This design comes from an exercise in tuning for a short achievable clock period and few clock cycles on the open sky130 flow, not from production work.
Only simulation tests tie the RTL to the original design; equivalence was not proved.
The series may have gaps, and a smaller design here may also do less where the tests do not look.
No activity file was given, so power comes from the tool's default toggle rates.

Figure 1. Power grid (run 1).
(0.5 px per µm) Pins as bars on the die edge.
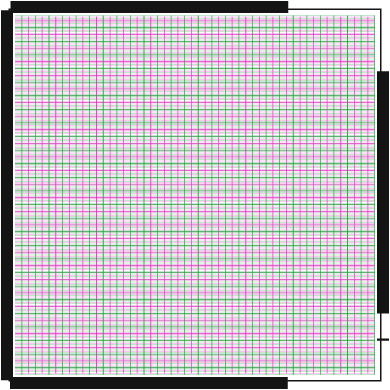
Figure 2. Placement by cell class (run 1).
(1 px per µm) Fill, decap, tap and diode cells in gray.
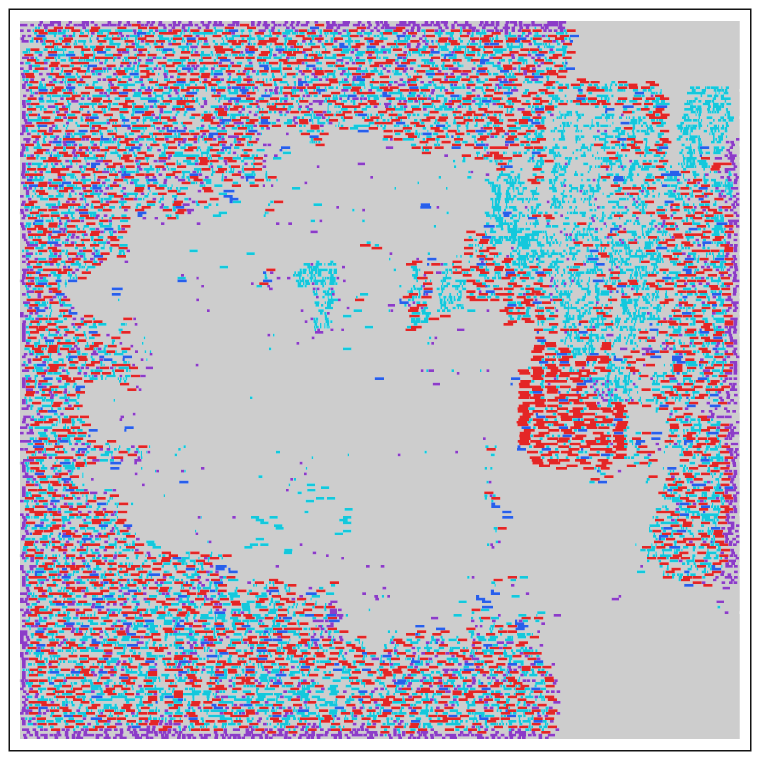
Figure 3. Routed clock nets over the placement (run 1).
(1 px per µm)
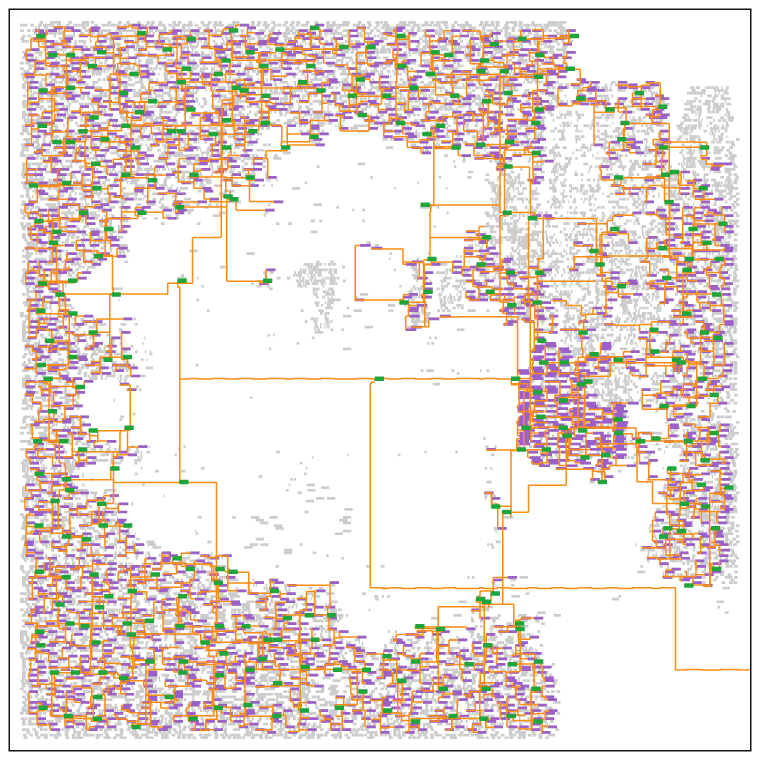
==> flow/design.v <==
`timescale 1ns / 1ps
module chip8_display (
    input wire clk,
    input wire reset,
    input wire draw,
    input wire clear,
    input wire [5:0] x,
    input wire [4:0] y,
    input wire [7:0] sprite_data,
    output wire [2047:0] pixels,
    output reg collision,
    output reg done
);
    reg [2047:0] display_mem;  
    localparam IDLE   = 3'b000;
    localparam LOAD   = 3'b001;
    localparam UPDATE = 3'b010;
    localparam STORE  = 3'b011;
    localparam NEXT   = 3'b100;
    localparam FINISH = 3'b101;
    reg [2:0] state;
    reg [2:0] byte_index;
    reg       second;
    reg [5:0] x_l;
    reg [4:0] y_l;
    reg [7:0] sprite_l;
    reg [7:0] curr_byte;
    reg [7:0] new_byte;
    reg [7:0] part;
    always @(*) begin
        if (!second)
            part = sprite_l >> x_l[2:0];
        else
            part = sprite_l << (4'd8 - {1'b0, x_l[2:0]});
    end
    always @(posedge clk or posedge reset) begin
        if (reset) begin
            state <= IDLE;
            byte_index <= 0;
            second <= 0;
            collision <= 0;
            done <= 0;
            x_l <= 0;
            y_l <= 0;
            sprite_l <= 0;
            curr_byte <= 0;
            new_byte <= 0;
            display_mem <= 2048'd0;
        end else begin
            done <= 0;
            if (clear)
                display_mem <= 2048'd0;
            case (state)
                IDLE: begin
                    second <= 0;
                    if (draw) begin
                        x_l <= x;
                        y_l <= y;
                        sprite_l <= sprite_data;
                        byte_index <= x[5:3];
                        collision <= 0;
                        state <= LOAD;
                    end
                end
                LOAD: begin
                    curr_byte <= display_mem[{y_l, byte_index, 3'b000} +: 8];
                    state <= UPDATE;
                end
                UPDATE: begin
                    new_byte <= curr_byte ^ part;  
                    if (|(curr_byte & part))  
                        collision <= 1;
                    state <= STORE;
                end
                STORE: begin
                    display_mem[{y_l, byte_index, 3'b000} +: 8] <= new_byte;
                    state <= NEXT;
                end
                NEXT: begin
                    if (!second && x_l[2:0] != 3'd0) begin
                        second <= 1;
                        byte_index <= byte_index + 1;
                        state <= LOAD;
                    end else
                        state <= FINISH;
                end
                FINISH: begin
                    done <= 1;
                    state <= IDLE;
                end
                default: state <= IDLE;
            endcase
        end
    end
    genvar b, j;
    generate
        for (b = 0; b < 256; b = b + 1) begin : g_byte
            for (j = 0; j < 8; j = j + 1) begin : g_bit
                assign pixels[8*b + j] = display_mem[8*b + 7 - j];
            end
        end
    endgenerate
endmodule
`timescale 1ns / 1ps
module chip8_cpu (
    input wire clk,
    input wire reset,
    input wire [7:0] mem_data_out,
    input wire [15:0] key_pressed,
    input wire collision,
    input wire display_done,
    output reg mem_read,
    output reg [11:0] mem_addr_out,
    output reg [7:0] mem_data_in,
    output reg mem_write,
    output reg draw,
    output reg clear,
    output reg [5:0] x,
    output reg [4:0] y,
    output reg [7:0] sprite_data,
    output reg halted
);
    reg [11:0]    pc;
    reg [11:0]    I;
    reg [7:0]     V[0:15];
    reg [15:0]    opcode;
    reg [4:0]     state;
    reg [11:0]    stack[0:15];
    reg [3:0]     sp;
    reg [7:0]     opcode_fh;
    reg [7:0]     opcode_sh;
    reg [7:0]     delay_timer;
    reg [15:0]    lfsr;
    reg [3:0]     i;
    reg [3:0]     draw_row;
    reg           draw_coll;
    reg [7:0]     bcd_val;
    localparam FETCH1 = 0, FETCH1_WAIT = 1, FETCH2 = 2, FETCH2_WAIT = 3;
    localparam LASTFETCH = 4, EXECUTE = 5, LASTFETCH_WAIT = 6;
    localparam STORE = 7, RETRIEVE = 8, RETRIEVE_WAIT = 9;
    localparam DRAW_START = 10, DRAW_INC = 11, DRAW_FETCH = 12;
    localparam RETRIEVE_WAIT1 = 13, DRAW_WAIT = 14, BCD1 = 15, BCD2 = 16, HALT = 17;
    wire [3:0]  X   = opcode[11:8];
    wire [3:0]  Y   = opcode[7:4];
    wire [7:0]  NN  = opcode[7:0];
    wire [11:0] NNN = opcode[11:0];
    wire [7:0]  VX  = V[opcode[11:8]];
    wire [7:0]  VY  = V[opcode[7:4]];
    wire [8:0]  sum = {1'b0, VX} + {1'b0, VY};
    wire [15:0] lfsr_next = {lfsr[14:0], lfsr[15] ^ lfsr[13] ^ lfsr[12] ^ lfsr[10]};
    reg [3:0] key_num;
    integer k;
    always @(*) begin
        key_num = 4'd0;
        for (k = 15; k >= 0; k = k - 1)
            if (key_pressed[k])
                key_num = k[3:0];
    end
    integer r;
    always @(posedge clk or posedge reset) begin
        if(reset) begin
            pc <= 12'h200;
            state <= FETCH1;
            opcode <= 0;
            I <= 12'd0;
            sp <= 4'd0;
            opcode_fh <= 0;
            opcode_sh <= 0;
            mem_read <= 0;
            mem_write <= 0;
            mem_addr_out <= 12'd0;
            mem_data_in <= 8'd0;
            delay_timer <= 0;
            lfsr <= 16'hACE1;
            draw <= 0;
            clear <= 0;
            x <= 0;
            y <= 0;
            draw_row <= 0;
            draw_coll <= 0;
            sprite_data <= 8'd0;
            halted <= 0;
            i <= 0;
            bcd_val <= 0;
            for (r = 0; r < 16; r = r + 1)
                V[r] <= 8'd0;
        end else begin
            mem_read <= 0;
            mem_write <= 0;
            draw <= 0;
            clear <= 0;
            case(state)
                FETCH1: begin
                    mem_addr_out <= pc;
                    mem_read <= 1;
                    state <= FETCH1_WAIT;
                end
                FETCH1_WAIT: state <= FETCH2;
                FETCH2: begin
                    opcode_fh <= mem_data_out;
                    mem_addr_out <= pc + 1;
                    mem_read <= 1;
                    state <= FETCH2_WAIT;
                end
                FETCH2_WAIT: state <= LASTFETCH;
                LASTFETCH: begin
                    opcode_sh <= mem_data_out;
                    state <= LASTFETCH_WAIT;
                end
                LASTFETCH_WAIT: begin
                    opcode <= {opcode_fh, opcode_sh};
                    state <= EXECUTE;
                end
                EXECUTE: begin
                    pc <= pc + 2;
                    state <= FETCH1;
                    case(opcode[15:12])
                        4'h0: begin
                            if (opcode == 16'h00E0)
                                clear <= 1;
                            else if (opcode == 16'h00EE) begin
                                pc <= stack[sp - 4'd1] + 12'd2;
                                sp <= sp - 4'd1;
                            end else if (opcode == 16'h00FD) begin
                                pc <= pc;
                                halted <= 1;
                                state <= HALT;
                            end
                        end
                        4'h1: pc <= NNN;
                        4'h2: begin
                            stack[sp] <= pc;
                            sp <= sp + 4'd1;
                            pc <= NNN;
                        end
                        4'h3: if (VX == NN) pc <= pc + 4;
                        4'h4: if (VX != NN) pc <= pc + 4;
                        4'h5: if (VX == VY) pc <= pc + 4;
                        4'h6: V[X] <= NN;
                        4'h7: V[X] <= VX + NN;
                        4'h8: begin
                            case (opcode[3:0])
                                4'h0: V[X] <= VY;
                                4'h1: V[X] <= VX | VY;
                                4'h2: V[X] <= VX & VY;
                                4'h3: V[X] <= VX ^ VY;
                                4'h4: begin
                                    V[X] <= sum[7:0];
                                    V[15] <= {7'd0, sum[8]};
                                end
                                4'h5: begin
                                    V[X] <= VX - VY;
                                    V[15] <= {7'd0, VX >= VY};
                                end
                                4'h6: begin
                                    V[X] <= VX >> 1;
                                    V[15] <= {7'd0, VX[0]};
                                end
                                4'h7: begin
                                    V[X] <= VY - VX;
                                    V[15] <= {7'd0, VY >= VX};
                                end
                                4'hE: begin
                                    V[X] <= VX << 1;
                                    V[15] <= {7'd0, VX[7]};
                                end
                                default: ;
                            endcase
                        end
                        4'h9: if (VX != VY) pc <= pc + 4;
                        4'hA: I <= NNN;
                        4'hB: pc <= NNN + {4'd0, V[0]};
                        4'hC: begin
                            lfsr <= lfsr_next;
                            V[X] <= lfsr_next[7:0] & NN;
                        end
                        4'hD: begin
                            pc <= pc;
                            draw_row <= 0;
                            draw_coll <= 0;
                            if (opcode[3:0] == 4'd0) begin
                                V[15] <= 8'd0;
                                pc <= pc + 2;
                            end else
                                state <= DRAW_FETCH;
                        end
                        4'hE: begin
                            if (NN == 8'h9E && key_pressed[VX[3:0]]) pc <= pc + 4;
                            if (NN == 8'hA1 && !key_pressed[VX[3:0]]) pc <= pc + 4;
                        end
                        4'hF: begin
                            case (NN)
                                8'h07: V[X] <= delay_timer;
                                8'h0A: begin
                                    if (key_pressed != 16'd0)
                                        V[X] <= {4'd0, key_num};
                                    else begin
                                        pc <= pc;
                                        state <= EXECUTE;
                                    end
                                end
                                8'h15: delay_timer <= VX;
                                8'h1E: I <= I + {4'd0, VX};
                                8'h29: I <= {6'd0, VX[3:0], 2'b00} + {8'd0, VX[3:0]};
                                8'h33: begin
                                    pc <= pc;
                                    mem_addr_out <= I;
                                    mem_data_in <= VX / 100;
                                    mem_write <= 1;
                                    bcd_val <= VX;
                                    state <= BCD1;
                                end
                                8'h55: begin
                                    pc <= pc;
                                    i <= 0;
                                    state <= STORE;
                                end
                                8'h65: begin
                                    pc <= pc;
                                    i <= 0;
                                    state <= RETRIEVE;
                                end
                                default: ;
                            endcase
                        end
                        default: ;
                    endcase
                end
                BCD1: begin
                    mem_addr_out <= I + 12'd1;
                    mem_data_in <= (bcd_val / 10) % 10;
                    mem_write <= 1;
                    state <= BCD2;
                end
                BCD2: begin
                    mem_addr_out <= I + 12'd2;
                    mem_data_in <= bcd_val % 10;
                    mem_write <= 1;
                    pc <= pc + 2;
                    state <= FETCH1;
                end
                DRAW_FETCH: begin
                    mem_addr_out <= I + {8'd0, draw_row};
                    mem_read <= 1;
                    state <= DRAW_WAIT;
                end
                DRAW_WAIT: state <= DRAW_START;
                DRAW_START: begin
                    draw <= 1;
                    x <= VX[5:0];
                    y <= VY[4:0] + {1'b0, draw_row};
                    sprite_data <= mem_data_out;
                    state <= DRAW_INC;
                end
                DRAW_INC: begin
                    if (display_done) begin
                        if (draw_row == opcode[3:0] - 4'd1) begin
                            V[15] <= {7'd0, draw_coll | collision};
                            pc <= pc + 2;
                            state <= FETCH1;
                        end else begin
                            draw_coll <= draw_coll | collision;
                            draw_row <= draw_row + 1;
                            state <= DRAW_FETCH;
                        end
                    end
                end
                STORE: begin
                    mem_addr_out <= I + {8'd0, i};
                    mem_data_in <= V[i];
                    mem_write <= 1;
                    if (i == X) begin
                        pc <= pc + 2;
                        state <= FETCH1;
                    end else begin
                        i <= i + 1;
                        state <= STORE;
                    end
                end
                RETRIEVE: begin
                    mem_addr_out <= I + {8'd0, i};
                    mem_read <= 1;
                    state <= RETRIEVE_WAIT1;
                end
                RETRIEVE_WAIT1: state <= RETRIEVE_WAIT;
                RETRIEVE_WAIT: begin
                    V[i] <= mem_data_out;
                    if (i == X) begin
                        pc <= pc + 2;
                        state <= FETCH1;
                    end else begin
                        i <= i + 1;
                        state <= RETRIEVE;
                    end
                end
                HALT: state <= HALT;
                default: state <= FETCH1;
            endcase
        end
    end
endmodule
`timescale 1ns / 1ps
module chip8_top(
    input wire clk,reset,
    input wire [15:0] key_pressed,
    input wire [7:0] mem_rdata,
    output wire [2047:0] display,
    output wire halted,
    output wire [11:0] mem_addr,
    output wire mem_re,
    output wire mem_we,
    output wire [7:0] mem_wdata
    );
    wire [7:0] sprite_data;
    wire [5:0] x;
    wire [4:0] y;
    wire draw, clear;
    wire collision, display_done;
    chip8_cpu cpu(.clk(clk),.reset(reset),.mem_data_out(mem_rdata),.key_pressed(key_pressed),
                  .collision(collision),.display_done(display_done),
                  .mem_read(mem_re),.mem_addr_out(mem_addr),.mem_data_in(mem_wdata),.mem_write(mem_we),
                  .draw(draw),.clear(clear),.x(x),.y(y),.sprite_data(sprite_data),.halted(halted));
    chip8_display display_module(.clk(clk),.reset(reset),.draw(draw),.clear(clear),.x(x),.y(y),
                  .sprite_data(sprite_data),.pixels(display),.collision(collision),.done(display_done));
endmodule
==> flow/run.sh <==
#!/bin/bash
# synth_recipe.tcl (not shown) runs the flow's synth.tcl, then flattens the netlist and writes it again
# the make line also repeats each setting of config.mk as NAME=value (left out here)
make -C /OpenROAD-flow-scripts/flow DESIGN_CONFIG=/design/flow/config.mk WORK_HOME=/design/flow/orfs CLKGATE_MAP_FILE= SYNTH_SCRIPT=/design/flow/synth_recipe.tcl finish
==> flow/config.mk <==
export PLATFORM = sky130hd
export DESIGN_NAME = chip8_top
export DESIGN_NICKNAME = chip8_top
export VERILOG_FILES = /design/flow/design.v
export SDC_FILE = /design/flow/constraint.sdc
export NUM_CORES = 4
export LEC_CHECK = 0
export CAP_MARGIN = 20
export CORE_AREA = 10 10 730 730
export DIE_AREA = 0 0 740 740
export SLEW_MARGIN = 20
==> flow/constraint.sdc <==
create_clock -name core_clock -period 11.0 [get_ports {clk}]
set_input_delay 2.2000 -clock core_clock [delete_from_list [all_inputs] [get_ports {clk}]]
set_output_delay 2.2000 -clock core_clock [all_outputs]
set_load 0.01 [all_outputs]
==> reports/metrics.yaml, run 1 <==
outcome:
  status: "timing/DRC/antenna clean"
floorplanning:
  num_tap_cells: 6916
  core_area_um2: 517000
  rows: 264
  dieArea_um2: 548000
  initial_core_util_pct: 26.1
power_and_ir_drop:
  leakage_nw: 65.5
yosys:
  synth_adder_area_share_pct: 1.10
  syn-cell-area_um2: 135000
  synth_edf_count: 192
  synth.area.mux_share_pct: 13.3
  yosysWarnings: 4
  synthXorXnorAreaFrac_pct: 0.507
setup_path:
  r2r_slack_ns: 4.61
  cp.buffers_inverters: 4
  crit_required_ns: 11.80
  r2r_end: "cpu.V[5][3]"
  reg2regPathDepth: 17
  r2r_start: "cpu.opcode[8]"
final_layout:
  largest_reg_flops: 2048
  num-multi-input-gates: 9718
  layout-drive-gt1-share_pct: 12.8
  clock_cell_area_share_pct: 6.03
  inverters: 93
  bufAreaShareNonClock_pct: 13.6
  diodes: 234
  top_register: "display_module.display_mem"
  multi_input_area_share_pct: 37.6
  fin_util_pct: 33.8
routing:
  drt-met1-wl_mm: 324
  route.met2.wl_mm: 364
  met3WireLength_mm: 104
  dr.max_layer_used: "met5"
  via_per_inst: 5.42
  avgRoutedWirePerCell_um: 38.0
  via_count: 122000
timing:
  fin_crit_sh_pct: 58.1
  worst_slew_pin_slew_ns: 1.38
  drv_slew: 0
  fmax_mhz: 156
global_route:
  use_met2_pct: 44.0
  grt.busiest_layer: "met2"
  grt_max_degree: 272
  grt_pass1_vias: 114000
clocking:
  post_cts_buffers: 0
  clkSinkCount: 2559
  worstSkewPairLatency_ns: 1.01
  cts_tree: "yes"
  cts_hold_buf: 0
  clk_root_buffer_cell: "clkbuf_16"
  htreeDepth: 5
min_path:
  holdPathEnd: "cpu.opcode_fh[4]"
  worstHoldPathCells: 2
placement:
  dpl_cell_area_um2: 163000
  port_buffers: 2096
Testbench counts for the RTL of run 1, summed over its fixed seeds: cycles 463,959.
About Figure 1:
Key: VSS = green; VDD = magenta
53 straps on met4. 2,097 signal pins sit on the boundary. The core has 264 rows. 265 met1 rails follow the rows.

About Figure 2:
Key: all other logic = cyan [cells 9,811, share of their area 40%]; clock drivers and dummy loads = blue [cells 559, share of their area 6.4%]; other buffers and delay cells = purple [cells 2,407, share of their area 14%]; flip-flops = red [cells 2,559, share of their area 39%]

About Figure 3:
Key: cells driving clock nets = green [count 309]; clock wires = orange [length 39.3 mm]; flip-flops = purple [count 2,559]
Position of the flops: all over the die.

==> run 1: worst max path at each step <==
stage,from,end,slack (ns),cells past startpoint
after global placement,display_module.byte_index[0],display_module.display_mem[72],4.54,8
after floorplan,reset,cpu.stack[1][0],-29.59,4
after CTS,display_module.byte_index[0],display_module.curr_byte[0],4.77,8
after global routing,display_module.byte_index[0],display_module.curr_byte[1],4.58,8
final,cpu.opcode[8],cpu.V[5][3],4.61,17
after detailed placement,display_module.byte_index[0],display_module.curr_byte[0],4.82,8
==> run 1: per-stage QoR <==
| step | hold slack [ns] | power (mW) |
|---|---|---|
| 2_1_floorplan | 0.440 | 17.9 |
| 3_3_place_gp | 0.454 | 23.0 |
| 3_5_place_dp | 0.464 | 23.0 |
| 4_1_cts | 0.478 | 33.7 |
| 5_1_grt | 0.490 | 34.9 |
| 6_report | 0.476 | 33.9 |
==> run 1: synthesized netlist by cell type, types with 23 or more instances <==
library cell / count / area share (%)
nand2_1: 2492 / 6.9
dfrtp_1: 2358 / 44
o21ai_0: 2176 / 8.1
nand2b_1: 2032 / 9.4
clkbuf_1: 988 / 2.8
mux4_2: 681 / 11
nor2_1: 509 / 1.4
a21oi_1: 227 / 0.84
mux2_2: 193 / 1.6
edfxtp_1: 192 / 4.3
ha_1: 104 / 0.97
nand3_1: 93 / 0.35
inv_1: 88 / 0.25
buf_1: 78 / 0.22
nand3b_1: 74 / 0.41
a22oi_1: 72 / 0.40
nor3_1: 61 / 0.23
a221oi_1: 60 / 0.39
a22o_1: 52 / 0.34
xnor2_1: 50 / 0.33
a31oi_1: 44 / 0.20
and2_1: 39 / 0.18
buf_2: 39 / 0.14
mux2i_1: 39 / 0.29
nor2b_1: 39 / 0.18
nand4_1: 35 / 0.16
o22ai_1: 35 / 0.16
a211oi_1: 30 / 0.17
o21a_1: 30 / 0.17
xor2_1: 28 / 0.18
nor4_1: 25 / 0.12
o221ai_1: 25 / 0.16
a21o_1: 24 / 0.13
and3_1: 23 / 0.11
o211ai_1: 23 / 0.13
o31ai_1: 23 / 0.13
==> run 1: power breakdown <==
group | internal [mW] | switching (mW)
Sequential | 10.0 | 1.32
Clock | 6.14 | 4.63
Combinational | 3.60 | 8.17
Total | 19.8 | 14.1
==> run 1: cell families after synthesis <==
kind of cell,after synthesis
compound gates,3061
mux,918
fa+ha+maj,113
xor+xnor,78
simple gates,5548
flops,2559
buf+inv,1221
--- run 2 (changed files replaced; the others as in run 1) ---
removed: flow/run.sh
==> flow/design.v <==
`timescale 1ns / 1ps
module chip8_display (
    input  wire        clk,
    input  wire        reset,
    input  wire        srst,           
    input  wire        clear,
    input  wire        start,
    input  wire [5:0]  x,
    input  wire [4:0]  y,
    input  wire        row_v,
    input  wire        row_n,          
    input  wire [7:0]  spr,
    output wire [2047:0] pixels,
    output reg         hit_v,
    output wire        hit
);
    reg [2047:0] fb;
    reg [63:0]   xdec;
    reg [31:0]   ysel;
    reg [31:0]   rowact;        
    reg [63:0]   hitrow;
    reg [63:0] mask;
    integer j, k;
    always @(*) begin
        for (j = 0; j < 64; j = j + 1) begin
            mask[j] = 1'b0;
            for (k = 0; k < 8; k = k + 1)
                mask[j] = mask[j] | (xdec[(j - k) & 63] & spr[7 - k]);
        end
    end
    reg [63:0] oldrow;
    integer r;
    always @(*) begin
        oldrow = 64'd0;
        for (r = 0; r < 32; r = r + 1)
            oldrow = oldrow | ({64{rowact[r]}} & fb[64*r +: 64]);
    end
    assign hit = |hitrow;
    wire [31:0] ysel_n = start ? (32'd1 << y) : row_v ? {ysel[30:0], ysel[31]} : ysel;
    always @(posedge clk) begin
        if (srst)
            hit_v <= 1'b0;
        else
            hit_v <= row_v;
    end
    always @(posedge clk) begin
        begin
            ysel <= ysel_n;
            rowact <= row_n ? ysel_n : 32'd0;
            if (start)
                xdec <= 64'd1 << x;
            hitrow <= oldrow & mask;
        end
    end
    genvar g;
    generate
        for (g = 0; g < 32; g = g + 1) begin : g_row
            always @(posedge clk) begin
                if (srst || clear)
                    fb[64*g +: 64] <= 64'd0;
                else if (rowact[g])
                    fb[64*g +: 64] <= fb[64*g +: 64] ^ mask;
            end
        end
    endgenerate
    assign pixels = fb;
endmodule
`timescale 1ns / 1ps
module chip8_cpu (
    input  wire        clk,
    input  wire        reset,
    input  wire        srst,           
    input  wire [7:0]  mem_rdata,
    input  wire [15:0] key_pressed,
    output reg  [11:0] mem_addr,
    output reg         mem_re,
    output reg         mem_we,
    output reg  [7:0]  mem_wdata,
    output reg         halted,
    output reg         fb_clear,
    output reg         d_start,
    output reg  [5:0]  d_x,
    output reg  [4:0]  d_y,
    output wire        row_v,          
    output wire        row_n,          
    output wire [7:0]  spr,
    input  wire        hit_v,
    input  wire        hit
);
    localparam K_NONE = 2'd0, K_FETCH = 2'd1, K_SPR = 2'd2, K_LDV = 2'd3;
    localparam D_SPR = 2'd0, D_LDV = 2'd1, D_STV = 2'd2, D_BCD = 2'd3;
    localparam PD_VF  = 0;     
    localparam PD_KEY = 1;     
    localparam PD_DAT = 2;     
    localparam PD_B   = 3;     
    localparam PD_JMP = 4;     
    localparam PD_HLT = 5;     
    localparam PDW    = 6;
    function [PDW-1:0] predecode(input [15:0] w);
        reg [3:0] o, x, y, n;
        reg alu8f;
        begin
            o = w[15:12]; x = w[11:8]; y = w[7:4]; n = w[3:0];
            alu8f = (o == 4'h8) && (n == 4'h4 || n == 4'h5 || n == 4'h6 || n == 4'h7 || n == 4'hE);
            predecode[PD_VF]  = (x == 4'hF) || (y == 4'hF) || alu8f || (o == 4'hD) ||
                                (w == 16'h00E0) || (w == 16'h00FD);
            predecode[PD_KEY] = (o == 4'hF) && (w[7:0] == 8'h0A);
            predecode[PD_DAT] = ((o == 4'hD) && (n != 4'd0)) ||
                                ((o == 4'hF) && (w[7:0] == 8'h33 || w[7:0] == 8'h55 || w[7:0] == 8'h65));
            predecode[PD_B]   = (o == 4'hB);
            predecode[PD_JMP] = (o == 4'h1) || (o == 4'h2) || (w == 16'h00EE);
            predecode[PD_HLT] = (w == 16'h00FD);
        end
    endfunction
    reg [11:0] I;
    reg [7:0]  V [0:15];
    reg [11:0] stack [0:15];
    reg [3:0]  sp;
    reg [7:0]  delay_r;
    reg [15:0] lfsr;
    reg        skip;           
    reg [11:0] fa;             
    reg [11:0] mfa;            
    reg        hb_v;           
    reg [7:0]  hb;
    reg [15:0] iq  [0:2];
    reg [11:0] iqa [0:2];      
    reg [PDW-1:0] iqd [0:2];   
    reg [1:0]  iqn;
    reg [11:0] fr [0:15];      
    reg [3:0]  fsp;
    reg [11:0] ftop;           
    reg [11:0] ftop1;          
    reg        redir_q;        
    reg [1:0]  iss_k, ret_k;   
    reg [3:0]  iss_i, ret_i;
    reg [7:0]  hx, hy;
    reg [15:0] keys;
    reg        no_key;
    reg        d_act;
    reg [1:0]  d_op;
    reg [11:0] d_addr;
    reg [3:0]  d_cnt;
    reg [3:0]  d_k;
    reg [6:0]  bcd_r;          
    reg [3:0]  bcd_o;          
    reg        vfbusy;
    reg        coll;
    reg [3:0]  h_left;
    wire [15:0] opw = iq[0];
    wire [PDW-1:0] pd = iqd[0];
    wire [3:0]  op  = opw[15:12];
    wire [3:0]  X   = opw[11:8];
    wire [3:0]  N   = opw[3:0];
    wire [7:0]  NN  = opw[7:0];
    wire [11:0] NNN = opw[11:0];
    wire [11:0] epc = iqa[0];
    wire is_cls  = (opw == 16'h00E0);
    wire is_ret  = (opw == 16'h00EE);
    wire is_f    = (op == 4'hF);
    wire is_bcd  = is_f && NN == 8'h33;
    wire is_stv  = is_f && NN == 8'h55;
    wire is_ldv  = is_f && NN == 8'h65;
    reg [3:0] key_num;
    integer kk;
    always @(*) begin
        key_num = 4'd0;
        for (kk = 15; kk >= 0; kk = kk - 1)
            if (keys[kk])
                key_num = kk[3:0];
    end
    wire have     = (iqn != 2'd0);
    wire ldv_busy = (iss_k == K_LDV) || (ret_k == K_LDV);
    wire dbusy    = d_act || ldv_busy;
    wire fire_skip = have && skip && !halted;
    wire fire_exec = have && !skip && !halted && !dbusy && !(vfbusy && pd[PD_VF]) &&
                     !(no_key && pd[PD_KEY]);
    wire pop       = fire_skip || fire_exec;
    wire [8:0]  sum  = {1'b0, hx} + {1'b0, hy};
    wire [8:0]  dxy  = {1'b0, hx} - {1'b0, hy};
    wire [8:0]  dyx  = {1'b0, hy} - {1'b0, hx};
    wire [15:0] lfsr_next = {lfsr[14:0], lfsr[15] ^ lfsr[13] ^ lfsr[12] ^ lfsr[10]};
    reg       weA, weF;        
    reg [7:0] res;
    reg       flag;
    always @(*) begin
        weA  = 1'b0;
        weF  = 1'b0;
        res  = NN;
        flag = 1'b0;
        case (op)
            4'h6: weA = 1'b1;
            4'h7: begin weA = 1'b1; res = hx + NN; end
            4'h8: begin
                case (N)
                    4'h0: begin weA = 1'b1; res = hy; end
                    4'h1: begin weA = 1'b1; res = hx | hy; end
                    4'h2: begin weA = 1'b1; res = hx & hy; end
                    4'h3: begin weA = 1'b1; res = hx ^ hy; end
                    4'h4: begin weA = 1'b1; weF = 1'b1; res = sum[7:0]; flag = sum[8]; end
                    4'h5: begin weA = 1'b1; weF = 1'b1; res = dxy[7:0]; flag = !dxy[8]; end
                    4'h6: begin weA = 1'b1; weF = 1'b1; res = {1'b0, hx[7:1]}; flag = hx[0]; end
                    4'h7: begin weA = 1'b1; weF = 1'b1; res = dyx[7:0]; flag = !dyx[8]; end
                    4'hE: begin weA = 1'b1; weF = 1'b1; res = {hx[6:0], 1'b0}; flag = hx[7]; end
                    default: ;
                endcase
            end
            4'hC: begin weA = 1'b1; res = lfsr_next[7:0] & NN; end
            4'hD: weF = (N == 4'd0);
            4'hF: begin
                if (NN == 8'h07) begin weA = 1'b1; res = delay_r; end
                if (NN == 8'h0A) begin weA = 1'b1; res = {4'd0, key_num}; end
            end
            default: ;
        endcase
    end
    reg do_skip;
    always @(*) begin
        case (op)
            4'h3: do_skip = (hx == NN);
            4'h4: do_skip = (hx != NN);
            4'h5: do_skip = (hx == hy);
            4'h9: do_skip = (hx != hy);
            4'hE: do_skip = (NN == 8'h9E &&  keys[hx[3:0]]) ||
                            (NN == 8'hA1 && !keys[hx[3:0]]);
            default: do_skip = 1'b0;
        endcase
    end
    wire [11:0] epc2    = epc + 12'd2;
    wire [11:0] btgt    = NNN + {4'd0, V[0]};
    wire        redirect = (fire_skip && pd[PD_JMP]) || (fire_exec && pd[PD_B]);
    wire [11:0] target  = skip ? epc2 : btgt;
    wire start_dat = fire_exec && pd[PD_DAT];
    wire start_drw = start_dat && (op == 4'hD);
    wire start_ldv = start_dat && is_ldv;
    wire start_stv = start_dat && is_stv;
    wire       wA   = fire_exec && weA;
    wire       wC   = hit_v && (h_left == 4'd1);       
    wire       wF   = (fire_exec && weF) || wC;
    wire       fval = wC ? (coll | hit) : flag;
    wire       cval = coll | hit;
    wire       wL   = (ret_k == K_LDV);
    wire          rf    = (ret_k == K_FETCH);
    assign row_v = (ret_k == K_SPR);
    assign row_n = (iss_k == K_SPR);
    assign spr   = mem_rdata;
    wire          m_hi  = rf && !hb_v;
    wire          m_lo  = rf &&  hb_v;
    wire [15:0]   pw    = {hb, mem_rdata};
    wire [PDW-1:0] pwd  = predecode(pw);
    wire          pcall = (hb[7:4] == 4'h2);
    wire          pret  = (hb == 8'h00) && (mem_rdata == 8'hEE);
    wire          m_jmp = m_lo && ((hb[7:4] == 4'h1) || pcall || pret);
    wire [11:0]   jtgt  = {hb[3:0], mem_rdata};
    wire [11:0]   ptgt  = pret ? ftop : jtgt;
    wire [11:0]   ptgt1 = pret ? ftop1 : jtgt + 12'd1;
    wire          push  = m_lo;
    reg  [2:0]    fdist;       
    wire          f_ok  = ({2'd0, iqn, 1'b0} + {1'b0, fdist}) < 4'd5;
    wire          port_free = !start_dat && !d_act && !redirect && !halted &&
                              !(fire_exec && pd[PD_HLT]);
    wire          jmp_iss = m_jmp && port_free;
    wire          issue_f = port_free && !m_jmp && f_ok;
    wire [1:0]    iqb = pop ? iqn - 2'd1 : iqn;
    function [7:0] fwd(input [3:0] i, input full);
        begin
            if (wL && ret_i == i)
                fwd = mem_rdata;
            else if (full && wF && i == 4'hF)
                fwd = {7'd0, fval};
            else if (!full && wC && i == 4'hF)
                fwd = {7'd0, cval};
            else if (full && wA && X == i)
                fwd = res;
            else
                fwd = V[i];
        end
    endfunction
    wire [1:0] nsel = (!pop && iqn != 2'd0) ? 2'd0 : (pop && iqn >= 2'd2) ? 2'd1 : 2'd2;
    wire [7:0] x0 = fwd(iq[0][11:8], 1'b0), y0 = fwd(iq[0][7:4], 1'b0);
    wire [7:0] x1 = fwd(iq[1][11:8], 1'b1), y1 = fwd(iq[1][7:4], 1'b1);
    wire [7:0] x2 = fwd(pw[11:8], 1'b1),    y2 = fwd(pw[7:4], 1'b1);
    wire [7:0] hx_n = (nsel == 2'd0) ? x0 : (nsel == 2'd1) ? x1 : x2;
    wire [7:0] hy_n = (nsel == 2'd0) ? y0 : (nsel == 2'd1) ? y1 : y2;
    wire [1:0] bh  = (hx >= 8'd200) ? 2'd2 : (hx >= 8'd100) ? 2'd1 : 2'd0;
    wire [7:0] bhr = hx - (bh == 2'd2 ? 8'd200 : bh == 2'd1 ? 8'd100 : 8'd0);
    integer r;
    always @(posedge clk) begin
        for (r = 0; r < 16; r = r + 1) begin
            if (srst)
                V[r] <= 8'd0;
            else if (wL && ret_i == r[3:0])
                V[r] <= mem_rdata;
            else if (wF && r == 15)
                V[r] <= {7'd0, fval};
            else if (wA && X == r[3:0])
                V[r] <= res;
        end
        hx <= hx_n;
        hy <= hy_n;
        ret_i <= iss_i;
        if (start_ldv)
            iss_i <= 4'd0;
        else
            iss_i <= d_k;
        if (m_hi) hb <= mem_rdata;
        for (r = 0; r < 3; r = r + 1) begin
            if (push && iqb == r[1:0]) begin
                iq[r]  <= pw;
                iqa[r] <= fa;
                iqd[r] <= pwd;
            end else if (pop) begin
                iq[r]  <= (r < 2) ? iq[r + 1]  : 16'd0;
                iqa[r] <= (r < 2) ? iqa[r + 1] : 12'd0;
                iqd[r] <= (r < 2) ? iqd[r + 1] : {PDW{1'b0}};
            end
        end
        if (redir_q) begin
            for (r = 0; r < 16; r = r + 1) fr[r] <= stack[r];
            ftop  <= stack[sp - 4'd1] + 12'd2;
            ftop1 <= stack[sp - 4'd1] + 12'd3;
        end else if (push && m_jmp && pcall) begin
            fr[fsp] <= fa;
            ftop  <= fa + 12'd2;
            ftop1 <= fa + 12'd3;
        end else if (push && m_jmp && pret) begin
            ftop  <= fr[fsp - 4'd2] + 12'd2;
            ftop1 <= fr[fsp - 4'd2] + 12'd3;
        end
        if (fire_exec && op == 4'h2)
            stack[sp] <= epc;
        if (start_dat)
            bcd_r <= bhr[6:0];
        if (d_act && d_k == 4'd1)
            bcd_o <= bcd_r % 7'd10;
    end
    always @(posedge clk or posedge reset) begin
        if (reset) begin
            mfa <= 12'h200;
            fdist <= 3'd0;
            iss_k <= K_NONE;
            mem_addr <= 12'd0; mem_re <= 1'b0; mem_we <= 1'b0;
            halted <= 1'b0;
        end else begin
            if (redirect)
                fdist <= 3'd1;
            else if (push && m_jmp)
                fdist <= jmp_iss ? 3'd1 : 3'd0;
            else
                fdist <= fdist + {2'd0, issue_f} - {1'b0, push, 1'b0};
            if (redirect)
                mfa <= target + 12'd1;
            else if (push && m_jmp)
                mfa <= jmp_iss ? ptgt1 : ptgt;
            else if (issue_f)
                mfa <= mfa + 12'd1;
            if (fire_exec && pd[PD_HLT])
                halted <= 1'b1;
            mem_re <= 1'b0;
            mem_we <= 1'b0;
            iss_k <= K_NONE;
            if (start_dat) begin
                mem_addr <= I;
                if (start_drw || start_ldv) begin
                    mem_re <= 1'b1; iss_k <= start_drw ? K_SPR : K_LDV;
                end else
                    mem_we <= 1'b1;
            end else if (d_act) begin
                mem_addr <= d_addr;
                case (d_op)
                    D_SPR: begin mem_re <= 1'b1; iss_k <= K_SPR; end
                    D_LDV: begin mem_re <= 1'b1; iss_k <= K_LDV; end
                    default: mem_we <= 1'b1;
                endcase
            end else if (redirect) begin
                mem_addr <= target;
                mem_re <= 1'b1; iss_k <= K_FETCH;
            end else if (jmp_iss) begin
                mem_addr <= ptgt;
                mem_re <= 1'b1; iss_k <= K_FETCH;
            end else if (issue_f) begin
                mem_addr <= mfa;
                mem_re <= 1'b1; iss_k <= K_FETCH;
            end
        end
    end
    always @(posedge clk) begin
        if (srst) begin
            fa <= 12'h200;
            redir_q <= 1'b0;
            hb_v <= 1'b0;
            iqn <= 2'd0;
            fsp <= 4'd0;
            I <= 12'd0;
            sp <= 4'd0;
            delay_r <= 8'd0;
            lfsr <= 16'hACE1;
            skip <= 1'b0;
            ret_k <= K_NONE;
            d_act <= 1'b0; d_op <= D_SPR; d_addr <= 12'd0; d_cnt <= 4'd0; d_k <= 4'd0;
            vfbusy <= 1'b0; coll <= 1'b0; h_left <= 4'd0;
            mem_wdata <= 8'd0;
            keys <= 16'd0;
            no_key <= 1'b1;
            fb_clear <= 1'b0; d_start <= 1'b0; d_x <= 6'd0; d_y <= 5'd0;
        end else begin
            fb_clear <= 1'b0;
            d_start <= 1'b0;
            keys <= key_pressed;
            no_key <= (key_pressed == 16'd0);
            ret_k <= (redirect || m_jmp) && iss_k == K_FETCH ? K_NONE : iss_k;
            if (hit_v) begin
                coll <= coll | hit;
                h_left <= h_left - 4'd1;
                if (h_left == 4'd1)
                    vfbusy <= 1'b0;
            end
            redir_q <= redirect;
            if (redir_q)
                fsp <= sp;
            if (redirect) begin
                iqn <= 2'd0;
                hb_v <= 1'b0;
                fa <= target;
            end else begin
                iqn <= iqb + {1'b0, push};
                if (m_hi) hb_v <= 1'b1;
                if (push) begin
                    hb_v <= 1'b0;
                    if (m_jmp) begin
                        fa <= ptgt;
                        if (pcall)
                            fsp <= fsp + 4'd1;
                        if (pret)
                            fsp <= fsp - 4'd1;
                    end else
                        fa <= fa + 12'd2;
                end
            end
            if (fire_skip)
                skip <= 1'b0;
            if (fire_exec) begin
                skip <= do_skip;
                case (op)
                    4'h0: begin
                        if (is_cls) fb_clear <= 1'b1;
                        if (is_ret) sp <= sp - 4'd1;
                    end
                    4'h2: sp <= sp + 4'd1;
                    4'hA: I <= NNN;
                    4'hC: lfsr <= lfsr_next;
                    4'hD: begin
                        if (N != 4'd0) begin
                            vfbusy <= 1'b1;
                            coll <= 1'b0;
                            h_left <= N;
                            d_start <= 1'b1;
                            d_x <= hx[5:0];
                            d_y <= hy[4:0];
                        end
                    end
                    4'hF: begin
                        case (NN)
                            8'h15: delay_r <= hx;
                            8'h1E: I <= I + {4'd0, hx};
                            8'h29: I <= {6'd0, hx[3:0], 2'b00} + {8'd0, hx[3:0]};
                            default: ;
                        endcase
                    end
                    default: ;
                endcase
            end
            if (start_dat) begin
                d_addr <= I + 12'd1;
                d_k <= 4'd1;
                if (start_drw) begin
                    d_op <= D_SPR; d_cnt <= N - 4'd1; d_act <= (N != 4'd1);
                end else if (start_ldv) begin
                    d_op <= D_LDV; d_cnt <= X; d_act <= (X != 4'd0);
                end else if (start_stv) begin
                    mem_wdata <= V[0];
                    d_op <= D_STV; d_cnt <= X; d_act <= (X != 4'd0);
                end else begin
                    mem_wdata <= {6'd0, bh};
                    d_op <= D_BCD; d_cnt <= 4'd2; d_act <= 1'b1;
                end
            end else if (d_act) begin
                d_addr <= d_addr + 12'd1;
                d_k <= d_k + 4'd1;
                d_cnt <= d_cnt - 4'd1;
                if (d_cnt == 4'd1) d_act <= 1'b0;
                if (d_op == D_STV)
                    mem_wdata <= V[d_k];
                else if (d_op == D_BCD)
                    mem_wdata <= (d_k == 4'd1) ? {4'd0, bcd_r / 7'd10} : {4'd0, bcd_o};
            end
        end
    end
endmodule
`timescale 1ns / 1ps
module chip8_top(
    input wire clk,reset,
    input wire [15:0] key_pressed,
    input wire [7:0] mem_rdata,
    output wire [2047:0] display,
    output wire halted,
    output wire [11:0] mem_addr,
    output wire mem_re,
    output wire mem_we,
    output wire [7:0] mem_wdata
    );
    wire       fb_clear, d_start, row_v, row_n, hit_v, hit;
    reg srst;
    always @(posedge clk or posedge reset) begin
        if (reset)
            srst <= 1'b1;
        else
            srst <= 1'b0;
    end
    wire [5:0] d_x;
    wire [4:0] d_y;
    wire [7:0] spr;
    chip8_cpu cpu(.clk(clk), .reset(reset), .srst(srst), .mem_rdata(mem_rdata), .key_pressed(key_pressed),
                  .mem_addr(mem_addr), .mem_re(mem_re), .mem_we(mem_we), .mem_wdata(mem_wdata),
                  .halted(halted), .fb_clear(fb_clear), .d_start(d_start), .d_x(d_x), .d_y(d_y),
                  .row_v(row_v), .row_n(row_n), .spr(spr), .hit_v(hit_v), .hit(hit));
    chip8_display display_module(.clk(clk), .reset(reset), .srst(srst), .clear(fb_clear), .start(d_start),
                  .x(d_x), .y(d_y), .row_v(row_v), .row_n(row_n), .spr(spr), .pixels(display),
                  .hit_v(hit_v), .hit(hit));
endmodule
==> flow/flow/run.sh <==
#!/bin/bash
# The standard layout, run whole, with the timing repair asked for more
# setup slack than the 11 ns clock needs (the design's paths are far shorter),
# so that it sizes and buffers every path the achieved period depends on.
set -euo pipefail
bash standard.sh SETUP_SLACK_MARGIN=7.1 TNS_END_PERCENT=100 finish > standard_flow.log 2>&1
==> flow/standard.sh <==
#!/bin/bash
# synth_recipe.tcl (not shown) runs the flow's synth.tcl, then flattens the netlist and writes it again
# the make line also repeats each setting of config.mk as NAME=value (left out here)
make -C /OpenROAD-flow-scripts/flow DESIGN_CONFIG=/design/flow/config.mk WORK_HOME=/design/flow/orfs CLKGATE_MAP_FILE= SYNTH_SCRIPT=/design/flow/synth_recipe.tcl "${@:-finish}"
==> reports/metrics.yaml, run 2 <==
outcome:
  status: "timing/DRC/antenna clean"  # unchanged
floorplanning:
  die_w_um: 740  # unchanged
  dieArea_um2: 548000  # unchanged
  initial_core_util_pct: 29.0  # was 26.1%
clocking:
  htreeDepth: 5  # unchanged
  cts_hold_buf: 0  # unchanged
  clkSinkCount: 3085  # was 2,559
  clk_pin_slew_ns: 0.07  # was 0.06 ns
  clk_root_buffer_cell: "clkbuf_16"  # unchanged
  cts_tree: "yes"  # unchanged
timing:
  fin_crit_sh_pct: 36.6  # was 58.1%
  holdWs_ns: 0.324  # was 0.476 ns
  drv_slew: 0  # unchanged
  fmax_mhz: 249  # was 156 MHz
  worst_slew_pin_slew_ns: 1.31  # was 1.38 ns
routing:
  via_count: 150000  # was 122,000
  avgRoutedWirePerCell_um: 45.6  # was 38.0 µm
  via_per_inst: 5.84  # was 5.42
yosys:
  yosysWarnings: 7  # was 4
  syn-cell-area_um2: 150000  # was 135,000 µm²
  synth_top_cell_area_share_pct: 32.9  # was 43.8%
  synthTopCellsByCount: "nand2_1, nor2_1, dfxtp_1"  # was nand2_1, dfrtp_1, o21ai_0
  synth_seq_area_share_pct: 45.3  # was 48.2%
  ys_seq_elements: 3085  # was 2,559
  synth_most_common_cell: "nand2_1"  # unchanged
  synth.top_cells.by_area: "dfxtp_1, xor2_1, edfxtp_1"  # was dfrtp_1, mux4_2, nand2b_1
  netlist.top_cell.by_area: "dfxtp_1"  # was dfrtp_1
  synth_edf_count: 593  # was 192
power_and_ir_drop:
  vdd_drop_max_mv: 0.163  # was 0.178 mV
  leakage_nw: 73.6  # was 65.5 nW
  fin_total_pwr_mw: 42.2  # was 33.9 mW
min_path:
  worstHoldStart: "cpu.iss_i[3]"  # was cpu.opcode_fh[4]
  worstHoldPathCells: 0  # was 2
  holdPathEnd: "cpu.ret_i[3]"  # was cpu.opcode_fh[4]
setup_path:
  crit_required_ns: 11.90  # was 11.80 ns
  r2r_end: "cpu.hy[0]"  # was cpu.V[5][3]
  cp.buffers_inverters: 2  # was 4
  r2r_slack_ns: 6.98  # was 4.61 ns
  r2r_start: "display_module.hitrow[35]"  # was cpu.opcode[8]
final_layout:
  largestRegisters: "display_module.fb x2048, cpu.fr x192, cpu.stack x192"  # was display_module.display_mem x2048, cpu.stack x192, cpu.V x128
  layout-drive-gt1-share_pct: 27.9  # was 12.8%
  top_register: "display_module.fb"  # was display_module.display_mem
  largest_reg_flops: 2048  # unchanged
placement:
  dpl_cell_area_um2: 178000  # was 163,000 µm²
  port_buffers: 2096  # unchanged
global_route:
  grt_pass1_vias: 134000  # was 114,000
  grt_max_degree: 230  # was 272
Testbench counts for the RTL of run 2, summed over its fixed seeds: cycles 117,177.
run 2: changes by cell type after synthesis, moves of 905 or more:
cell / change
nor2_1: +1991
dfxtp_1: +2459
dfrtp_1: -2327
xor2_1: +2086
o21ai_0: -1923
nand2b_1: -1986
a22oi_1: +905
run 2: cell families after synthesis:
kind of cell,synth area share [%]
AND/OR/NAND/NOR,17.2
flip-flops,45.3
AO/OA/AOI/OAI,14.3
XOR/XNOR,13.1
buffers and inverters,4.15
multiplexers,4.90
adder cells (fa/ha/maj),1.00
other,0.00250
run 2: worst max path at each step:
stage,startpoint,cells past startpoint,to
2_1_floorplan,mem_rdata[0],18,cpu.fdist[2]
6_report,display_module.hitrow[35],11,cpu.hy[0]
5_1_grt,display_module.hitrow[35],11,cpu.hy[0]
3_5_place_dp,mem_rdata[7],12,cpu.mem_addr[3]
4_1_cts,display_module.hitrow[36],11,cpu.hy[0]
3_3_place_gp,mem_rdata[7],12,cpu.mem_addr[3]
run 2: final cells by class:
cell class / count / area [µm²] / share of cell area (%)
Sequential cell: 3085 / 70500 / 36.2
Antenna cell: 24 / 60.1 / 0.0308
Inverter: 115 / 472 / 0.242
Multi-Input combinational cell: 12000 / 76900 / 39.5
Clock buffer: 530 / 10600 / 5.45
Clock inverter: 146 / 1910 / 0.983
Timing Repair Buffer: 2780 / 25700 / 13.2
Timing Repair inverter: 2 / 12.5 / 0.00642
Tap cell: 6916 / 8650 / 4.44
run 2: what timing repair did:
item	CTS	global route
gates resized for setup	12300	142
setup endpoints to repair	4786	1196
pin swaps	17	18
cloned	2	7
setup buffers	168	32
run 2: layer usage:
metal | wire length (µm) | global-route usage, % | share of wire, %
met1 | 416000 | 46.6 | 36
met4 | 107000 | 28.0 | 9.1
met2 | 434000 | 53.0 | 37
met5 | 859 | 0.606 | 0.073
met3 | 212000 | 27.1 | 18
run 2: power by group:
part	internal (mW)	total, mW	switching (mW)
clock	7.30	13.0	5.68
sequential	13.2	15.5	2.26
combinational	4.34	13.7	9.39
total	24.9	42.2	17.3
run 2: through the flow:
stage | setup slack, ns | utilization, %
finish | 6.98 | 37.7
global route | 7.02 | 37.7
CTS | 6.93 | 37.5
detailed placement | 5.00 | 34.4
global placement | 4.99 | 34.4
floorplan | 6.61 | -
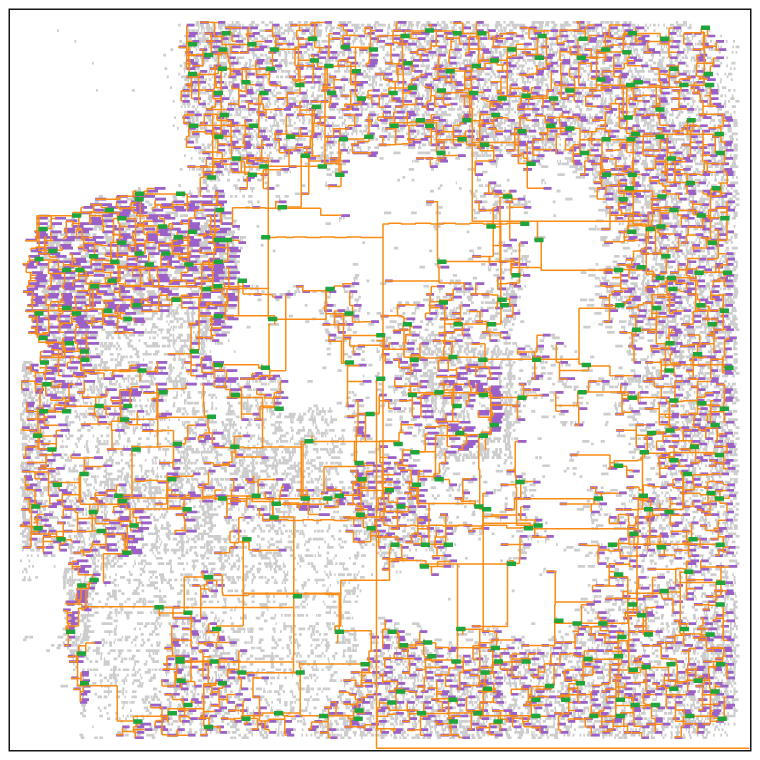
Figure 4: run 2, routed clock nets over the placement.
(1 px per µm)
Key: cells driving clock nets = green [count 368]; clock wires = orange [length 47.8 mm]; flip-flops = purple [count 3,085]
There are 369 routed clock nets.

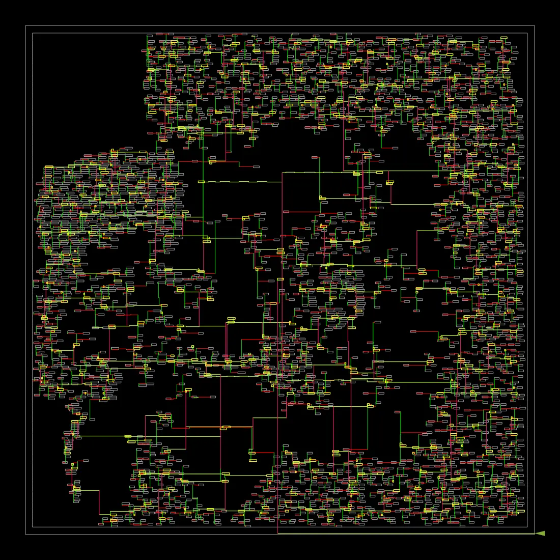
Figure 5: run 2, the clock network.
Num CTS Buffers: 368
Seq cells: 3,085
Worst-Skew Late Latency: 1.05 ns

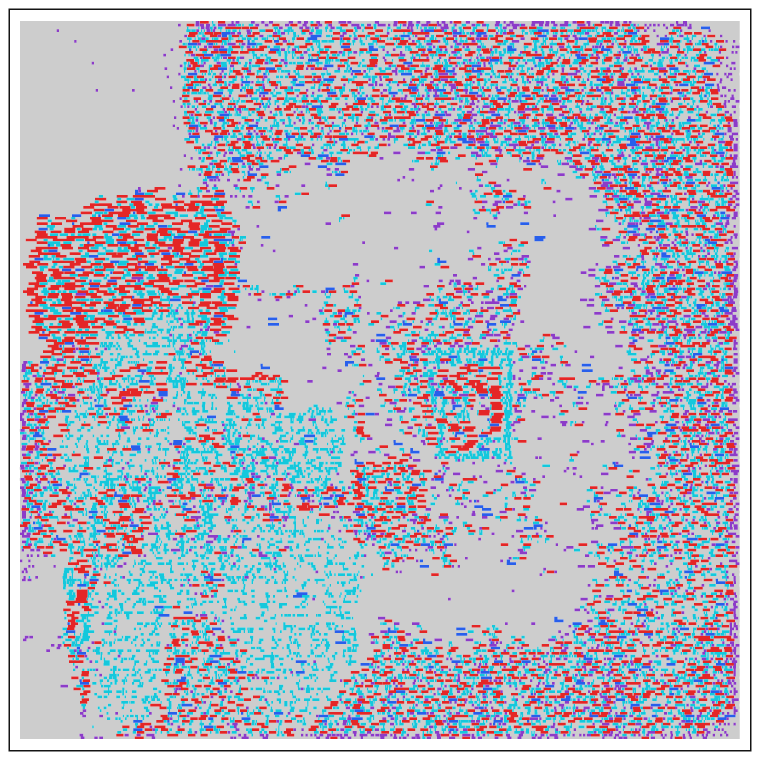
Figure 6: run 2, placement by cell class.
(1 px per µm) Fill, decap, tap and diode cells in gray.
Seq area share: 36.2%
core region area: 517,000 µm²
row cnt: 264
Util after Layout: 37.7%

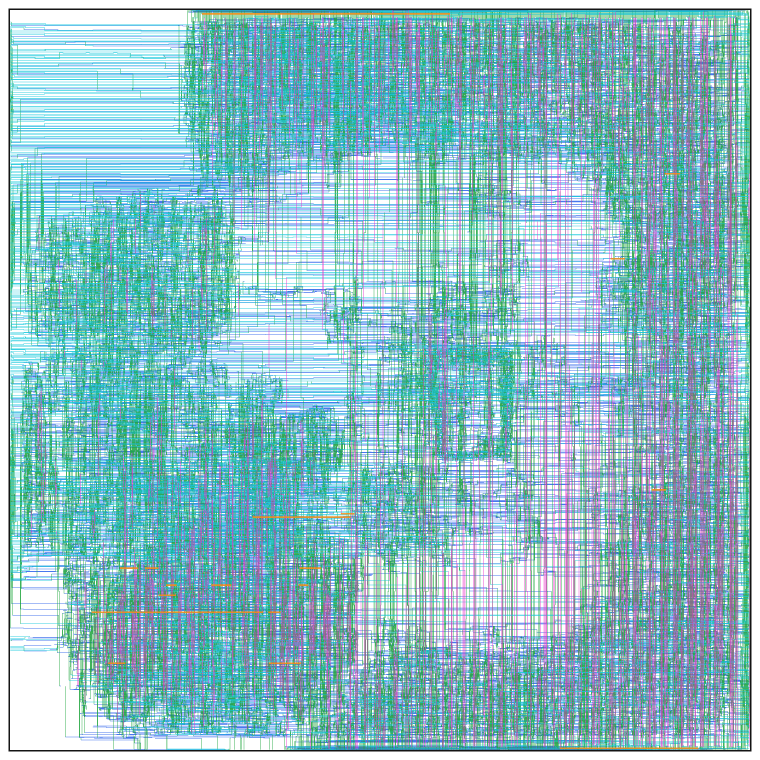
Figure 7: run 2, routed metal, one color a layer.
(1 px per µm)
Key: met2 = green [wire length 434 mm]; met4 = magenta [wire length 107 mm]; met5 = orange [wire length 859 µm]; met1 = blue [wire length 416 mm]; met3 = cyan [wire length 212 mm]

==> inputs of run 3 (changes only) <==
--- a/flow/design.v
+++ b/flow/design.v
@@ -169,7 +169,7 @@
             if (keys[kk])
                 key_num = kk[3:0];
     end
-    wire have     = (iqn != 2'd0);
+    reg  have;                 
     wire ldv_busy = (iss_k == K_LDV) || (ret_k == K_LDV);
     wire dbusy    = d_act || ldv_busy;
     wire fire_skip = have && skip && !halted;
@@ -390,6 +390,7 @@
             redir_q <= 1'b0;
             hb_v <= 1'b0;
             iqn <= 2'd0;
+            have <= 1'b0;
             fsp <= 4'd0;
             I <= 12'd0;
             sp <= 4'd0;
@@ -420,10 +421,12 @@
                 fsp <= sp;
             if (redirect) begin
                 iqn <= 2'd0;
+                have <= 1'b0;
                 hb_v <= 1'b0;
                 fa <= target;
             end else begin
                 iqn <= iqb + {1'b0, push};
+                have <= push || (iqn > {1'b0, pop});
                 if (m_hi) hb_v <= 1'b1;
                 if (push) begin
                     hb_v <= 1'b0;
==> flow/flow/run.sh (replaced) <==
#!/bin/bash
# The standard layout, run whole, with the timing repair asked for more
# setup slack than the 11 ns clock needs (the design's paths are far shorter),
# so that it sizes and buffers every path the achieved period depends on.
set -euo pipefail
bash standard.sh SETUP_SLACK_MARGIN=7.5 TNS_END_PERCENT=100 finish > standard_flow.log 2>&1
--- a/flow/config.mk
+++ b/flow/config.mk
@@ -5,7 +5,7 @@
 export SDC_FILE = /design/flow/constraint.sdc
 export NUM_CORES = 4
 export LEC_CHECK = 0
-export CAP_MARGIN = 20
+export CAP_MARGIN = 30
 export CORE_AREA = 10 10 730 730
 export DIE_AREA = 0 0 740 740
-export SLEW_MARGIN = 20
+export SLEW_MARGIN = 45
==> reports/metrics.yaml, run 3 <==
yosys:
  syn-cell-area_um2: 150000  # about the same
  synth_most_common_cell: "nand2_1"  # unchanged
  synth_seq_area_share_pct: 45.3  # about the same
  netlist.top_cell.by_area: "dfxtp_1"  # unchanged
  synth.top_cells.by_area: "dfxtp_1, xor2_1, edfxtp_1"  # unchanged
  synth.area.mux_share_pct: 5.23  # was 4.90%
  synth_compound_area_share_pct: 14.2  # was 14.3%
routing:
  via_per_inst: 5.72  # was 5.84
  avgRoutedWirePerCell_um: 41.6  # was 45.6 µm
outcome:
  status: "timing/DRC/antenna clean"  # unchanged
setup_path:
  crit_required_ns: 8.80  # was 11.90 ns
  r2r_slack_ns: 7.14  # was 6.98 ns
  cp.buffers_inverters: 1  # was 2
  reg2regPathDepth: 10  # was 11
min_path:
  holdPathEnd: "cpu.ret_i[2]"  # was cpu.ret_i[3]
  worstHoldPathCells: 0  # unchanged
floorplanning:
  initial_core_util_pct: 29.0  # about the same
  rows: 264  # unchanged
  die_w_um: 740  # unchanged
  core_area_um2: 517000  # unchanged
final_layout:
  top_register: "display_module.fb"  # unchanged
  register_area_um2: 73500  # was 70,500 µm²
global_route:
  grt_pass1_vias: 146000  # was 134,000
  grt_max_degree: 137  # was 230
power_and_ir_drop:
  fin_total_pwr_mw: 33.3  # was 42.2 mW
clocking:
  clk_pin_slew_ns: 0.06  # was 0.07 ns
  cts_tree: "yes"  # unchanged
Testbench counts for the RTL of run 3, summed over its fixed seeds: cycles 117,177.
[run 3: cell types whose count changed in the layout (fill, tap and decap cells not counted), sizes merged, moves of 23 or more]
| cell | before | now |
|---|---|---|
| a221oi | 355 | 332 |
| buf | 2317 | 4952 |
| clkdlybuf4s15 | 429 | 0 |
| clkinv | 108 | 77 |
| inv | 110 | 143 |
| mux2 | 240 | 284 |
| nor2 | 2502 | 2538 |
| o21ai | 263 | 227 |
[run 3: through the flow]
step	instance area (µm²)	hold slack (ns)
4_1_cts	228000	0.324
5_1_grt	231000	0.326
3_3_place_gp	183000	0.311
6_report	231000	0.324
2_1_floorplan	158000	0.310
3_5_place_dp	184000	0.312
[run 3: final cells by class]
class	instances	area share (%)
Timing Repair Buffer	5005	22.6
Inverter	131	0.244
Tap cell	6916	3.75
Clock buffer	520	4.58
Antenna cell	33	0.0358
Sequential cell	3086	31.8
Clock inverter	145	0.866
Multi-Input combinational cell	12000	36.1
[run 3: what timing repair did]
item | 4_1_cts | 5_1_grt
setup endpoints to repair | 5049 | 3137
cloned | 20 | 12
setup buffers | 2168 | 146
resized for setup | 16200 | 297
pin swaps | 58 | 83
[run 3: worst max-delay path by stage]
stage	start	endpoint	slack, ns	cells after the start
6_report	cpu.mem_addr[5]	mem_addr[5]	7.10	1
5_1_grt	cpu.mem_addr[2]	mem_addr[2]	7.08	1
4_1_cts	cpu.mem_addr[5]	mem_addr[5]	7.04	1
3_5_place_dp	mem_rdata[6]	cpu.hy[0]	5.45	12
3_3_place_gp	mem_rdata[6]	cpu.hy[0]	5.14	12
2_1_floorplan	mem_rdata[0]	cpu.fdist[2]	6.63	17
[run 3: power by group]
group / switching (mW) / internal, mW / leakage, nW / total, mW
clock: 5.58 / 7.46 / 6.11 / 13.0
sequential: 0.714 / 11.9 / 27.1 / 12.6
combinational: 5.00 / 2.68 / 55.2 / 7.68
[run 3: logic make-up after synthesis]
family          count (synthesis)
mux                           584
simple gates                 6225
xor+xnor                     2227
compound gates               2891
other cells                     1
buf+inv                      1645
flops                        3086
fa+ha+maj                     115
[run 3: per-layer routing]
metal	share of wire, %	track usage (%)
met1	37	47.4
met4	8.8	27.4
met2	38	53.2
met5	0.094	1.15
met3	16	23.1
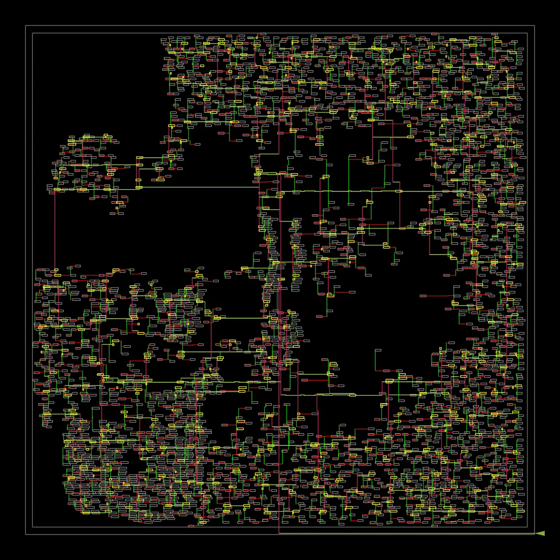
Figure 8: run 3, the clock network.
CTS sink cnt: 3,086
clock group power: 13.0 mW

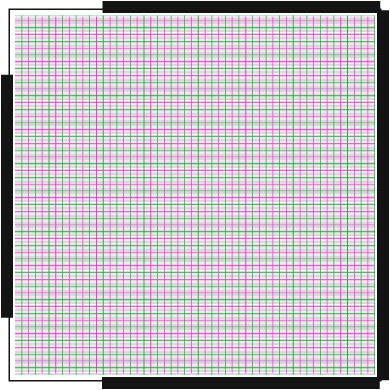
Figure 9: run 3, power grid.
(0.5 px per µm) Pins as bars on the die edge.
Key: VSS = green; VDD = magenta
53 straps on met4. The core has 264 rows. 52 straps on met5. 265 met1 rails follow the rows. 2,097 signal pins sit on the boundary.

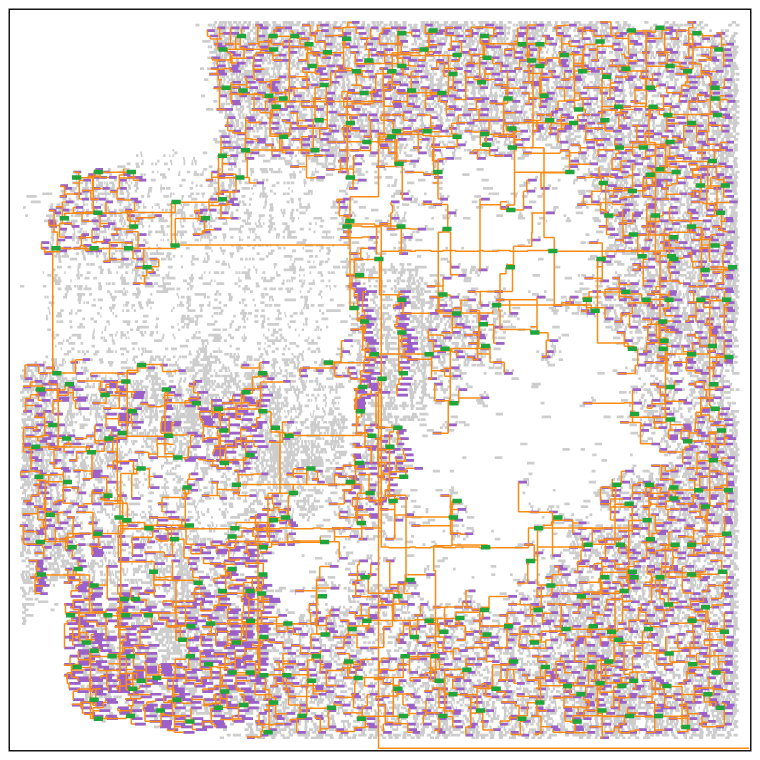
Figure 10: run 3, routed clock nets over the placement.
(1 px per µm)
Clk pwr share: 39.1%
Max Clock Skew: 0.123 ns

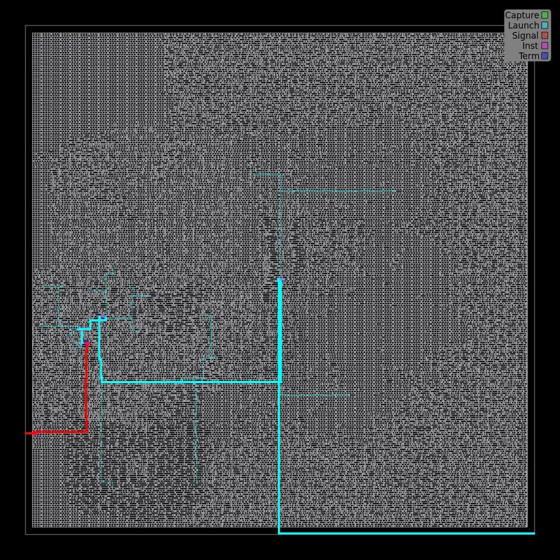
Figure 11: run 3, worst path highlighted.
Util after Layout: 44.7%
min cycle time layout: 3.90 ns
final setup TNS: 0 ns
setup ws final: 7.10 ns

==> inputs of run 4 (changes only) <==
--- a/flow/design.v
+++ b/flow/design.v
@@ -132,6 +132,25 @@
     reg [11:0] ftop;           
     reg [11:0] ftop1;          
     reg        redir_q;        
+    localparam CI = 6;
+    localparam NC = 1 << CI;
+    localparam TW = 11 - CI;
+    reg [15:0]   c_data [0:NC-1];
+    reg [TW-1:0] c_tag  [0:NC-1];
+    reg [NC-1:0] c_val;
+    reg          f_v;
+    reg [CI-1:0] f_idx;
+    reg [TW-1:0] f_tag;
+    reg [15:0]   f_data;
+    reg          l0_h, l1_h;    
+    reg [15:0]   l0_d, l1_d;
+    reg          fa_same;       
+    reg          fa_adv;        
+    reg          halt_i;        
+    reg          wa_w;          
+    reg [11:0]   wa;            
+    reg          inv_q;         
+    reg [11:0]   inv_a;         
     reg [1:0]  iss_k, ret_k;   
     reg [3:0]  iss_i, ret_i;
     reg [7:0]  hx, hy;
@@ -172,8 +191,8 @@
     reg  have;                 
     wire ldv_busy = (iss_k == K_LDV) || (ret_k == K_LDV);
     wire dbusy    = d_act || ldv_busy;
-    wire fire_skip = have && skip && !halted;
-    wire fire_exec = have && !skip && !halted && !dbusy && !(vfbusy && pd[PD_VF]) &&
+    wire fire_skip = have && skip && !halt_i;
+    wire fire_exec = have && !skip && !halt_i && !dbusy && !(vfbusy && pd[PD_VF]) &&
                      !(no_key && pd[PD_KEY]);
     wire pop       = fire_skip || fire_exec;
     wire [8:0]  sum  = {1'b0, hx} + {1'b0, hy};
@@ -244,20 +263,24 @@
     assign row_v = (ret_k == K_SPR);
     assign row_n = (iss_k == K_SPR);
     assign spr   = mem_rdata;
-    wire          m_hi  = rf && !hb_v;
-    wire          m_lo  = rf &&  hb_v;
-    wire [15:0]   pw    = {hb, mem_rdata};
+    wire          c_av  = (fa_same && l0_h) || (fa_adv && l1_h);
+    wire [15:0]   cw    = fa_same ? l0_d : l1_d;
+    wire          c_use = c_av && (iqn != 2'd3);
+    wire          m_hi  = rf && !hb_v && !c_use;
+    wire          m_lo  = rf &&  hb_v && !c_use;
+    wire [15:0]   pw    = c_use ? cw : {hb, mem_rdata};
     wire [PDW-1:0] pwd  = predecode(pw);
-    wire          pcall = (hb[7:4] == 4'h2);
-    wire          pret  = (hb == 8'h00) && (mem_rdata == 8'hEE);
-    wire          m_jmp = m_lo && ((hb[7:4] == 4'h1) || pcall || pret);
-    wire [11:0]   jtgt  = {hb[3:0], mem_rdata};
-    wire [11:0]   ptgt  = pret ? ftop : jtgt;
-    wire [11:0]   ptgt1 = pret ? ftop1 : jtgt + 12'd1;
-    wire          push  = m_lo;
-    reg  [2:0]    fdist;       
-    wire          f_ok  = ({2'd0, iqn, 1'b0} + {1'b0, fdist}) < 4'd5;
-    wire          port_free = !start_dat && !d_act && !redirect && !halted &&
+    wire          push  = m_lo || c_use;
+    wire          pcall = (pw[15:12] == 4'h2);
+    wire          pret  = (pw == 16'h00EE);
+    wire          pjmp  = (pw[15:12] == 4'h1) || pcall || pret;
+    wire [11:0]   fa2   = fa + 12'd2;
+    wire          m_jmp = push && (pjmp || c_use);
+    wire [11:0]   ptgt  = !pjmp ? fa2 : pret ? ftop : pw[11:0];
+    wire [11:0]   ptgt1 = !pjmp ? fa + 12'd3 : pret ? ftop1 : pw[11:0] + 12'd1;
+    reg  [2:0]    fdist;
+    wire          f_ok  = ({2'd0, iqn, 1'b0} + {1'b0, fdist}) < 4'd6;
+    wire          port_free = !start_dat && !d_act && !redirect && !halt_i &&
                               !(fire_exec && pd[PD_HLT]);
     wire          jmp_iss = m_jmp && port_free;
     wire          issue_f = port_free && !m_jmp && f_ok;
@@ -284,6 +307,27 @@
     wire [7:0] hy_n = (nsel == 2'd0) ? y0 : (nsel == 2'd1) ? y1 : y2;
     wire [1:0] bh  = (hx >= 8'd200) ? 2'd2 : (hx >= 8'd100) ? 2'd1 : 2'd0;
     wire [7:0] bhr = hx - (bh == 2'd2 ? 8'd200 : bh == 2'd1 ? 8'd100 : 8'd0);
+    wire [11:0]   fa2l  = fa + 12'd2;
+    wire [CI-1:0] i0 = fa[CI:1], i1 = fa2l[CI:1];
+    wire          lk0 = !fa[0] && c_val[i0] && (c_tag[i0] == fa[11:CI+1]);
+    wire          lk1 = !fa[0] && c_val[i1] && (c_tag[i1] == fa2l[11:CI+1]);
+    wire          wr0 = (wa_w && (wa[11:1] == fa[11:1])) ||
+                        (inv_q && (inv_a[11:1] == fa[11:1]));
+    wire          wr1 = (wa_w && (wa[11:1] == fa2l[11:1])) ||
+                        (inv_q && (inv_a[11:1] == fa2l[11:1]));
+    wire [CI-1:0] wi  = wa[CI:1];
+    wire          w_inv = wa_w && ((c_tag[wi] == wa[11:CI+1]) ||
+                          (f_v && f_idx == wi && f_tag == wa[11:CI+1]));
+    always @(posedge clk) begin
+        if (f_v) begin
+            c_data[f_idx] <= f_data;
+            c_tag[f_idx]  <= f_tag;
+        end
+        l0_h <= lk0 && !wr0;
+        l1_h <= lk1 && !wr1;
+        l0_d <= c_data[i0];
+        l1_d <= c_data[i1];
+    end
     integer r;
     always @(posedge clk) begin
         for (r = 0; r < 16; r = r + 1) begin
@@ -319,11 +363,11 @@
             for (r = 0; r < 16; r = r + 1) fr[r] <= stack[r];
             ftop  <= stack[sp - 4'd1] + 12'd2;
             ftop1 <= stack[sp - 4'd1] + 12'd3;
-        end else if (push && m_jmp && pcall) begin
+        end else if (push && pjmp && pcall) begin
             fr[fsp] <= fa;
             ftop  <= fa + 12'd2;
             ftop1 <= fa + 12'd3;
-        end else if (push && m_jmp && pret) begin
+        end else if (push && pjmp && pret) begin
             ftop  <= fr[fsp - 4'd2] + 12'd2;
             ftop1 <= fr[fsp - 4'd2] + 12'd3;
         end
@@ -386,6 +430,13 @@
     end
     always @(posedge clk) begin
         if (srst) begin
+            c_val <= {NC{1'b0}};
+            f_v <= 1'b0;
+            wa_w <= 1'b0;
+            halt_i <= 1'b0;
+            inv_q <= 1'b0;
+            fa_same <= 1'b0;
+            fa_adv <= 1'b0;
             fa <= 12'h200;
             redir_q <= 1'b0;
             hb_v <= 1'b0;
@@ -417,6 +468,24 @@
                     vfbusy <= 1'b0;
             end
             redir_q <= redirect;
+            f_v <= m_lo && !fa[0];
+            f_idx <= fa[CI:1];
+            f_tag <= fa[11:CI+1];
+            f_data <= pw;
+            if (f_v) c_val[f_idx] <= 1'b1;
+            inv_q <= w_inv;
+            inv_a <= wa;
+            if (inv_q) c_val[inv_a[CI:1]] <= 1'b0;
+            fa_same <= !redirect && !push;
+            if (fire_exec && pd[PD_HLT])
+                halt_i <= 1'b1;
+            wa_w <= start_dat ? (start_stv || (!start_drw && !start_ldv)) :
+                    d_act && (d_op == D_STV || d_op == D_BCD);
+            if (start_dat)
+                wa <= I;
+            else if (d_act)
+                wa <= d_addr;
+            fa_adv  <= !redirect && push && !pjmp;
             if (redir_q)
                 fsp <= sp;
             if (redirect) begin
@@ -430,14 +499,14 @@
                 if (m_hi) hb_v <= 1'b1;
                 if (push) begin
                     hb_v <= 1'b0;
-                    if (m_jmp) begin
+                    if (m_jmp)
                         fa <= ptgt;
-                        if (pcall)
-                            fsp <= fsp + 4'd1;
-                        if (pret)
-                            fsp <= fsp - 4'd1;
-                    end else
-                        fa <= fa + 12'd2;
+                    else
+                        fa <= fa2;
+                    if (pjmp && pcall)
+                        fsp <= fsp + 4'd1;
+                    if (pjmp && pret)
+                        fsp <= fsp - 4'd1;
                 end
             end
             if (fire_skip)
==> reports/metrics.yaml, run 4 <==
timing:
  worst_slew_pin_slew_ns: 1.09  # was 0.995 ns
  holdWs_ns: 0.327  # was 0.324 ns
  fmax_mhz: 243  # was 257 MHz
  setup_ws_ns: 6.89  # was 7.10 ns
  drv_slew: 0  # unchanged
  skew_ns: 0.0951  # was 0.123 ns
  fin_crit_sh_pct: 37.3  # was 35.4%
final_layout:
  largestRegisters: "display_module.fb x2048, cpu.c_data x1024, cpu.c_tag x320"  # was display_module.fb x2048, cpu.fr x192, cpu.stack x192
  multi_input_area_um2: 113000  # was 83,200 µm²
  largest_reg_flops: 2048  # unchanged
setup_path:
  crit_required_ns: 8.80  # about the same
yosys:
  netlist.top_cell.by_area: "edfxtp_1"  # was dfxtp_1
  ys_seq_elements: 4595  # was 3,086
  synth.top_cells.by_area: "edfxtp_1, dfxtp_1, mux4_2"  # was dfxtp_1, xor2_1, edfxtp_1
  yosysWarnings: 7  # unchanged
  synthTopCellsByCount: "nand2_1, nor2_1, dfxtp_1"  # unchanged
  synth_most_common_cell: "nand2_1"  # unchanged
  synth_top_cell_area_share_pct: 26.7  # was 32.8%
  syn-cell-area_um2: 223000  # was 150,000 µm²
global_route:
  use_met2_pct: 69.6  # was 53.2%
  gr-usage-met1_pct: 60.4  # was 47.4%
  grt_util_met3_pct: 34.9  # was 23.1%
  grt_pass1_vias: 191000  # was 146,000
  grt.busiest_layer: "met2"  # unchanged
  grt_max_degree: 169  # was 137
routing:
  via_per_inst: 6.64  # was 5.72
  avgRoutedWirePerCell_um: 47.9  # was 41.6 µm
  via_count: 213000  # was 160,000
clocking:
  worstSkewPairLatency_ns: 1.19  # was 1.05 ns
  clkSinkCount: 4595  # was 3,086
  htreeDepth: 6  # was 5
  cts_tree: "yes"  # unchanged
  cts_buffers: 533  # was 367
  clk_root_buffer_cell: "clkbuf_16"  # unchanged
floorplanning:
  initial_core_util_pct: 43.2  # was 29.0%
  core_area_um2: 517000  # unchanged
  dieArea_um2: 548000  # unchanged
outcome:
  status: "timing/DRC/antenna clean"  # unchanged
Testbench counts for the RTL of run 4, summed over its fixed seeds: cycles 110,756.
[run 4: cell count changes in the layout (fill, tap and decap cells not counted), sizes merged, moves of 49 or more]
cell and delta:
a211oi +80, a21oi +93, buf +392, clkbuf +238, clkinv +82, dfxtp +116
diode +49, edfxtp +1393, mux4 +992, nand2 +71, nand3 +61, nor2 +49
o21ai +125, xor2 +61
[run 4: worst paths after layout]
| kind | slack [ns] | end | depth (start not counted) | startpoint |
|---|---|---|---|---|
| min in group asynchronous | 1.47 | cpu.mem_we | 3 | reset |
| worst min-delay path | 0.33 | cpu.ret_i[2] | 0 | cpu.iss_i[2] |
| worst max-delay path | 6.89 | display[420] | 1 | display_module.fb[420] |
| worst min register to register | 0.33 | cpu.ret_i[2] | 0 | cpu.iss_i[2] |
| max in group asynchronous | 9.04 | cpu.mem_addr[6] | 3 | reset |
| worst max register to register | 7.17 | cpu.hy[6] | 14 | cpu.hx[0] |
[run 4: cell type report]
class | count | share of cell area [%]
multi-input combinational | 13900 | 35.7
tap | 6916 | 2.74
inverter | 160 | 0.218
antenna | 82 | 0.0650
timing repair inverter | 2 | 0.00595
sequential | 4595 | 37.4
clock inverter | 212 | 0.914
clock buffer | 750 | 4.76
timing repair buffer | 5423 | 18.2
[run 4: stage by stage]
stage	utilization, %	area [µm²]
finish	61.1	316000
global route	61.0	315000
CTS	60.2	311000
detailed placement	50.0	258000
global placement	49.7	257000
floorplan	-	231000
[run 4: per-layer routing]
layer  wire (µm)  up-vias
met4      158000       76
met1      510000   108000
met3      280000     4129
met5        5130        -
met2      580000    18100
li1            -    82500
[run 4: power by group]
group	switching, mW	internal [mW]	leakage [nW]
logic	9.73	6.43	66.2
clock network	8.17	10.4	8.67
registers	1.49	18.8	40.7
total	19.4	35.7	116
[run 4: logic make-up (layout without fill, tap and decap cells)]
logic type	count (synthesis)	after routing	share of synthesized area [%]
mux	1578	1578	13.5
buf+inv	1998	6547	3.48
xor+xnor	2324	2324	9.13
flops	4595	4595	50.2
fa+ha+maj	128	128	0.748
simple gates	6542	6556	12.3
other cells	1	83	0.00168
compound gates	3281	3285	10.6
[run 4: what timing repair did]
item	in CTS	in global routing
gates resized for setup	16200	457
pin swaps	96	148
setup endpoints to repair	5087	3730
buffers inserted	2246	205
gates cloned	51	23
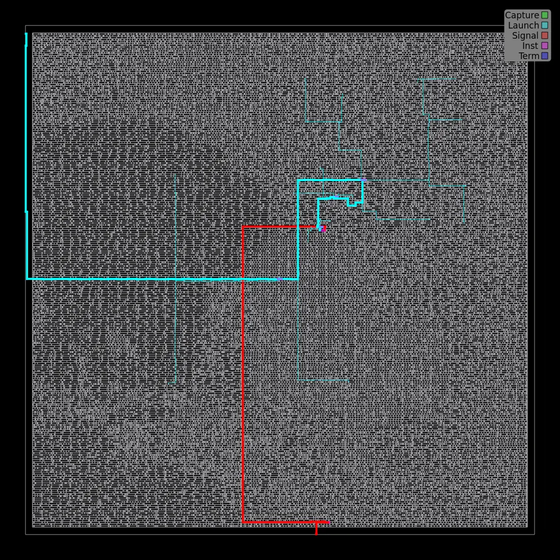
Figure 12: run 4, worst path highlighted.
min cycle time layout: 4.11 ns
Post-Layout Cell Count: 32,000
Util after Layout: 61.1%

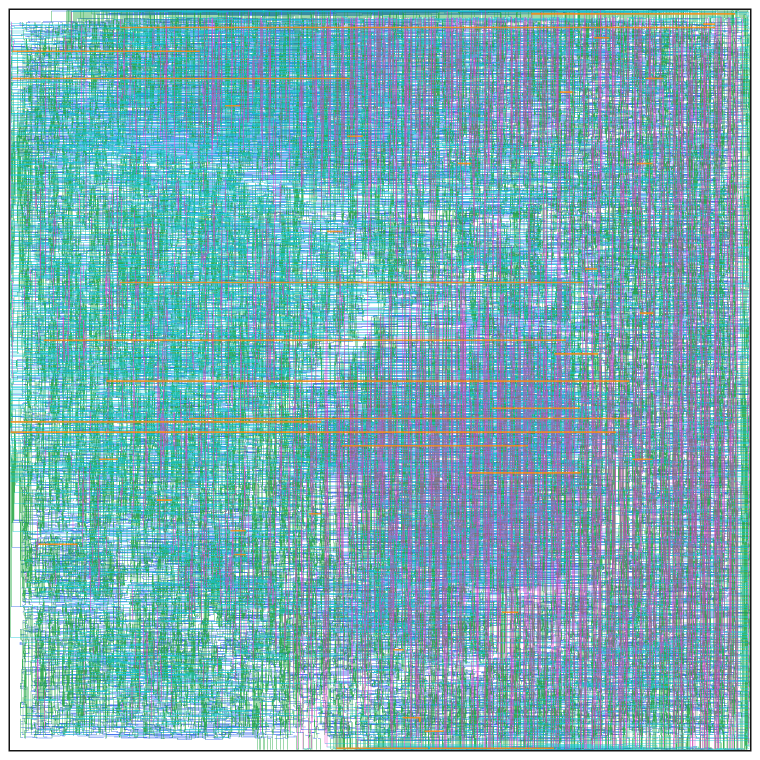
Figure 13: run 4, routed metal, one color a layer.
(1 px per µm)
Key: met1 = blue [wire length 510 mm]; met4 = magenta [wire length 158 mm]; met3 = cyan [wire length 280 mm]; met2 = green [wire length 580 mm]; met5 = orange [wire length 5,130 µm]

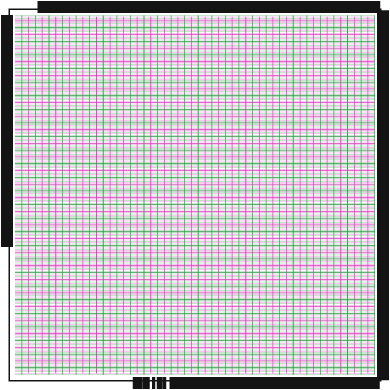
Figure 14: run 4, power grid.
(0.5 px per µm) Pins as bars on the die edge.
Die H: 740 µm
VDD IR max: 0.206 mV
chip width: 740 µm

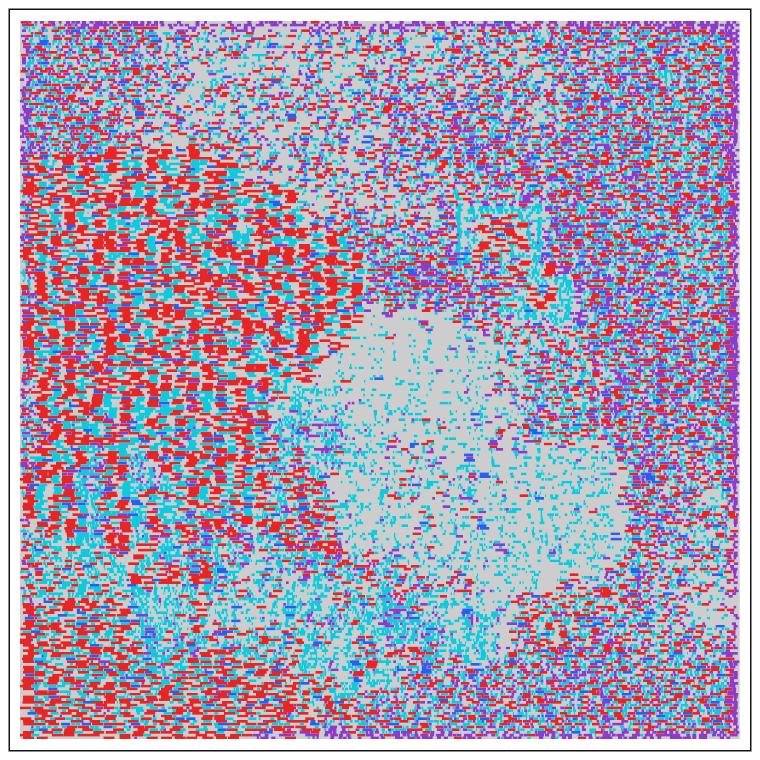
Figure 15: run 4, placement by cell class.
(1 px per µm) Fill, decap, tap and diode cells in gray.
Key: all other logic = cyan [cells 14,034, share of their area 37%]; clock drivers and dummy loads = blue [cells 962, share of their area 5.8%]; flip-flops = red [cells 4,595, share of their area 39%]; other buffers and delay cells = purple [cells 5,423, share of their area 19%]

[port drivers added, routing unchanged]
Ports are ideal in the flow. The routed layouts listed here were re-timed in OpenROAD. Step 1, drivers: a clkbuf_16 drives clk and a buf_2 each remaining input, both assumed. Step 2 adds t to the input delays and takes it off the output delays; t is the mean of the earliest and latest rising clock arrival at the registers after step 1. Input paths then give back, and output paths get back, about the clock's delay inside the block. a / b / c = no drivers / after step 1 / after step 2; a / b = the first two.
| run | t, ns | setup slack, ns | hold slack, ns |
|---|---|---|---|
| run 1 | 1.059 | 4.607 / 4.607 / 4.607 | 0.476 / 0.476 / 0.476 |
| run 2 | 1.171 | 6.977 / 6.948 / 5.991 | 0.324 / 0.324 / 0.324 |
| run 3 | 1.144 | 7.105 / 6.948 / 5.986 | 0.324 / 0.324 / 0.324 |
| run 4 | 1.291 | 6.892 / 6.745 / 5.894 | 0.327 / 0.327 / 0.327 |
After both steps setup and hold are still met in every run listed. For run 3, which loses most, drivers alone change the setup slack by -0.157 ns; drivers and shift together by -1.119 ns.
